This design comes from an exercise in tuning for small area on the open sky130 flow, not from production work.
The RTL was checked by simulation tests, not by an equivalence proof against the original design.
The series may have gaps, and a smaller design here may also do less where the tests do not look.
No activity file was given, so power comes from the tool's default toggle rates.

File: design/flow/design.v
module StoreBuffer(
    input wire CLK,
    input wire RST,
    input wire clear_speculative,  
    input wire reserve_1,
    input wire reserve_2,
    input wire LS_W,
    input wire [4:0] LS_index,
    input wire [15:0] LS_addr,
    input wire [15:0] LS_data,
    input wire [15:0] LS_search_addr,
    input wire pop_head,
    input wire [7:0] ROB_W,       
    input wire [39:0] SB_index,   
    output wire [4:0] free_index_1,
    output wire [4:0] free_index_2,
    output wire stall,
    output wire head_valid,
    output wire [15:0] head_addr,
    output wire [15:0] head_data,
    output wire LS_match,
    output wire [15:0] LS_search_data
);
    reg [31:0] valid;
    reg [31:0] executed;
    reg [31:0] retired;
    reg [15:0] addr [0:31];
    reg [15:0] data [0:31];
    reg [4:0] head;
    reg [4:0] tail;
    reg is_full;
    integer i;
    wire nclr = ~clear_speculative;
    wire res1 = reserve_1 & nclr;
    wire res2 = reserve_2 & nclr;
    wire lsw  = LS_W & nclr;
    wire [4:0] tail_p1 = tail + 5'd1;
    assign free_index_1 = tail;
    assign free_index_2 = tail_p1;
    assign stall = is_full | (tail_p1 == head);
    reg [31:0] ge_head;
    reg [31:0] lt_tail;
    reg [31:0] hdec;      
    reg [31:0] tdec;      
    reg [31:0] tdec1;     
    always @(*) begin
        for (i = 0; i < 32; i = i + 1) begin
            ge_head[i] = (i >= head);
            lt_tail[i] = (i < tail);
        end
        hdec = ge_head & ~{ge_head[30:0], 1'b0};
        tdec = ~lt_tail & {lt_tail[30:0], 1'b1};
        tdec1 = {tdec[30:0], tdec[31]};
    end
    wire wrapf = (head > tail) | ((head == tail) & is_full);
    wire [31:0] active = wrapf ? (ge_head | lt_tail) : (ge_head & lt_tail);
    reg hv;
    reg [15:0] ha, hd;
    always @(*) begin
        hv = 1'b0;
        ha = 16'b0;
        hd = 16'b0;
        for (i = 0; i < 32; i = i + 1) begin
            hv = hv | (hdec[i] & valid[i] & executed[i] & retired[i]);
            ha = ha | ({16{hdec[i]}} & addr[i]);
            hd = hd | ({16{hdec[i]}} & data[i]);
        end
    end
    assign head_valid = hv;
    assign head_addr = ha;
    assign head_data = hd;
    reg [31:0] m;
    always @(*) begin
        for (i = 0; i < 32; i = i + 1)
            m[i] = valid[i] & executed[i] & active[i] & (addr[i] == LS_search_addr);
    end
    wire m_lo = |(m & ~ge_head);
    wire [31:0] mx = m & (m_lo ? ~ge_head : ge_head);
    reg [31:0] msel;
    reg macc;
    reg [15:0] sd;
    always @(*) begin
        macc = 1'b0;
        for (i = 31; i >= 0; i = i - 1) begin
            msel[i] = mx[i] & ~macc;
            macc = macc | mx[i];
        end
        sd = 16'b0;
        for (i = 0; i < 32; i = i + 1)
            sd = sd | ({16{msel[i]}} & data[i]);
    end
    assign LS_match = |m;
    assign LS_search_data = sd;
    wire [31:0] c = valid & retired;
    wire c_lo = |(c & ~ge_head);
    wire [31:0] cx = c & (c_lo ? ~ge_head : ge_head);
    reg [4:0] cidx;
    always @(*) begin
        cidx = 5'd0;
        for (i = 0; i < 32; i = i + 1)
            if (cx[i]) cidx = i;
    end
    wire [4:0] mispredict_new_tail = (|c) ? cidx + 5'd1 : head;
    reg [31:0] ret;
    always @(*) begin
        ret = 32'b0;
        for (i = 0; i < 8; i = i + 1)
            if (ROB_W[i]) ret = ret | (32'b1 << SB_index[5*i +: 5]);
    end
    reg [31:0] wdec;
    always @(*) begin
        wdec = 32'b0;
        wdec[LS_index] = lsw;
    end
    wire [31:0] resv = ({32{res1}} & tdec) | ({32{res2}} & tdec1);
    wire [31:0] popv = {32{pop_head}} & hdec;
    wire [31:0] we = wdec | {32{RST}};
    wire [15:0] wa = LS_addr & {16{~RST}};
    wire [15:0] wd = LS_data & {16{~RST}};
    wire [4:0] tail_next = tail + {4'b0, res1} + {4'b0, res2};
    always @(posedge CLK) begin
        for (i = 0; i < 32; i = i + 1)
            if (we[i]) begin
                addr[i] <= wa;
                data[i] <= wd;
            end
        executed <= wdec | (executed & ~resv);
        retired <= ret | (retired & ~resv);
        if (RST)
            valid <= 32'b0;
        else if (clear_speculative)
            valid <= valid & retired;
        else
            valid <= (valid | resv) & ~popv;
        if (RST) begin
            head <= 5'd0;
            tail <= 5'd0;
            is_full <= 1'b0;
        end else if (clear_speculative) begin
            tail <= mispredict_new_tail;
            is_full <= 1'b0;
        end else begin
            tail <= tail_next;
            if (pop_head) begin
                head <= head + 5'd1;
                is_full <= 1'b0;
            end else if ((res1 | res2) & (tail_next == head))
                is_full <= 1'b1;
        end
    end
endmodule
File: design/flow/run.sh
#!/bin/bash
# synth_recipe.tcl (not shown) runs the flow's synth.tcl, then flattens the netlist and writes it again
# the make line also repeats each setting of config.mk as NAME=value (left out here)
make -C /OpenROAD-flow-scripts/flow DESIGN_CONFIG=/design/flow/config.mk WORK_HOME=/design/flow/orfs CLKGATE_MAP_FILE= SYNTH_SCRIPT=/design/flow/synth_recipe.tcl finish
File: design/flow/constraint.sdc
create_clock -name core_clock -period 100.0 [get_ports {CLK}]
set_input_delay 20.0000 -clock core_clock [delete_from_list [all_inputs] [get_ports {CLK}]]
set_output_delay 20.0000 -clock core_clock [all_outputs]
set_load 0.01 [all_outputs]
File: design/flow/config.mk
export PLATFORM = sky130hd
export DESIGN_NAME = StoreBuffer
export DESIGN_NICKNAME = StoreBuffer
export VERILOG_FILES = /design/flow/design.v
export SDC_FILE = /design/flow/constraint.sdc
export NUM_CORES = 4
export LEC_CHECK = 0
export CAP_MARGIN = 20
export CORE_MARGIN = 2
export CORE_UTILIZATION = 40
export PLACE_DENSITY = 0.6
export SLEW_MARGIN = 20
Figure 1. Routing congestion map (run 1).
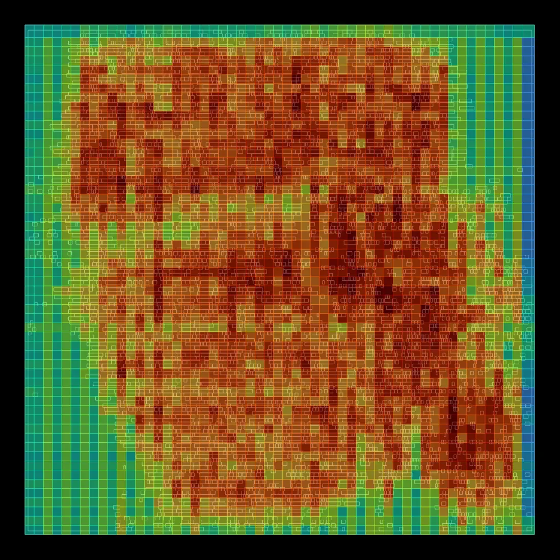
WL/cell: 41.2 um
met1 usage: 49.8%
met3 GRT Util: 15.2%
Core Util, Final: 46.2%
met2 usage: 52.9%

Figure 2. Nets reached from selected ports (run 1).
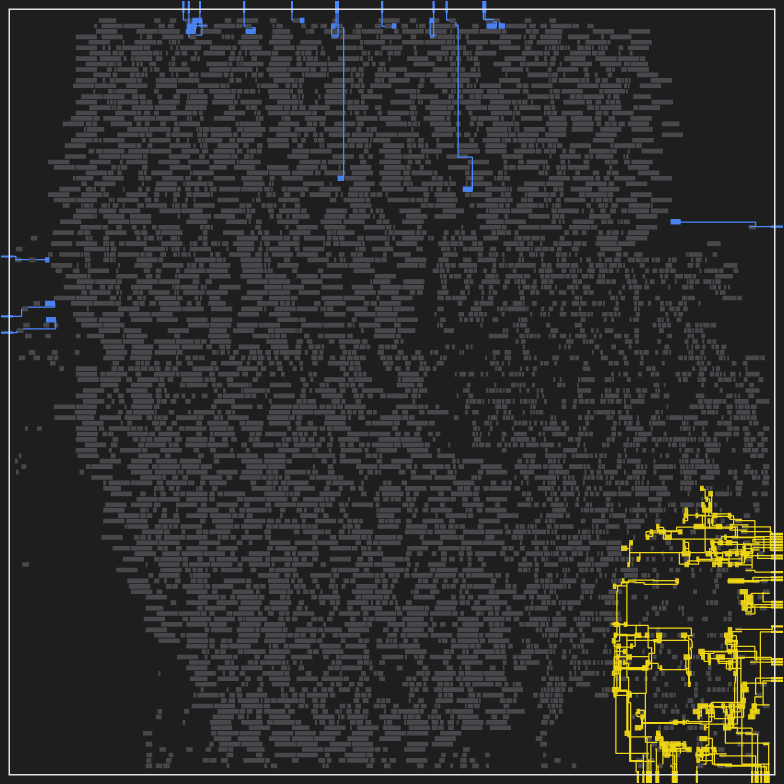
legend:
  LS_data:
    color: blue
    direction: input
    end_cells: 16
    buffers: 16
    wire: 448 um
  SB_index:
    color: yellow
    direction: input
    end_cells: 175
    buffers: 40
    wire: 3250 um
Port Buffers: 168
IO Count: 169

==> reports/metrics.csv, run 1 <==
stage,metric,value,unit
final_layout,multi_input_area,22900,um2
synth,synthCells,4818,
floorplan,die_w,382,um
final_layout,nClkBuffers,153,
final_layout,dominant_cells,sequential cells,
power,p_comb_share,10.5,%
synth,synth_mux_area_share,0.709,%
global_routing,gr-total-overflow,0,
synth,synth_seq_cells,1131,
clock_network,clk_latency,800,ps
power,seqPwrFrac,50.8,%
synth,synth_top_area_share,53.8,%
floorplan,dieArea,146000,um2
power,pg_seq,602,uW
power,clock_power_share,38.7,%
final_layout,final_cells,6972,
drt,drt_iter0_drc,10500,
worst_setup_path,cp.arrival,27730,ps
clock_network,cts_tree,built,
clock_network,cts_root_buf,clkbuf_16,
drt,firstDrtPassIters,11,
clock_network,cts_buffer_depth,3,
worst_setup_path,rr_endpoint,tail[4],
worst_setup_path,crit_type,primary input to primary output,
clock_network,postCtsHoldBufs,0,
timing,drv_slew,0,
drt,ant_nets,0,
synth,ys_warn_count,3,
power,p_int,860,uW
hold_path,worstHoldEndpoint,executed[7],
timing,fin_ws,52270,ps
power,top_power_group,registers,
timing,clock-skew-final,45.6,ps
placement,gp_congestion,1.07,
final_layout,layout_commonest_cell,edfxtp_1,
final_layout,drive_gt1_share,10.6,%
power,irDropWorstVdd,0.0000141,V
global_routing,grt_pass1_wl,386000,um
synth,synth-xor-area-share,8.23,%
floorplan,die_h,382,um
final_layout,final_net_count,5090,
power,comb-power,124,uW
placement,place_ws,52620,ps
synth,synthArstFlopShare,0,%
drt,dr_wl_met2,115000,um
power,power_clock,458,uW
worst_setup_path,path_cells,buf_2 > buf_4 > xor2_1 > nor4_1 > nand4_1 > nor4b_1 > a21oi_1 > o311ai_1 > a2111oi_4 > a21oi_4 > buf_4 > a21o_1 > buf_4 > nand2_1 > or3_2 > o2111ai_1 > clkdlybuf4s50_1,
clock_network,clk_pin_slew_worst_paths,60,ps
worst_setup_path,r2r_slack,94290,ps
timing,tightest_slew,1250,ps
synth,synth_seq_area_share,57.6,%
final_layout,area_delta_synth_final,14.7,%
final_layout,final_cell_mix,"edfxtp_1 (1024), nand2_1 (357), xnor2_1 (318), nor2_1 (236), xor2_1 (217)",
global_routing,grt_pass1_vias,46800,
floorplan,rows,138,
clock_network,cts-buffers-inserted,120,
synth,syn_area_per_cell,11.9,um2
run_status,status,timing/DRC/antenna clean,
power,p_leak,0.0214,uW
hold_path,min_from,executed[7],
timing,setup_viol,0,
worst_setup_path,worstPathMaxFanout,32,
worst_setup_path,r2r-start,head[4],
synth,synth_common_cells,"edfxtp_1 (1024), nand2_1 (357), xnor2_1 (318)",
clock_network,cts_setup_buffers,0,
synth,synth_compound_area_share,17.0,%
placement,place_area,61400,um2
floorplan,coreArea,142000,um2
synth,synth_edf_count,1024,
timing,rsz0062_at_grt,no,
worst_setup_path,setup.worst_path.start,LS_search_addr[12],
synth,synthTopCellsByArea,"edfxtp_1 (54%), xnor2_1 (4.9%), dfxtp_1 (3.7%)",
worst_setup_path,crit_top_cell,buf_4,
timing,hold_viol,0,
worst_setup_path,cpMaxStageDelayCell,or3_2,
worst_setup_path,cp_slowest_stage_delay,1100,ps
hold_path,worstHoldPathCells,1,
floorplan,taps,1890,
global_routing,grt_max_degree,58,
drt,drc,0,
worst_setup_path,cp_top_family,simple AND/OR/NAND/NOR gates,
Figure 3. Signal wires by layer (run 1).
Only two layers are drawn.
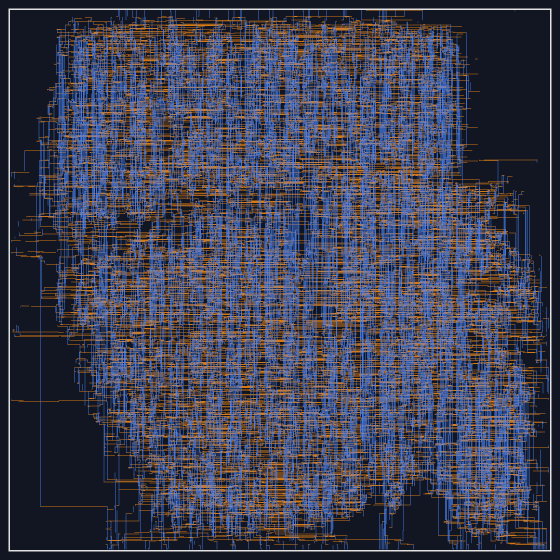
legend:
  met1:
    color: orange
    wire_length: 103 mm
  met2:
    color: blue
    wire_length: 115 mm
Total Routing Usage GR: 38.0%
total number of vias: 49900
Detailed Route WL: 287000 um

Figure 4. Clock network drawn from the DEF (run 1).
The bar under the picture is 100 um long.
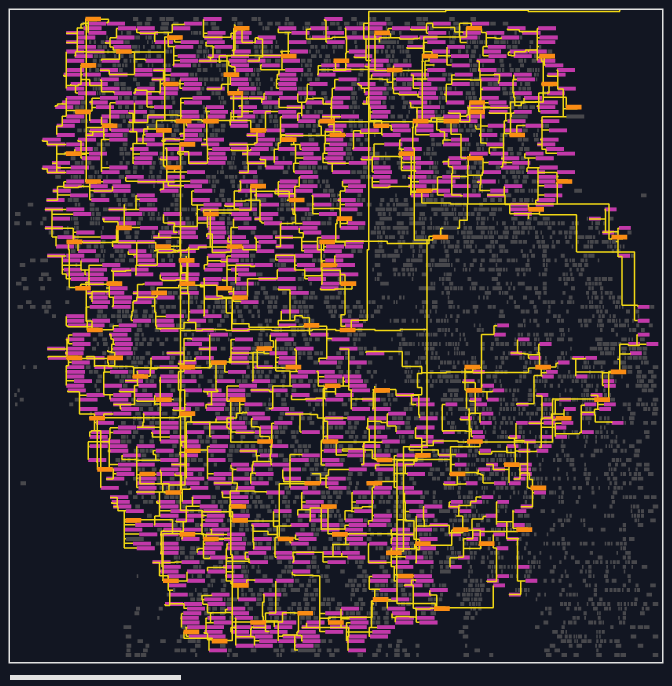

==> run 1 -> run 2 <==
--- a/design/flow/design.v
+++ b/design/flow/design.v
@@ -77,14 +77,16 @@
     wire m_lo = |(m & ~ge_head);
     wire [31:0] mx = m & (m_lo ? ~ge_head : ge_head);
     reg [31:0] msel;
-    reg macc;
+    reg [31:0] sfx;
     reg [15:0] sd;
     always @(*) begin
-        macc = 1'b0;
-        for (i = 31; i >= 0; i = i - 1) begin
-            msel[i] = mx[i] & ~macc;
-            macc = macc | mx[i];
-        end
+        sfx = mx;
+        sfx = sfx | (sfx >> 1);
+        sfx = sfx | (sfx >> 2);
+        sfx = sfx | (sfx >> 4);
+        sfx = sfx | (sfx >> 8);
+        sfx = sfx | (sfx >> 16);
+        msel = mx & ~(sfx >> 1);
         sd = 16'b0;
         for (i = 0; i < 32; i = i + 1)
             sd = sd | ({16{msel[i]}} & data[i]);
--- a/design/flow/config.mk
+++ b/design/flow/config.mk
@@ -7,6 +7,9 @@
 export LEC_CHECK = 0
 export CAP_MARGIN = 20
 export CORE_MARGIN = 2
-export CORE_UTILIZATION = 40
+export CORE_UTILIZATION = 45
+export CTS_BUF_LIST = sky130_fd_sc_hd__clkbuf_8
+export CTS_CLUSTER_DIAMETER = 50
+export CTS_CLUSTER_SIZE = 15
 export PLACE_DENSITY = 0.6
 export SLEW_MARGIN = 20
Figure 5. Clock network drawn from the DEF (run 2).
The bar under the picture is 100 um long.
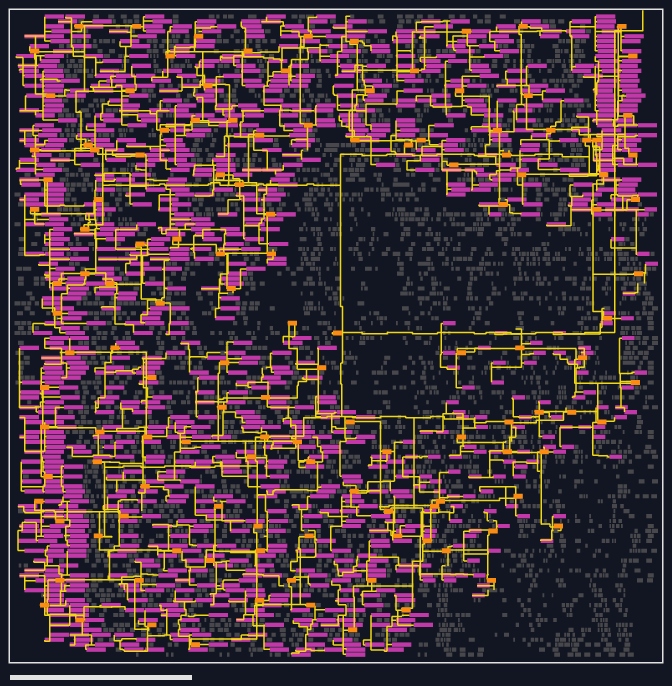
legend:
  flip-flops:
    color: magenta
    count: 1131
  clock wires:
    color: yellow
    length: 14500 um
  cells driving clock nets:
    color: orange
    count: 131
routed clock nets: 132
clk_skew: 53.5 ps
clock share of power: 31.9%

==> run 2 against run 1 <==
Effect of this change: clock skew is 7.9 ps higher; maximum frequency is 0.77% lower; non-clock buffer count is 11 higher; wire length is 8.8% higher; critical path type unchanged; largest cell class unchanged.
==> reports/metrics.csv, run 2 <==
stage,metric,value,unit
global_routing,grt_pass1_vias,46600,
final_layout,final_net_count,5026,
synth,synth_mux_area_share,0.0376,%
synth,synth_top_area_share,54.4,%
timing,drv_slew,0,
final_layout,final_cell_mix,"edfxtp_1 (1024), nand2_1 (428), xor2_1 (271), xnor2_1 (266), nand4_1 (204)",
synth,synth_seq_area_share,58.2,%
timing,hold_viol,0,
clock_network,cts-buffers-inserted,131,
worst_setup_path,cp_slowest_stage_delay,1000,ps
drt,drt_iter0_drc,12000,
worst_setup_path,setup.worst_path.start,LS_search_addr[11],
floorplan,coreArea,125000,um2
final_layout,area_delta_synth_final,12.6,%
power,p_comb_share,12.5,%
timing,fin_ws,51900,ps
floorplan,die_w,359,um
synth,synth_common_cells,"edfxtp_1 (1024), nand2_1 (428), xor2_1 (271)",
synth,synthArstFlopShare,0,%
global_routing,grt_max_degree,50,
final_layout,buf_share,4.87,%
worst_setup_path,cpMaxStageDelayCell,a2111o_1,
floorplan,taps,1650,
worst_setup_path,rr_endpoint,tail[4],
global_routing,gr-usage-all-layers,47.5,%
global_routing,gr-total-overflow,0,
floorplan,die_h,359,um
placement,portBuffers,168,
worst_setup_path,crit_type,primary input to primary output,
placement,gp_congestion,1.05,
clock_network,clk_pin_slew_worst_paths,80,ps
synth,synthCells,4717,
power,top_power_group,registers,
worst_setup_path,cp.arrival,28100,ps
final_layout,layout_commonest_cell,edfxtp_1,
drt,vias,51000,
clock_network,cts_root_buf,clkbuf_8,
final_layout,finish.utilization,50.8,%
drt,dr_wl_met2,124000,um
drt,wirelength,312000,um
final_layout,multi_input_area,22700,um2
power,irDropWorstVdd,0.0000148,V
hold_path,worstHoldPathCells,2,
clock_network,cts_tree,built,
final_layout,antenna_cells,10,
drt,drc,0,
worst_setup_path,cp_top_family,simple AND/OR/NAND/NOR gates,
power,seqPwrFrac,55.6,%
timing,setup_viol,0,
synth,synth_seq_cells,1131,
power,p_leak,0.0212,uW
synth,synth_top_family_by_area,compound AO/OA/AOI/OAI gates,
worst_setup_path,r2r-start,head[0],
clock_network,cts_setup_buffers,0,
floorplan,rows,130,
floorplan,num_io_pins,169,
timing,rsz0062_at_grt,no,
placement,place_ws,52310,ps
power,comb-power,136,uW
worst_setup_path,worstPathMaxFanout,23,
final_layout,final_cells,6658,
timing,tightest_slew,1340,ps
hold_path,min_from,retired[22],
drt,firstDrtPassIters,13,
power,power_clock,346,uW
clock_network,postCtsHoldBufs,0,
power,pg_seq,602,uW
final_layout,dominant_cells,sequential cells,
drt,ant_nets,0,
run_status,status,timing/DRC/antenna clean,
synth,syn_area_per_cell,12.0,um2
global_routing,grt_pass1_wl,410000,um
clock_network,cts_buffer_depth,3,
worst_setup_path,path_cells,buf_2 > buf_4 > xnor2_1 > nand4_1 > or4_1 > nor4_1 > a311oi_1 > and2_1 > a21o_1 > nand3_1 > xnor2_1 > a2111o_1 > or2_1 > nor2_1 > buf_4 > a221o_1 > or4_1 > clkdlybuf4s50_1,
synth,ys_warn_count,3,
power,p_int,748,uW
synth,synth_compound_area_share,17.2,%
final_layout,nClkBuffers,136,
synth,synth-xor-area-share,8.32,%
Figure 6. Routing congestion map (run 2).
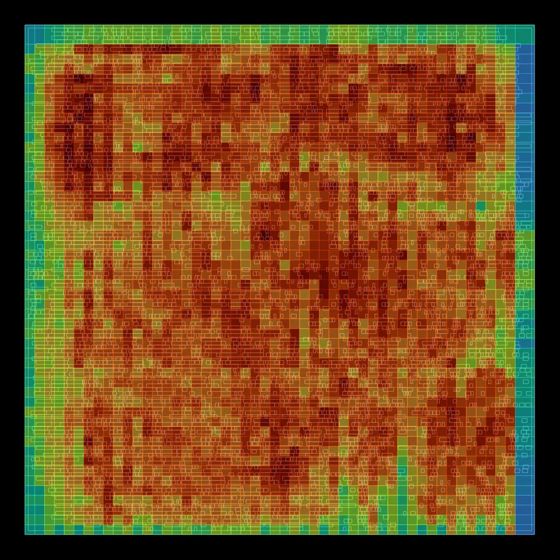
WL/cell: 46.9 um
met1 usage: 63.6%
met2 usage: 64.9%
met3 GRT Util: 19.6%
gr busiest metal: met2

Figure 7. Nets reached from selected ports (run 2).
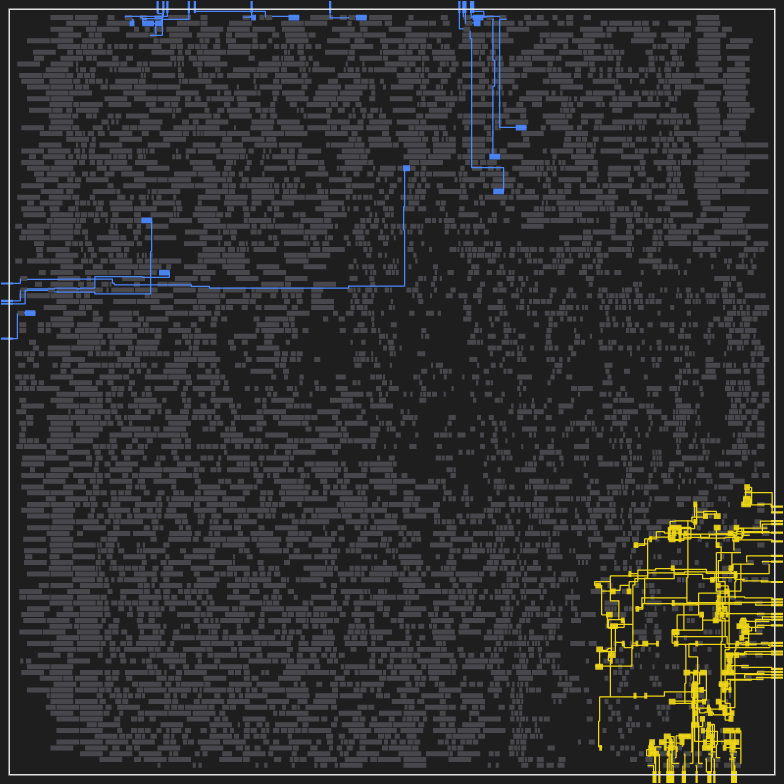

==> run 2 -> run 3 <==
==> design/flow/flow/run.sh (new file) <==
#!/bin/bash
# Standard ORFS layout with three changes to how the layout is made:
#  - synthesis maps logic with an area-oriented ABC script (flow/area.abc);
#    everything else in synthesis is the standard script, so the
#    registers, their names and cell types are unchanged
#  - port buffers use the smallest buffer cell
#  - CTS uses small clock buffers and no dummy loads
set -euo pipefail
W=$PWD
{
  head -n 1 synth_recipe.tcl
  echo "proc abc {args} { set i [lsearch -exact \$args -script]; if {\$i >= 0} { lset args [expr {\$i + 1}] $W/flow/area.abc }; yosys abc {*}\$args }"
  tail -n +2 synth_recipe.tcl
} > my_synth.tcl
bash standard.sh \
  SYNTH_SCRIPT=$W/my_synth.tcl \
  "BUFFER_PORTS_ARGS=-buffer_cell sky130_fd_sc_hd__buf_1" \
  "CTS_ARGS=-sink_clustering_enable -repair_clock_nets -dont_use_dummy_load -buf_list {sky130_fd_sc_hd__clkbuf_8} -sink_clustering_size 15 -sink_clustering_max_diameter 50" \
  finish > flow.log 2>&1
==> design/flow/flow/area.abc (new file) <==
&get -n
&st
&dc2
&dch -f
&nf -a -R 1000
&put
mfs2
&get -n
&st
&dch -f
&nf -a -R 1000
&put
==> design/flow/standard.sh (new file) <==
#!/bin/bash
# synth_recipe.tcl (not shown) runs the flow's synth.tcl, then flattens the netlist and writes it again
# the make line also repeats each setting of config.mk as NAME=value (left out here)
make -C /OpenROAD-flow-scripts/flow DESIGN_CONFIG=/design/flow/config.mk WORK_HOME=/design/flow/orfs CLKGATE_MAP_FILE= SYNTH_SCRIPT=/design/flow/synth_recipe.tcl "${@:-finish}"
--- a/design/flow/config.mk
+++ b/design/flow/config.mk
@@ -8,8 +8,5 @@
 export CAP_MARGIN = 20
 export CORE_MARGIN = 2
 export CORE_UTILIZATION = 45
-export CTS_BUF_LIST = sky130_fd_sc_hd__clkbuf_8
-export CTS_CLUSTER_DIAMETER = 50
-export CTS_CLUSTER_SIZE = 15
 export PLACE_DENSITY = 0.6
 export SLEW_MARGIN = 20
removed: design/flow/run.sh
Figure 8. Nets reached from selected ports (run 3).
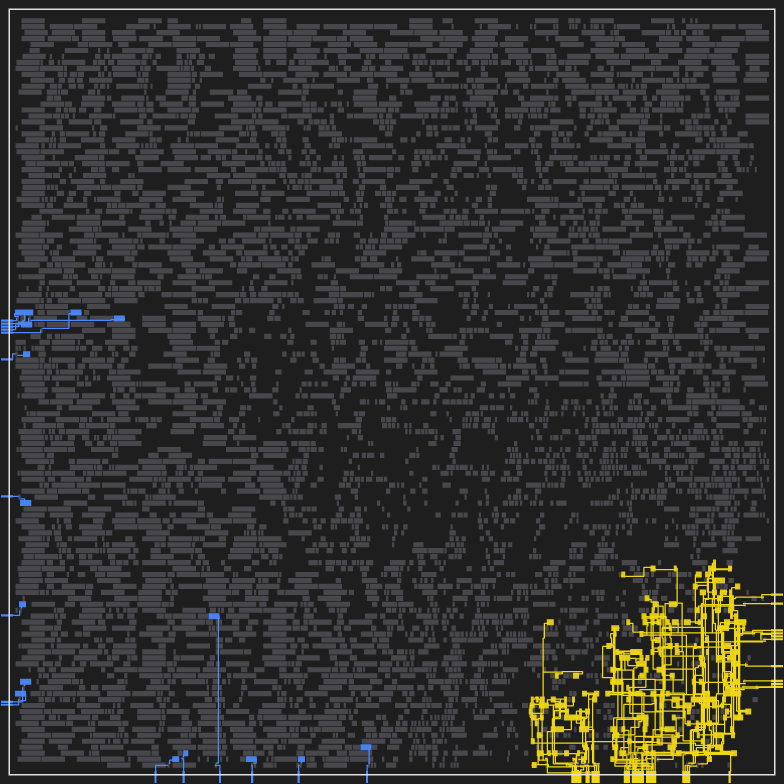
legend:
  SB_index:
    color: yellow
    direction: input
    end_cells: 224
    buffers: 43
    wire: 4470 um
  LS_data:
    color: blue
    direction: input
    end_cells: 16
    buffers: 16
    wire: 314 um

Figure 9. Signal wires by layer (run 3).
Only two layers are drawn.
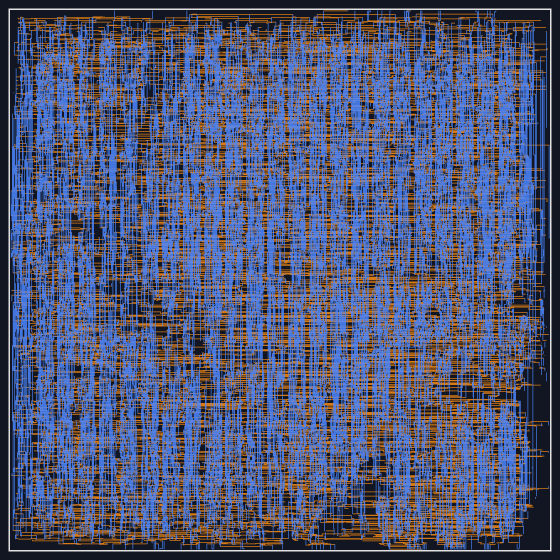
legend:
  met1:
    color: orange
    wire_length: 107 mm
  met2:
    color: blue
    wire_length: 126 mm

==> run 3 against run 2 <==
Effect of this change: still clean; worst hold slack worse by 11 ps; non-clock buffer count is 5 lower; synthesized area is 5.3% lower; register-to-register slack worse by 840 ps; die area is 5.3% lower; worst setup slack worse by 2200 ps; power is 6.3% lower; wire length is 0.52% lower; critical path depth is 19 higher; global-route usage is 2.4 points higher; count of clock-buffer cells in the layout is 17 lower; synthesized cell count is 7.4% lower; critical path type unchanged; critical endpoint is now LS_search_data[13].
==> reports/metrics.csv, run 3 <==
stage,metric,value,unit
clock_network,cts_resized,0,
final_layout,clock_area_share,2.73,%
drt,drt_iter0_drc,12000,
worst_setup_path,r2r_slack,92140,ps
synth,synth_seq_area_share,61.4,%
floorplan,die_h,349,um
floorplan,coreArea,118000,um2
synth,synth_seq_cells,1131,
synth,ys_warn_count,3,
floorplan,rows,126,
drt,wire_per_inst,48.5,um
floorplan,dieArea,122000,um2
synth,synthSimpleGateAreaFrac,11.9,%
drt,ant_nets,0,
global_routing,grtUsageMet2,70.4,%
synth,synth_compound_area_share,22.5,%
final_layout,fill_cells,10500,
worst_setup_path,cp.required,80000,ps
floorplan,num_io_pins,169,
timing,hold_viol,0,
global_routing,busiest_layer,met2,
synth,synthTopCellsByArea,"edfxtp_1 (57%), a222oi_1 (4.1%), dfxtp_1 (4.0%)",
clock_network,postCtsHoldBufs,0,
placement,place_area,58300,um2
final_layout,seq_area_share,54.8,%
flow_run,drv_cap,0,
final_layout,multi_input_area_share,34.4,%
drt,m1WireLength,107000,um
power,p_comb_share,13.3,%
drt,firstDrtPassIters,13,
worst_setup_path,crit_path_start_kind,primary input,
hold_path,hp-class,flop to flop,
power,p_leak,0.0192,uW
power,power,1020,uW
placement,place_ws,50260,ps
clock_network,htree_num_levels,3,
global_routing,gr-total-overflow,0,
timing,relSlewSlack,8.91,%
final_layout,multi_input_area,20700,um2
synth,yosysMostFrequentCell,edfxtp_1,
floorplan,start_util,45.4,%
final_layout,final_cells,6398,
power,pg_seq,613,uW
global_routing,grt_pass1_wl,412000,um
clock_network,cts_setup_buffers,0,
synth,synth_top_area_cell,edfxtp_1,
clock_network,cts_root_buf,clkbuf_8,
final_layout,seqCellArea,32900,um2
timing,setup_viol,0,
power,power_clock,268,uW
power,p_int,704,uW
synth,synthCells,4369,
drt,viasPerCell,8.05,
global_routing,grt_max_degree,47,
power,seqPwrFrac,60.3,%
global_routing,use_met1,63.1,%
hold_path,worstHoldPathCells,2,
final_layout,final_cell_mix,"edfxtp_1 (1024), nand2_1 (386), a222oi_1 (222), clkinv_1 (214), a221oi_1 (201)",
synth,synth-xor-area-share,2.36,%
final_layout,layout_commonest_cell,edfxtp_1,
final_layout,inverters,215,
final_layout,buf_share,3.52,%
worst_setup_path,worst-r2r-cell-count,33,
timing,tightest_slew,1370,ps
final_layout,fin_area,60100,um2
synth,synth_mux_area_share,0.0187,%
timing,clock-skew-final,120,ps
timing,drv_slew,0,
final_layout,drive_gt1_share,9.05,%
worst_setup_path,crit_top_cell,buf_4,
drt,routed.top_layer,met5,
worst_setup_path,cpMaxStageDelayCell,clkinv_1,
final_layout,flops_and_latches,1131,
final_layout,multi_input_gates,3023,
synth,syn_nets,4490,
worst_setup_path,r2r-start,head[3],
drt,drc,0,
final_layout,nClkBuffers,119,
power,p_sw,311,uW
synth,synth_top_area_share,57.4,%
power,clock_power_share,26.3,%
floorplan,die_w,349,um
synth,synthArstFlopShare,0,%
worst_setup_path,cp.arrival,30300,ps
synth,syn_area_per_cell,12.3,um2
final_layout,area_delta_synth_final,12.2,%
power,swShare,30.7,%
timing,fin_ws,49700,ps
floorplan,taps,1536,
clock_network,clock-sinks,1131,
final_layout,dominant_cells,sequential cells,
worst_setup_path,cp.depth,37,
worst_setup_path,rr_endpoint,tail[4],
synth,synth_top_family_by_area,compound AO/OA/AOI/OAI gates,
worst_setup_path,setup.worst_path.start,LS_search_addr[9],
placement,gp_congestion,1.11,
worst_setup_path,cp_top_family,simple AND/OR/NAND/NOR gates,
hold_path,min_from,valid[22],
timing,hold_slack,464,ps
hold_path,worstHoldEndpoint,valid[22],
final_layout,reg_top3,"addr x512, data x512",
global_routing,grt_use_met3,18.8,%
timing,rsz0062_at_grt,no,
global_routing,grt_pass1_vias,47600,
drt,wirelength,311000,um
final_layout,antenna_cells,11,
drt,vias,51500,
timing,finalCritPeriodShare,50.3,%
clock_network,clk_pin_slew_worst_paths,60,ps
final_layout,finish.utilization,50.9,%
synth,synthAdderAreaFrac,0.318,%
clock_network,clk_latency,920,ps
worst_setup_path,worstPathMaxFanout,34,
synth,synth_common_cells,"edfxtp_1 (1024), nand2_1 (394), a222oi_1 (222)",
synth,synth_edf_count,1024,
final_layout,n_all_buffers,363,
timing,fmax,19.9,MHz
worst_setup_path,cp-end-kind,primary output,
placement,portBuffers,168,
drt,met3_length,50200,um
clock_network,cts_tree,built,
synth,synthFlopType,edfxtp_1,
timing,tns,0,ps
synth,synth.cell_area,53600,um2
timing,period_minus_slack,50300,ps
placement,dpl.hpwl,207000,um
final_layout,final_net_count,4974,
clock_network,cts-buffers-inserted,119,
global_routing,antenna_found_initial,19,
worst_setup_path,crit_type,primary input to primary output,
synth,synth_cell_types,60,
power,comb-power,135,uW
placement,dpl.cell_count,6266,
worst_setup_path,endpoint,LS_search_data[13],
global_routing,gr-usage-all-layers,49.9,%
worst_setup_path,crit_buf_inv,7,
power,top_power_group,registers,
drt,dr_wl_met2,126000,um
power,power_per_cell_area,16.9,nW/um2
run_status,status,timing/DRC/antenna clean,
clock_network,cts_buffer_depth,3,
power,irDropWorstVdd,0.0000131,V
worst_setup_path,cp_slowest_stage_delay,830,ps
Figure 10. Clock network drawn from the DEF (run 3).
The bar under the picture is 100 um long.
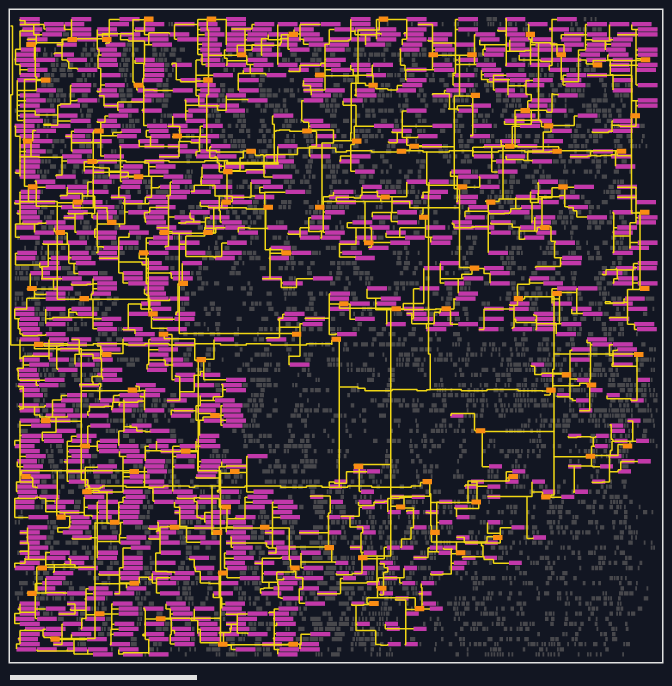

==> run 3 -> run 4 <==
--- a/design/flow/flow/run.sh
+++ b/design/flow/flow/run.sh
@@ -15,5 +15,5 @@
 bash standard.sh \
   SYNTH_SCRIPT=$W/my_synth.tcl \
   "BUFFER_PORTS_ARGS=-buffer_cell sky130_fd_sc_hd__buf_1" \
-  "CTS_ARGS=-sink_clustering_enable -repair_clock_nets -dont_use_dummy_load -buf_list {sky130_fd_sc_hd__clkbuf_8} -sink_clustering_size 15 -sink_clustering_max_diameter 50" \
+  "CTS_ARGS=-sink_clustering_enable -repair_clock_nets -dont_use_dummy_load -buf_list {sky130_fd_sc_hd__clkbuf_8} -sink_clustering_size 16 -sink_clustering_max_diameter 60" \
   finish > flow.log 2>&1
==> design/flow/flow/area.abc (replaced) <==
&get -n
&st
&deepsyn -T 400
&dch -f
&nf -a -R 1000
&put
mfs2
&get -n
&st
&dch -f
&nf -a -R 1000
&put
Figure 11. Clock network drawn from the DEF (run 4).
The bar under the picture is 100 um long.
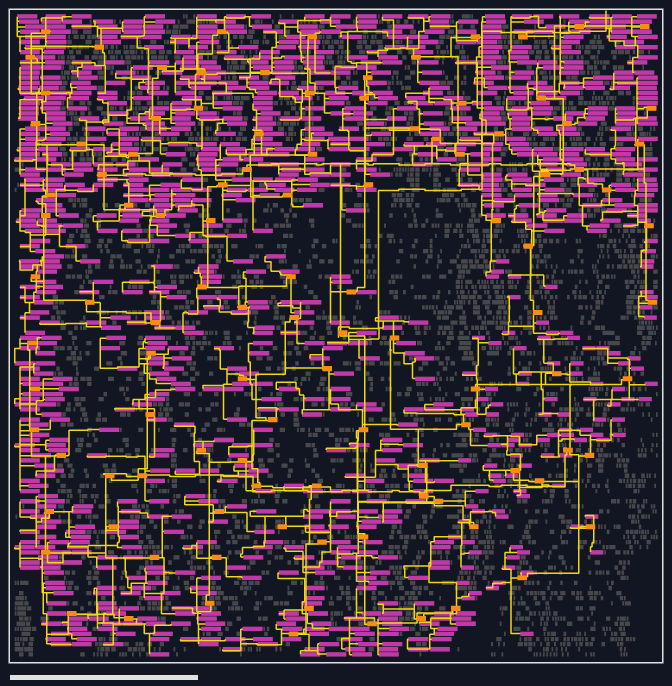
legend:
  flip-flops:
    color: magenta
    count: 1131
  clock wires:
    color: yellow
    length: 13800 um
  cells driving clock nets:
    color: orange
    count: 108
flops lie: all over the die

==> run 4 against run 3 <==
Effect of this change: register-to-register slack improved by 230 ps; largest cell class unchanged; critical endpoint unchanged; worst hold slack better by 12 ps; power fell by 2.8%; still clean on timing, DRC and antenna; via count is 2.5% higher.
==> reports/metrics.csv, run 4 <==
stage,metric,value,unit
power,pg_seq,614,uW
power,seqPwrFrac,62.2,%
placement,gp_congestion,1.10,
final_layout,dominant_cells,sequential cells,
final_layout,fill_cells,10400,
power,swShare,30.5,%
power,p_int,686,uW
floorplan,die_w,348,um
global_routing,grt_pass1_vias,48500,
worst_setup_path,cp_top_family,simple AND/OR/NAND/NOR gates,
placement,portBuffers,168,
final_layout,antenna_cells,20,
drt,routed.top_layer,met5,
drt,dr_wl_met2,131000,um
clock_network,clock-sinks,1131,
synth,synthFlopType,edfxtp_1,
synth,synth_edf_count,1024,
drt,firstDrtPassIters,14,
final_layout,flops_and_latches,1131,
final_layout,nClkBuffers,108,
drt,drt_iter0_drc,13400,
power,comb-power,116,uW
final_layout,drive_gt1_share,9.28,%
power,p_comb_share,11.7,%
worst_setup_path,worst-r2r-cell-count,36,
timing,relSlewSlack,8.93,%
power,irDropWorstVdd,0.0000134,V
worst_setup_path,crit_path_start_kind,primary input,
hold_path,worstHoldEndpoint,executed[30],
worst_setup_path,crit_type,primary input to primary output,
run_status,status,timing/DRC/antenna clean,
synth,synth_compound_area_share,23.5,%
power,power,987,uW
worst_setup_path,worstPathMaxFanout,24,
worst_setup_path,rr_endpoint,tail[4],
final_layout,multi_input_area,20100,um2
placement,place_area,58000,um2
flow_run,drv_cap,0,
worst_setup_path,cp_slowest_stage_delay,1080,ps
final_layout,n_all_buffers,380,
placement,dpl.cell_count,6235,
synth,syn_nets,4441,
final_layout,seq_area_share,55.2,%
worst_setup_path,crit_top_cell,buf_4,
power,top_power_group,registers,
timing,tightest_slew,1360,ps
final_layout,final_cells,6364,
final_layout,layout_commonest_cell,edfxtp_1,
global_routing,busiest_layer,met2,
clock_network,clk_pin_slew_worst_paths,60,ps
hold_path,worstHoldPathCells,1,
worst_setup_path,cp-end-kind,primary output,
clock_network,cts_root_buf,clkbuf_8,
power,p_leak,0.0189,uW
placement,place_ws,50060,ps
power,power_per_cell_area,16.6,nW/um2
final_layout,area_delta_synth_final,12.2,%
floorplan,num_io_pins,169,
worst_setup_path,cp.required,80000,ps
timing,hold_viol,0,
global_routing,grt_max_degree,67,
placement,dpl.hpwl,225000,um
clock_network,cts_buffer_depth,3,
synth,synthTopCellsByArea,"edfxtp_1 (58%), a222oi_1 (4.2%), dfxtp_1 (4.0%)",
timing,fin_ws,49540,ps
synth,synth_top_area_share,57.9,%
synth,synthCells,4320,
synth,synth_seq_cells,1131,
final_layout,multi_input_gates,2939,
drt,drc,0,
power,power_clock,257,uW
power,p_sw,301,uW
final_layout,clock_area_share,2.49,%
clock_network,cts_tree,built,
worst_setup_path,r2r-start,head[1],
final_layout,finish.utilization,50.7,%
timing,hold_slack,476,ps
timing,tns,0,ps
power,clock_power_share,26.0,%
synth,ys_warn_count,3,
drt,met3_length,59400,um
worst_setup_path,cp.depth,41,
floorplan,die_h,348,um
synth,synth_seq_area_share,61.9,%
timing,clock-skew-final,125,ps
synth,synth_cell_types,62,
Figure 12. Signal wires by layer (run 4).
Only two layers are drawn.
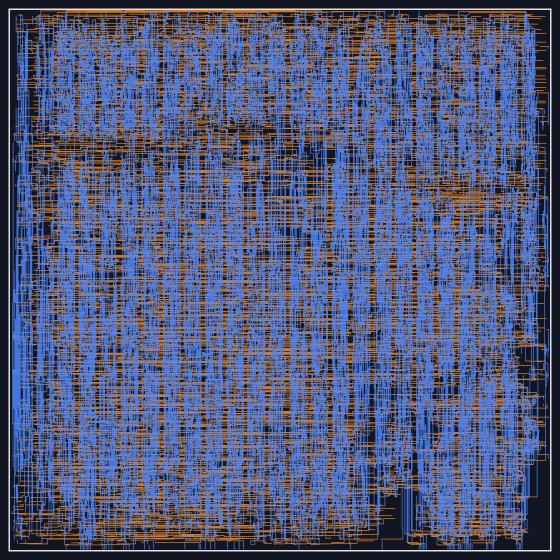
legend:
  met1:
    color: orange
    wire_length: 111 mm
  met2:
    color: blue
    wire_length: 131 mm
total number of vias: 52800
Detailed Route WL: 332000 um
WL/cell: 52.2 um
Total Routing Usage GR: 53.4%

Figure 13. Routing congestion map (run 4).
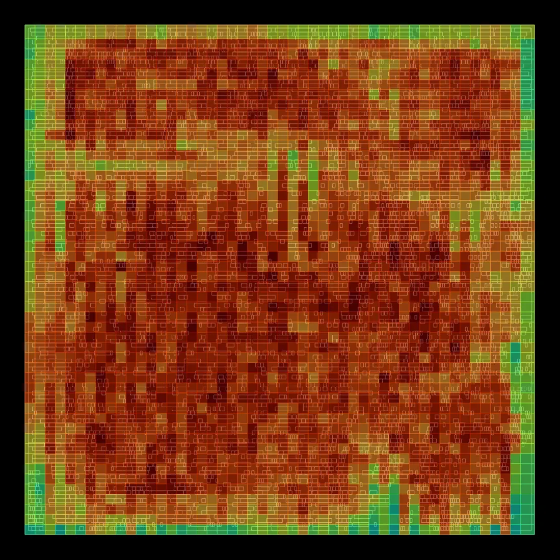

## Run 5: files that changed since run 4, shown whole
==> design/flow/design.v <==
module StoreBuffer(
    input wire CLK,
    input wire RST,
    input wire clear_speculative,  
    input wire reserve_1,
    input wire reserve_2,
    input wire LS_W,
    input wire [4:0] LS_index,
    input wire [15:0] LS_addr,
    input wire [15:0] LS_data,
    input wire [15:0] LS_search_addr,
    input wire pop_head,
    input wire [7:0] ROB_W,       
    input wire [39:0] SB_index,   
    output wire [4:0] free_index_1,
    output wire [4:0] free_index_2,
    output wire stall,
    output wire head_valid,
    output wire [15:0] head_addr,
    output wire [15:0] head_data,
    output wire LS_match,
    output wire [15:0] LS_search_data
);
    reg [31:0] valid;
    reg [31:0] executed;
    reg [31:0] retired;
    reg [15:0] addr [0:31];
    reg [15:0] data [0:31];
    reg [4:0] head;
    reg [4:0] tail;
    reg is_full;
    integer i;
    wire nclr = ~clear_speculative;
    wire res1 = reserve_1 & nclr;
    wire res2 = reserve_2 & nclr;
    wire lsw  = LS_W & nclr;
    wire [4:0] tail_p1 = tail + 5'd1;
    assign free_index_1 = tail;
    assign free_index_2 = tail_p1;
    assign stall = is_full | (tail_p1 == head);
    reg [31:0] ge_head;
    reg [31:0] lt_tail;
    reg [31:0] hdec;      
    reg [31:0] tdec;      
    reg [31:0] tdec1;     
    always @(*) begin
        for (i = 0; i < 32; i = i + 1) begin
            ge_head[i] = (i >= head);
            lt_tail[i] = (i < tail);
        end
        hdec = ge_head & ~{ge_head[30:0], 1'b0};
        tdec = ~lt_tail & {lt_tail[30:0], 1'b1};
        tdec1 = {tdec[30:0], tdec[31]};
    end
    wire wrapf = (head > tail) | ((head == tail) & is_full);
    wire [31:0] active = wrapf ? (ge_head | lt_tail) : (ge_head & lt_tail);
    reg hv;
    reg [15:0] ha, hd;
    always @(*) begin
        hv = 1'b0;
        ha = 16'b0;
        hd = 16'b0;
        for (i = 0; i < 32; i = i + 1) begin
            hv = hv | (hdec[i] & valid[i] & executed[i] & retired[i]);
            ha = ha | ({16{hdec[i]}} & addr[i]);
            hd = hd | ({16{hdec[i]}} & data[i]);
        end
    end
    assign head_valid = hv;
    assign head_addr = ha;
    assign head_data = hd;
    reg [31:0] m;
    always @(*) begin
        for (i = 0; i < 32; i = i + 1)
            m[i] = valid[i] & executed[i] & active[i] & (addr[i] == LS_search_addr);
    end
    wire m_lo = |(m & ~ge_head);
    wire [31:0] mx = m & (m_lo ? ~ge_head : ge_head);
    reg [31:0] msel;
    reg [31:0] sfx;
    reg [15:0] sd;
    always @(*) begin
        sfx = mx;
        sfx = sfx | (sfx >> 1);
        sfx = sfx | (sfx >> 2);
        sfx = sfx | (sfx >> 4);
        sfx = sfx | (sfx >> 8);
        sfx = sfx | (sfx >> 16);
        msel = mx & ~(sfx >> 1);
        sd = 16'b0;
        for (i = 0; i < 32; i = i + 1)
            sd = sd | ({16{msel[i]}} & data[i]);
    end
    assign LS_match = |m;
    assign LS_search_data = sd;
    wire [31:0] c = valid & retired;
    wire c_lo = |(c & ~ge_head);
    wire [31:0] cx = c & (c_lo ? ~ge_head : ge_head);
    reg [31:0] csfx;
    reg [4:0] cidx1;
    always @(*) begin
        csfx = cx;
        csfx = csfx | (csfx >> 1);
        csfx = csfx | (csfx >> 2);
        csfx = csfx | (csfx >> 4);
        csfx = csfx | (csfx >> 8);
        csfx = csfx | (csfx >> 16);
        cidx1 = 5'd0;
        for (i = 0; i < 32; i = i + 1)
            if (cx[i] & ~((i < 31) ? csfx[(i+1)%32] : 1'b0))
                cidx1 = cidx1 | ((i + 1) % 32);
    end
    wire [4:0] mispredict_new_tail = (|c) ? cidx1 : head;
    reg [31:0] ret;
    reg [3:0] rhi;
    reg [7:0] rlo;
    integer l;
    always @(*) begin
        ret = 32'b0;
        for (l = 0; l < 8; l = l + 1) begin
            rhi = ROB_W[l] ? (4'b1 << SB_index[5*l+3 +: 2]) : 4'b0;
            rlo = 8'b1 << SB_index[5*l +: 3];
            for (i = 0; i < 32; i = i + 1)
                ret[i] = ret[i] | (rhi[i/8] & rlo[i%8]);
        end
    end
    reg [31:0] wdec;
    always @(*) begin
        wdec = 32'b0;
        wdec[LS_index] = lsw;
    end
    wire [31:0] resv = ({32{res1}} & tdec) | ({32{res2}} & tdec1);
    wire [31:0] popv = {32{pop_head}} & hdec;
    wire [31:0] we = wdec | {32{RST}};
    wire [15:0] wa = LS_addr & {16{~RST}};
    wire [15:0] wd = LS_data & {16{~RST}};
    wire [4:0] tail_next = tail + {4'b0, res1} + {4'b0, res2};
    always @(posedge CLK) begin
        for (i = 0; i < 32; i = i + 1)
            if (we[i]) begin
                addr[i] <= wa;
                data[i] <= wd;
            end
        executed <= wdec | (executed & ~resv);
        retired <= ret | (retired & ~resv);
        if (RST)
            valid <= 32'b0;
        else if (clear_speculative)
            valid <= valid & retired;
        else
            valid <= (valid | resv) & ~popv;
        if (RST) begin
            head <= 5'd0;
            tail <= 5'd0;
            is_full <= 1'b0;
        end else if (clear_speculative) begin
            tail <= mispredict_new_tail;
            is_full <= 1'b0;
        end else begin
            tail <= tail_next;
            if (pop_head) begin
                head <= head + 5'd1;
                is_full <= 1'b0;
            end else if ((res1 | res2) & (tail_next == head))
                is_full <= 1'b1;
        end
    end
endmodule
==> design/flow/flow/run.sh <==
#!/bin/bash
# Standard ORFS layout with these changes to how the layout is made:
#  - synthesis maps logic with an area-oriented ABC script (flow/area.abc);
#    everything else in synthesis is the standard script, so the
#    registers, their names and cell types are unchanged
#  - the platform's don't-use list is extended with the high-drive (_2 and
#    up) logic cells and large buffers (flow/dont_use.txt), so repair fixes
#    slew with small buffers instead of upsizing gates
#  - port buffers use the smallest buffer cell
#  - CTS uses clkbuf_8 with small sink clusters and no dummy loads
set -euo pipefail
W=$PWD
{
  head -n 1 synth_recipe.tcl
  echo "proc abc {args} { set i [lsearch -exact \$args -script]; if {\$i >= 0} { lset args [expr {\$i + 1}] $W/flow/area.abc }; yosys abc {*}\$args }"
  tail -n +2 synth_recipe.tcl
} > my_synth.tcl
DU=$(tr '\n' ' ' < flow/dont_use.txt)
bash standard.sh \
  SYNTH_SCRIPT=$W/my_synth.tcl \
  "DONT_USE_CELLS=$DU" \
  "BUFFER_PORTS_ARGS=-buffer_cell sky130_fd_sc_hd__buf_1" \
  "CTS_ARGS=-sink_clustering_enable -repair_clock_nets -dont_use_dummy_load -buf_list {sky130_fd_sc_hd__clkbuf_8} -sink_clustering_size 16 -sink_clustering_max_diameter 60" \
  finish > flow.log 2>&1
==> design/flow/flow/dont_use.txt <==
DONT_USE_CELLS:
sky130_fd_sc_hd__a2111o_2
sky130_fd_sc_hd__a2111o_4
sky130_fd_sc_hd__a2111oi_2
sky130_fd_sc_hd__a2111oi_4
sky130_fd_sc_hd__a211o_2
sky130_fd_sc_hd__a211o_4
sky130_fd_sc_hd__a211oi_2
sky130_fd_sc_hd__a211oi_4
sky130_fd_sc_hd__a21bo_2
sky130_fd_sc_hd__a21bo_4
sky130_fd_sc_hd__a21boi_2
sky130_fd_sc_hd__a21boi_4
sky130_fd_sc_hd__a21o_2
sky130_fd_sc_hd__a21o_4
sky130_fd_sc_hd__a21oi_2
sky130_fd_sc_hd__a21oi_4
sky130_fd_sc_hd__a221o_2
sky130_fd_sc_hd__a221o_4
sky130_fd_sc_hd__a221oi_2
sky130_fd_sc_hd__a221oi_4
sky130_fd_sc_hd__a22o_2
sky130_fd_sc_hd__a22o_4
sky130_fd_sc_hd__a22oi_2
sky130_fd_sc_hd__a22oi_4
sky130_fd_sc_hd__a2bb2o_2
sky130_fd_sc_hd__a2bb2o_4
sky130_fd_sc_hd__a2bb2oi_2
sky130_fd_sc_hd__a2bb2oi_4
sky130_fd_sc_hd__a311o_2
sky130_fd_sc_hd__a311o_4
sky130_fd_sc_hd__a311oi_2
sky130_fd_sc_hd__a311oi_4
sky130_fd_sc_hd__a31o_2
sky130_fd_sc_hd__a31o_4
sky130_fd_sc_hd__a31oi_2
sky130_fd_sc_hd__a31oi_4
sky130_fd_sc_hd__a32o_2
sky130_fd_sc_hd__a32o_4
sky130_fd_sc_hd__a32oi_2
sky130_fd_sc_hd__a32oi_4
sky130_fd_sc_hd__a41o_2
sky130_fd_sc_hd__a41o_4
sky130_fd_sc_hd__a41oi_2
sky130_fd_sc_hd__a41oi_4
sky130_fd_sc_hd__and2_2
sky130_fd_sc_hd__and2_4
sky130_fd_sc_hd__and2b_2
sky130_fd_sc_hd__and2b_4
sky130_fd_sc_hd__and3_2
sky130_fd_sc_hd__and3_4
sky130_fd_sc_hd__and3b_2
sky130_fd_sc_hd__and3b_4
sky130_fd_sc_hd__and4_2
sky130_fd_sc_hd__and4_4
sky130_fd_sc_hd__and4b_2
sky130_fd_sc_hd__and4b_4
sky130_fd_sc_hd__and4bb_2
sky130_fd_sc_hd__and4bb_4
sky130_fd_sc_hd__buf_12
sky130_fd_sc_hd__buf_16
sky130_fd_sc_hd__buf_6
sky130_fd_sc_hd__buf_8
sky130_fd_sc_hd__bufbuf_16
sky130_fd_sc_hd__bufbuf_8
sky130_fd_sc_hd__bufinv_16
sky130_fd_sc_hd__bufinv_8
sky130_fd_sc_hd__dfbbn_2
sky130_fd_sc_hd__dfrbp_2
sky130_fd_sc_hd__dfrtp_2
sky130_fd_sc_hd__dfrtp_4
sky130_fd_sc_hd__dfsbp_2
sky130_fd_sc_hd__dfstp_2
sky130_fd_sc_hd__dfstp_4
sky130_fd_sc_hd__dfxbp_2
sky130_fd_sc_hd__dlclkp_2
sky130_fd_sc_hd__dlclkp_4
sky130_fd_sc_hd__dlrbn_2
sky130_fd_sc_hd__dlrbp_2
sky130_fd_sc_hd__dlrtn_2
sky130_fd_sc_hd__dlrtn_4
sky130_fd_sc_hd__dlrtp_2
sky130_fd_sc_hd__dlrtp_4
sky130_fd_sc_hd__dlxbn_2
sky130_fd_sc_hd__dlxtn_2
sky130_fd_sc_hd__dlxtn_4
sky130_fd_sc_hd__ebufn_2
sky130_fd_sc_hd__ebufn_4
sky130_fd_sc_hd__ebufn_8
sky130_fd_sc_hd__einvn_2
sky130_fd_sc_hd__einvn_4
sky130_fd_sc_hd__einvn_8
sky130_fd_sc_hd__einvp_2
sky130_fd_sc_hd__einvp_4
sky130_fd_sc_hd__einvp_8
sky130_fd_sc_hd__fa_2
sky130_fd_sc_hd__fa_4
sky130_fd_sc_hd__ha_2
sky130_fd_sc_hd__ha_4
sky130_fd_sc_hd__inv_12
sky130_fd_sc_hd__inv_16
sky130_fd_sc_hd__inv_6
sky130_fd_sc_hd__inv_8
sky130_fd_sc_hd__lpflow_bleeder_1
sky130_fd_sc_hd__lpflow_clkbufkapwr_1
sky130_fd_sc_hd__lpflow_clkbufkapwr_16
sky130_fd_sc_hd__lpflow_clkbufkapwr_2
sky130_fd_sc_hd__lpflow_clkbufkapwr_4
sky130_fd_sc_hd__lpflow_clkbufkapwr_8
sky130_fd_sc_hd__lpflow_clkinvkapwr_1
sky130_fd_sc_hd__lpflow_clkinvkapwr_16
sky130_fd_sc_hd__lpflow_clkinvkapwr_2
sky130_fd_sc_hd__lpflow_clkinvkapwr_4
sky130_fd_sc_hd__lpflow_clkinvkapwr_8
sky130_fd_sc_hd__lpflow_decapkapwr_12
sky130_fd_sc_hd__lpflow_decapkapwr_3
sky130_fd_sc_hd__lpflow_decapkapwr_4
sky130_fd_sc_hd__lpflow_decapkapwr_6
sky130_fd_sc_hd__lpflow_decapkapwr_8
sky130_fd_sc_hd__lpflow_inputiso0n_1
sky130_fd_sc_hd__lpflow_inputiso0p_1
sky130_fd_sc_hd__lpflow_inputiso1n_1
sky130_fd_sc_hd__lpflow_inputiso1p_1
sky130_fd_sc_hd__lpflow_inputisolatch_1
sky130_fd_sc_hd__lpflow_isobufsrc_1
sky130_fd_sc_hd__lpflow_isobufsrc_16
sky130_fd_sc_hd__lpflow_isobufsrc_2
sky130_fd_sc_hd__lpflow_isobufsrc_4
sky130_fd_sc_hd__lpflow_isobufsrc_8
sky130_fd_sc_hd__lpflow_isobufsrckapwr_16
sky130_fd_sc_hd__lpflow_lsbuf_lh_hl_isowell_tap_1
sky130_fd_sc_hd__lpflow_lsbuf_lh_hl_isowell_tap_2
sky130_fd_sc_hd__lpflow_lsbuf_lh_hl_isowell_tap_4
sky130_fd_sc_hd__lpflow_lsbuf_lh_isowell_4
sky130_fd_sc_hd__lpflow_lsbuf_lh_isowell_tap_1
sky130_fd_sc_hd__lpflow_lsbuf_lh_isowell_tap_2
sky130_fd_sc_hd__lpflow_lsbuf_lh_isowell_tap_4
sky130_fd_sc_hd__maj3_2
sky130_fd_sc_hd__maj3_4
sky130_fd_sc_hd__mux2_2
sky130_fd_sc_hd__mux2_4
sky130_fd_sc_hd__mux2_8
sky130_fd_sc_hd__mux2i_2
sky130_fd_sc_hd__mux2i_4
sky130_fd_sc_hd__mux4_2
sky130_fd_sc_hd__mux4_4
sky130_fd_sc_hd__nand2_2
sky130_fd_sc_hd__nand2_4
sky130_fd_sc_hd__nand2_8
sky130_fd_sc_hd__nand2b_2
sky130_fd_sc_hd__nand2b_4
sky130_fd_sc_hd__nand3_2
sky130_fd_sc_hd__nand3_4
sky130_fd_sc_hd__nand3b_2
sky130_fd_sc_hd__nand3b_4
sky130_fd_sc_hd__nand4_2
sky130_fd_sc_hd__nand4_4
sky130_fd_sc_hd__nand4b_2
sky130_fd_sc_hd__nand4b_4
sky130_fd_sc_hd__nand4bb_2
sky130_fd_sc_hd__nand4bb_4
sky130_fd_sc_hd__nor2_2
sky130_fd_sc_hd__nor2_4
sky130_fd_sc_hd__nor2_8
sky130_fd_sc_hd__nor2b_2
sky130_fd_sc_hd__nor2b_4
sky130_fd_sc_hd__nor3_2
sky130_fd_sc_hd__nor3_4
sky130_fd_sc_hd__nor3b_2
sky130_fd_sc_hd__nor3b_4
sky130_fd_sc_hd__nor4_2
sky130_fd_sc_hd__nor4_4
sky130_fd_sc_hd__nor4b_2
sky130_fd_sc_hd__nor4b_4
sky130_fd_sc_hd__nor4bb_2
sky130_fd_sc_hd__nor4bb_4
sky130_fd_sc_hd__o2111a_2
sky130_fd_sc_hd__o2111a_4
sky130_fd_sc_hd__o2111ai_2
sky130_fd_sc_hd__o2111ai_4
sky130_fd_sc_hd__o211a_2
sky130_fd_sc_hd__o211a_4
sky130_fd_sc_hd__o211ai_2
sky130_fd_sc_hd__o211ai_4
sky130_fd_sc_hd__o21a_2
sky130_fd_sc_hd__o21a_4
sky130_fd_sc_hd__o21ai_2
sky130_fd_sc_hd__o21ai_4
sky130_fd_sc_hd__o21ba_2
sky130_fd_sc_hd__o21ba_4
sky130_fd_sc_hd__o21bai_2
sky130_fd_sc_hd__o21bai_4
sky130_fd_sc_hd__o221a_2
sky130_fd_sc_hd__o221a_4
sky130_fd_sc_hd__o221ai_2
sky130_fd_sc_hd__o221ai_4
sky130_fd_sc_hd__o22a_2
sky130_fd_sc_hd__o22a_4
sky130_fd_sc_hd__o22ai_2
sky130_fd_sc_hd__o22ai_4
sky130_fd_sc_hd__o2bb2a_2
sky130_fd_sc_hd__o2bb2a_4
sky130_fd_sc_hd__o2bb2ai_2
sky130_fd_sc_hd__o2bb2ai_4
sky130_fd_sc_hd__o311a_2
sky130_fd_sc_hd__o311a_4
sky130_fd_sc_hd__o311ai_2
sky130_fd_sc_hd__o311ai_4
sky130_fd_sc_hd__o31a_2
sky130_fd_sc_hd__o31a_4
sky130_fd_sc_hd__o31ai_2
sky130_fd_sc_hd__o31ai_4
sky130_fd_sc_hd__o32a_2
sky130_fd_sc_hd__o32a_4
sky130_fd_sc_hd__o32ai_2
sky130_fd_sc_hd__o32ai_4
sky130_fd_sc_hd__o41a_2
sky130_fd_sc_hd__o41a_4
sky130_fd_sc_hd__o41ai_2
sky130_fd_sc_hd__o41ai_4
sky130_fd_sc_hd__or2_2
sky130_fd_sc_hd__or2_4
sky130_fd_sc_hd__or2b_2
sky130_fd_sc_hd__or2b_4
sky130_fd_sc_hd__or3_2
sky130_fd_sc_hd__or3_4
sky130_fd_sc_hd__or3b_2
sky130_fd_sc_hd__or3b_4
sky130_fd_sc_hd__or4_2
sky130_fd_sc_hd__or4_4
sky130_fd_sc_hd__or4b_2
sky130_fd_sc_hd__or4b_4
sky130_fd_sc_hd__or4bb_2
sky130_fd_sc_hd__or4bb_4
sky130_fd_sc_hd__probe_p_8
sky130_fd_sc_hd__probec_p_8
sky130_fd_sc_hd__sdfbbn_2
sky130_fd_sc_hd__sdfrbp_2
sky130_fd_sc_hd__sdfrtp_2
sky130_fd_sc_hd__sdfrtp_4
sky130_fd_sc_hd__sdfsbp_2
sky130_fd_sc_hd__sdfstp_2
sky130_fd_sc_hd__sdfstp_4
sky130_fd_sc_hd__sdfxbp_2
sky130_fd_sc_hd__sdlclkp_2
sky130_fd_sc_hd__sdlclkp_4
sky130_fd_sc_hd__sedfxbp_2
sky130_fd_sc_hd__xnor2_2
sky130_fd_sc_hd__xnor2_4
sky130_fd_sc_hd__xnor3_2
sky130_fd_sc_hd__xnor3_4
sky130_fd_sc_hd__xor2_2
sky130_fd_sc_hd__xor2_4
sky130_fd_sc_hd__xor3_2
sky130_fd_sc_hd__xor3_4
Figure 14. Routing congestion map (run 5).
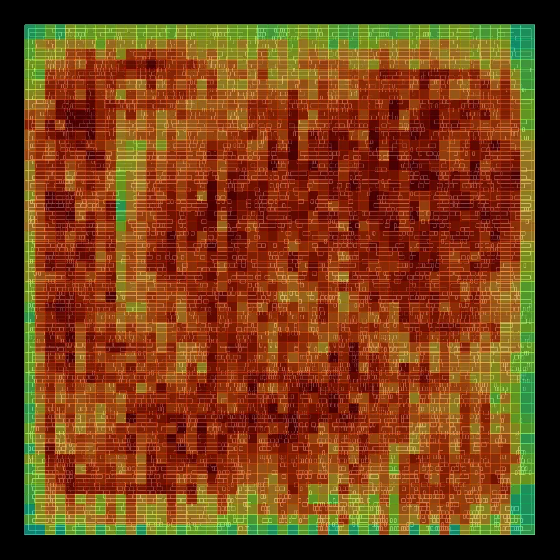
Core Util, Final: 49.8%
met3 GRT Util: 23.3%
met2 usage: 73.2%

Figure 15. Nets reached from selected ports (run 5).
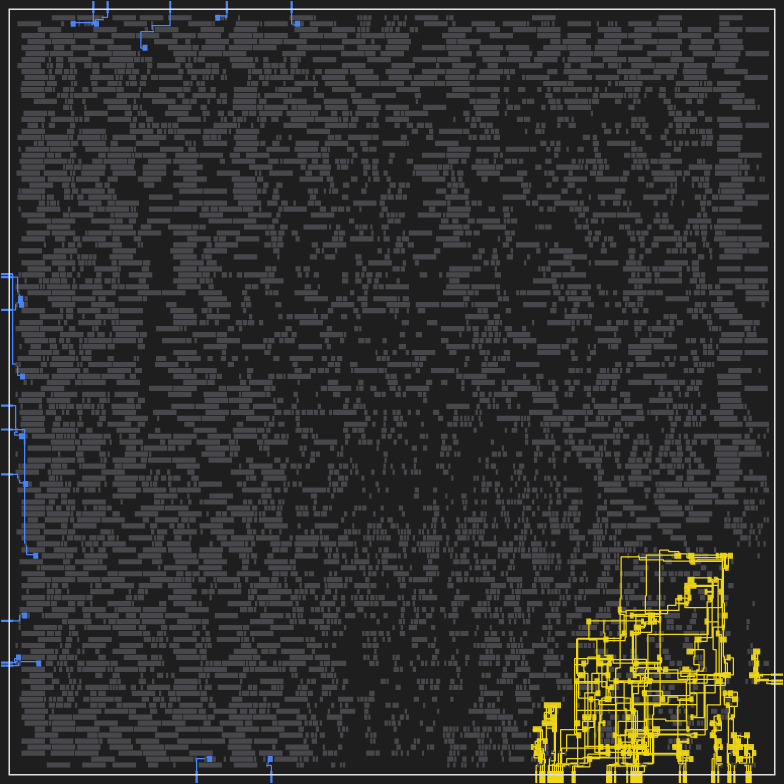
legend:
  SB_index:
    color: yellow
    direction: input
    end_cells: 166
    buffers: 49
    wire: 4150 um
  LS_data:
    color: blue
    direction: input
    end_cells: 16
    buffers: 16
    wire: 282 um

==> run 5 against run 4 <==
Effect of this change: still clean; via count grew 0.74%; final cell count up 0.33%; synthesized area about the same; flip-flop and latch count unchanged; die area is essentially flat; register-to-register slack got worse by 170 ps; maximum frequency decreased by 6.1%; count of clock-buffer cells in the layout rose by 1; core utilization fell by 0.84 points; power up 5.3%; combinational power up 35%; worst setup slack worse by 3300 ps.
==> reports/metrics.csv, run 5 <==
stage,metric,value,unit
drt,vias,53200,
final_layout,multi_input_area_share,33.0,%
placement,dpl.hpwl,220000,um
clock_network,cts_resized,0,
synth,synthArstFlopShare,0,%
final_layout,fin_area,58600,um2
timing,setup_viol,0,
placement,portBuffers,168,
worst_setup_path,endpoint,LS_search_data[3],
synth,synth_common_cells,"edfxtp_1 (1024), nand2_1 (371), clkinv_1 (249)",
timing,tightest_slew,1340,ps
worst_setup_path,worstPathMaxFanout,19,
final_layout,antenna_cells,14,
final_layout,fill_cells,10500,
global_routing,gr-total-overflow,0,
worst_setup_path,cp.arrival,33720,ps
hold_path,min_from,executed[23],
final_layout,seqCellArea,32900,um2
synth,synth_top_family_by_area,compound AO/OA/AOI/OAI gates,
global_routing,use_met1,64.0,%
power,power_clock,259,uW
final_layout,multi_input_gates,2922,
placement,dpl.cell_count,6256,
placement,place_area,57000,um2
timing,fin_ws,46280,ps
timing,clock-skew-final,112,ps
final_layout,multi_input_area,19300,um2
timing,period_minus_slack,53720,ps
power,top_power_group,registers,
final_layout,drive_gt1_share,6.04,%
drt,routed.top_layer,met5,
final_layout,seq_area_share,56.1,%
synth,synthSimpleGateAreaFrac,11.0,%
synth,synthTopCellsByArea,"edfxtp_1 (58%), a222oi_1 (4.4%), dfxtp_1 (4.0%)",
final_layout,nClkBuffers,109,
synth,synth_mux_area_share,0.0188,%
drt,drt_iter0_drc,13100,
run_status,status,timing/DRC/antenna clean,
worst_setup_path,crit_type,primary input to primary output,
power,clock_power_share,24.9,%
synth,synthAdderAreaFrac,0.297,%
power,power_per_cell_area,17.7,nW/um2
global_routing,busiest_layer,met2,
synth,yosysMostFrequentCell,edfxtp_1,
final_layout,final_cells,6385,
power,swShare,32.8,%
synth,synth_seq_cells,1131,
floorplan,rows,126,
final_layout,area_delta_synth_final,10.3,%
worst_setup_path,cp.depth,41,
floorplan,taps,1536,
clock_network,cts_tree,built,
clock_network,cts_root_buf,clkbuf_8,
worst_setup_path,cp.required,80000,ps
worst_setup_path,rr_endpoint,tail[0],
synth,synth-xor-area-share,1.71,%
placement,place_ws,47330,ps
synth,synthCells,4302,
synth,syn_nets,4422,
timing,hold_viol,0,
final_layout,inverters,249,
global_routing,gr-usage-all-layers,52.9,%
drt,ant_nets,0,
floorplan,num_io_pins,169,
final_layout,n_all_buffers,424,
synth,synth_top_area_share,57.9,%
final_layout,final_cell_mix,"edfxtp_1 (1024), nand2_1 (371), clkinv_1 (249), buf_1 (241), a222oi_1 (236)",
global_routing,grt_pass1_vias,48700,
drt,firstDrtPassIters,14,
hold_path,hp-class,flop to flop,
worst_setup_path,r2r_slack,92200,ps
worst_setup_path,cp_slowest_stage_delay,1010,ps
final_layout,buf_share,3.42,%
clock_network,cts_setup_buffers,0,
power,p_leak,0.0185,uW
timing,finalCritPeriodShare,53.7,%
power,p_sw,340,uW
clock_network,clk_latency,900,ps
power,pg_seq,623,uW
power,irDropWorstVdd,0.0000129,V
drt,drc,0,
clock_network,postCtsHoldBufs,0,
hold_path,worstHoldPathCells,2,
drt,wirelength,329000,um
power,comb-power,157,uW
clock_network,cts_buffer_depth,3,
clock_network,clk_pin_slew_worst_paths,80,ps
clock_network,htree_num_levels,3,
worst_setup_path,cpMaxStageDelayCell,clkinv_1,
timing,rsz0062_at_grt,no,
final_layout,clock_area_share,2.56,%
drt,dr_wl_met2,131000,um
worst_setup_path,crit_buf_inv,9,
final_layout,dominant_cells,sequential cells,
timing,tns,0,ps
drt,wire_per_inst,51.5,um
worst_setup_path,setup.worst_path.start,LS_search_addr[9],
power,seqPwrFrac,60.0,%
worst_setup_path,cp_top_family,simple AND/OR/NAND/NOR gates,
power,p_int,698,uW
floorplan,dieArea,121000,um2
final_layout,final_net_count,4957,
floorplan,die_h,348,um
final_layout,layout_commonest_cell,edfxtp_1,
global_routing,antenna_found_initial,28,
power,p_comb_share,15.1,%
synth,synth_seq_area_share,61.9,%
timing,drv_slew,0,
final_layout,reg_top3,"addr x512, data x512",
hold_path,worstHoldEndpoint,executed[23],
flow_run,drv_cap,0,
worst_setup_path,crit_path_start_kind,primary input,
floorplan,coreArea,118000,um2
timing,fmax,18.6,MHz
worst_setup_path,cp-end-kind,primary output,
timing,hold_slack,456,ps
synth,synth_cell_types,60,
global_routing,grt_max_degree,40,
synth,synth_compound_area_share,23.3,%
synth,synthFlopType,edfxtp_1,
floorplan,die_w,348,um
synth,ys_warn_count,3,
placement,gp_congestion,1.12,
worst_setup_path,worst-r2r-cell-count,23,
synth,syn_area_per_cell,12.4,um2
final_layout,flops_and_latches,1131,
worst_setup_path,r2r-start,head[2],
clock_network,cts-buffers-inserted,109,
timing,relSlewSlack,10.5,%
floorplan,start_util,45.2,%
synth,synth_edf_count,1024,
drt,viasPerCell,8.33,
synth,synth.cell_area,53100,um2
power,power,1040,uW
synth,synth_top_area_cell,edfxtp_1,
drt,m1WireLength,108000,um
clock_network,clock-sinks,1131,
drt,met3_length,56600,um
global_routing,grt_pass1_wl,432000,um
Figure 16. Signal wires by layer (run 5).
Only two layers are drawn.
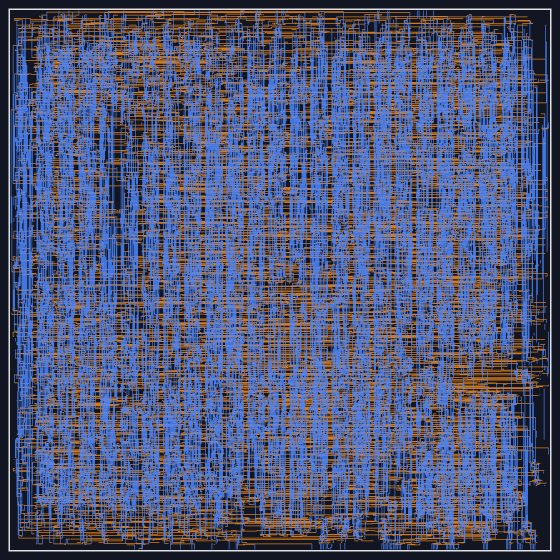

==> run 5 -> run 6 <==
==> design/flow/flow/area.abc (replaced) <==
&get -n
&st
&dc2
&dch -f
&nf -a -R 1000
&put
mfs2
&get -n
&st
&dc2
&dch -f
&nf -a -R 1000
&put
mfs2
&get -n
&st
&dch -f
&nf -a -R 1000
&put
--- a/design/flow/config.mk
+++ b/design/flow/config.mk
@@ -8,5 +8,5 @@
 export CAP_MARGIN = 20
 export CORE_MARGIN = 2
 export CORE_UTILIZATION = 45
-export PLACE_DENSITY = 0.6
+export PLACE_DENSITY = 0.75
 export SLEW_MARGIN = 20
Figure 17. Signal wires by layer (run 6).
Only two layers are drawn.
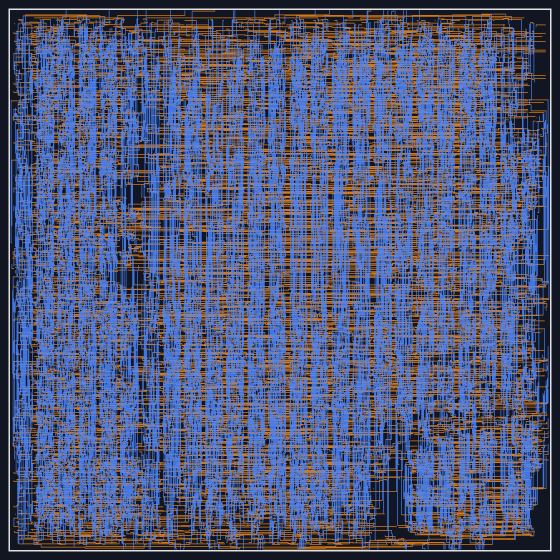
legend:
  met1:
    color: orange
    wire_length: 109 mm
  met2:
    color: blue
    wire_length: 133 mm

Figure 18. Nets reached from selected ports (run 6).
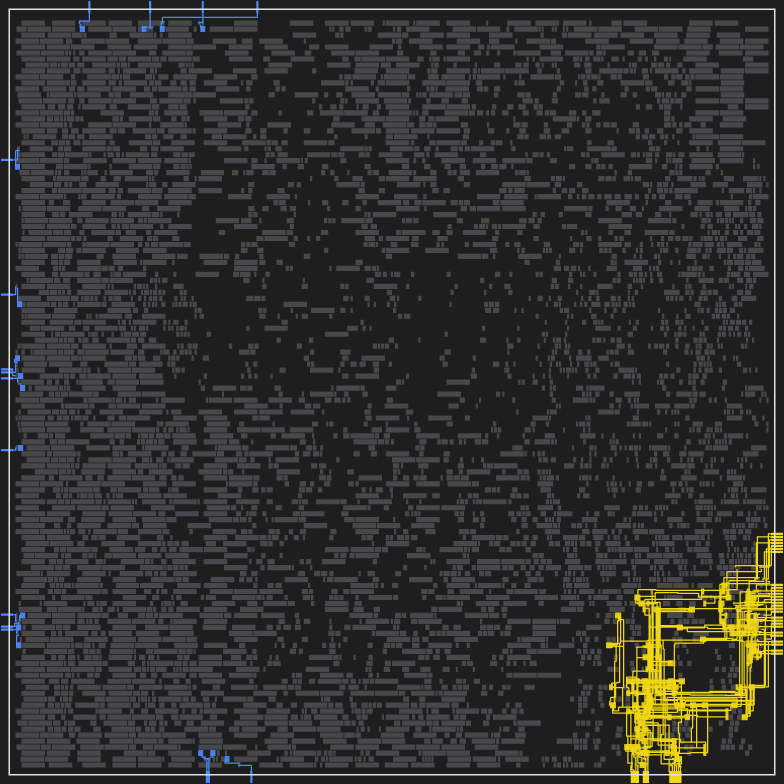
legend:
  LS_data:
    color: blue
    direction: input
    end_cells: 16
    buffers: 16
    wire: 219 um
  SB_index:
    color: yellow
    direction: input
    end_cells: 124
    buffers: 40
    wire: 4270 um

==> run 6 against run 5 <==
Effect of this change: non-clock buffer count fell by 3; register-to-register slack worse by 330 ps; global-route usage rose by 1.8 points; worst setup slack better by 1900 ps; largest cell class unchanged; synthesized area fell by 0.17%; critical path depth down 7; wire length increased by 3.2%; maximum frequency grew 3.7%; power shrank 2.8%; first-iteration DRC count is 5.7% higher; final cell count fell by 0.63%; sequential power fell by 1%; highest routed layer unchanged.
==> reports/metrics.csv, run 6 <==
stage,metric,value,unit
run_status,status,timing/DRC/antenna clean,
synth,synthTopCellsByArea,"edfxtp_1 (58%), a222oi_1 (4.7%), dfxtp_1 (4.0%)",
floorplan,start_util,45.5,%
timing,relSlewSlack,9.51,%
synth,synth.cell_area,53000,um2
power,power_clock,259,uW
worst_setup_path,worstPathMaxFanout,23,
floorplan,taps,1524,
final_layout,antenna_cells,26,
worst_setup_path,cp_top_family,simple AND/OR/NAND/NOR gates,
placement,portBuffers,168,
clock_network,postCtsHoldBufs,0,
final_layout,fill_cells,10300,
synth,synth_top_area_share,58.0,%
power,top_power_group,registers,
synth,yosysMostFrequentCell,edfxtp_1,
drt,wirelength,340000,um
drt,routed.top_layer,met5,
drt,met3_length,58600,um
floorplan,dieArea,121000,um2
worst_setup_path,rr_endpoint,tail[2],
clock_network,cts-buffers-inserted,109,
power,p_comb_share,13.6,%
power,p_leak,0.0188,uW
final_layout,area_delta_synth_final,10.3,%
global_routing,busiest_layer,met2,
timing,fmax,19.3,MHz
clock_network,cts_buffer_depth,3,
final_layout,final_cell_mix,"edfxtp_1 (1024), nand2_1 (416), o22ai_1 (267), a222oi_1 (251), buf_1 (243)",
clock_network,clk_latency,900,ps
drt,drc,0,
worst_setup_path,cpMaxStageDelayCell,buf_1,
timing,tns,0,ps
placement,dpl.cell_count,6206,
worst_setup_path,r2r-start,head[4],
worst_setup_path,cp-end-kind,primary output,
final_layout,reg_top3,"addr x512, data x512",
power,power_per_cell_area,17.3,nW/um2
final_layout,nClkBuffers,109,
drt,ant_nets,0,
power,power,1010,uW
final_layout,clock_area_share,2.56,%
drt,m1WireLength,109000,um
power,pg_seq,614,uW
flow_run,drv_cap,0,
placement,gp_congestion,1.11,
floorplan,die_w,347,um
power,p_sw,319,uW
worst_setup_path,endpoint,LS_search_data[3],
drt,viasPerCell,8.41,
hold_path,hp-class,flop to flop,
worst_setup_path,crit_buf_inv,8,
timing,drv_slew,0,
final_layout,finish.utilization,50.2,%
synth,synthCells,4265,
worst_setup_path,cp.required,80000,ps
synth,synth_common_cells,"edfxtp_1 (1024), nand2_1 (416), o22ai_1 (267)",
synth,syn_area_per_cell,12.4,um2
placement,place_ws,48840,ps
timing,rsz0062_at_grt,no,
synth,syn_nets,4385,
synth,synth_top_family_by_area,compound AO/OA/AOI/OAI gates,
final_layout,inverters,190,
timing,clock-skew-final,95.2,ps
final_layout,buf_share,3.42,%
synth,synth_seq_area_share,62.0,%
global_routing,grt_use_met3,24.8,%
timing,fin_ws,48200,ps
worst_setup_path,setup.worst_path.start,LS_search_addr[4],
timing,tightest_slew,1360,ps
synth,synthArstFlopShare,0,%
final_layout,seq_area_share,56.2,%
synth,synth_cell_types,58,
timing,hold_slack,455,ps
synth,synthFlopType,edfxtp_1,
power,irDropWorstVdd,0.0000197,V
floorplan,num_io_pins,169,
final_layout,dominant_cells,sequential cells,
timing,setup_viol,0,
worst_setup_path,worst-r2r-cell-count,24,
floorplan,coreArea,117000,um2
global_routing,gr-usage-all-layers,54.7,%
global_routing,gr-total-overflow,0,
hold_path,worstHoldPathCells,2,
final_layout,flops_and_latches,1131,
final_layout,n_all_buffers,421,
timing,period_minus_slack,51800,ps
power,clock_power_share,25.6,%
clock_network,cts_resized,0,
power,comb-power,137,uW
final_layout,final_cells,6345,
synth,synth_top_area_cell,edfxtp_1,
final_layout,seqCellArea,32900,um2
timing,finalCritPeriodShare,51.8,%
worst_setup_path,crit_type,primary input to primary output,
final_layout,drive_gt1_share,6.03,%
global_routing,antenna_found_initial,43,
clock_network,cts_tree,built,
clock_network,clk_pin_slew_worst_paths,60,ps
synth,ys_warn_count,3,
floorplan,die_h,347,um
drt,dr_wl_met2,133000,um
worst_setup_path,cp.arrival,31800,ps
worst_setup_path,crit_path_start_kind,primary input,
synth,synthSimpleGateAreaFrac,11.3,%
global_routing,grtUsageMet2,75.9,%
hold_path,min_from,retired[30],
worst_setup_path,r2r_slack,91870,ps
final_layout,multi_input_area_share,33.2,%
drt,firstDrtPassIters,17,
power,swShare,31.6,%
worst_setup_path,cp_slowest_stage_delay,1060,ps
synth,synth_compound_area_share,22.6,%
final_layout,fin_area,58500,um2
synth,synth_edf_count,1024,
floorplan,rows,125,
drt,wire_per_inst,53.5,um
synth,synthAdderAreaFrac,0.297,%
global_routing,grt_pass1_vias,49300,
global_routing,use_met1,64.5,%
clock_network,clock-sinks,1131,
clock_network,htree_num_levels,3,
final_layout,layout_commonest_cell,edfxtp_1,
synth,synth_seq_cells,1131,
drt,vias,53300,
drt,drt_iter0_drc,13900,
final_layout,multi_input_gates,2944,
power,p_int,691,uW
worst_setup_path,cp.depth,34,
hold_path,worstHoldEndpoint,retired[30],
global_routing,grt_pass1_wl,443000,um
synth,synth-xor-area-share,2.51,%
global_routing,grt_max_degree,55,
clock_network,cts_setup_buffers,0,
timing,hold_viol,0,
clock_network,cts_root_buf,clkbuf_8,
synth,synth_mux_area_share,0,%
final_layout,final_net_count,4917,
final_layout,multi_input_area,19400,um2
placement,place_area,56900,um2
power,seqPwrFrac,60.8,%
placement,dpl.hpwl,231000,um

==> separate check: timing with driven ports <==
Ports are ideal in the flow. The routed layouts listed here were re-timed in OpenROAD. Step 1 sets driving cells, clkbuf_16 on the clock port and buf_2 on the other inputs (assumed; they add their load-dependent delay and slew). Step 2 moves the port delays by t, midway between the first and last clock arrival at a register: inputs arrive t later, outputs are due t later. That takes back most of the time a late clock gives input paths. Slacks: ideal / step 1 / step 2; pairs: ideal / step 1.
run	t, ns	setup WS [ns]	clock arrival spread, ns	worst data-port slew with drivers (ns)
run 1	0.843	52.268 / 52.246 / 52.246	0.061 / 0.060	0.05
run 2	0.982	51.896 / 51.859 / 51.859	0.081 / 0.081	0.06
run 3	0.951	49.697 / 49.671 / 49.671	0.162 / 0.162	0.08
run 4	0.926	49.544 / 49.518 / 49.518	0.165 / 0.165	0.06
run 5	0.946	46.284 / 46.247 / 46.247	0.149 / 0.149	0.06
run 6	0.942	48.199 / 48.166 / 48.166	0.146 / 0.146	0.07
After both steps setup and hold are still met in every run listed.
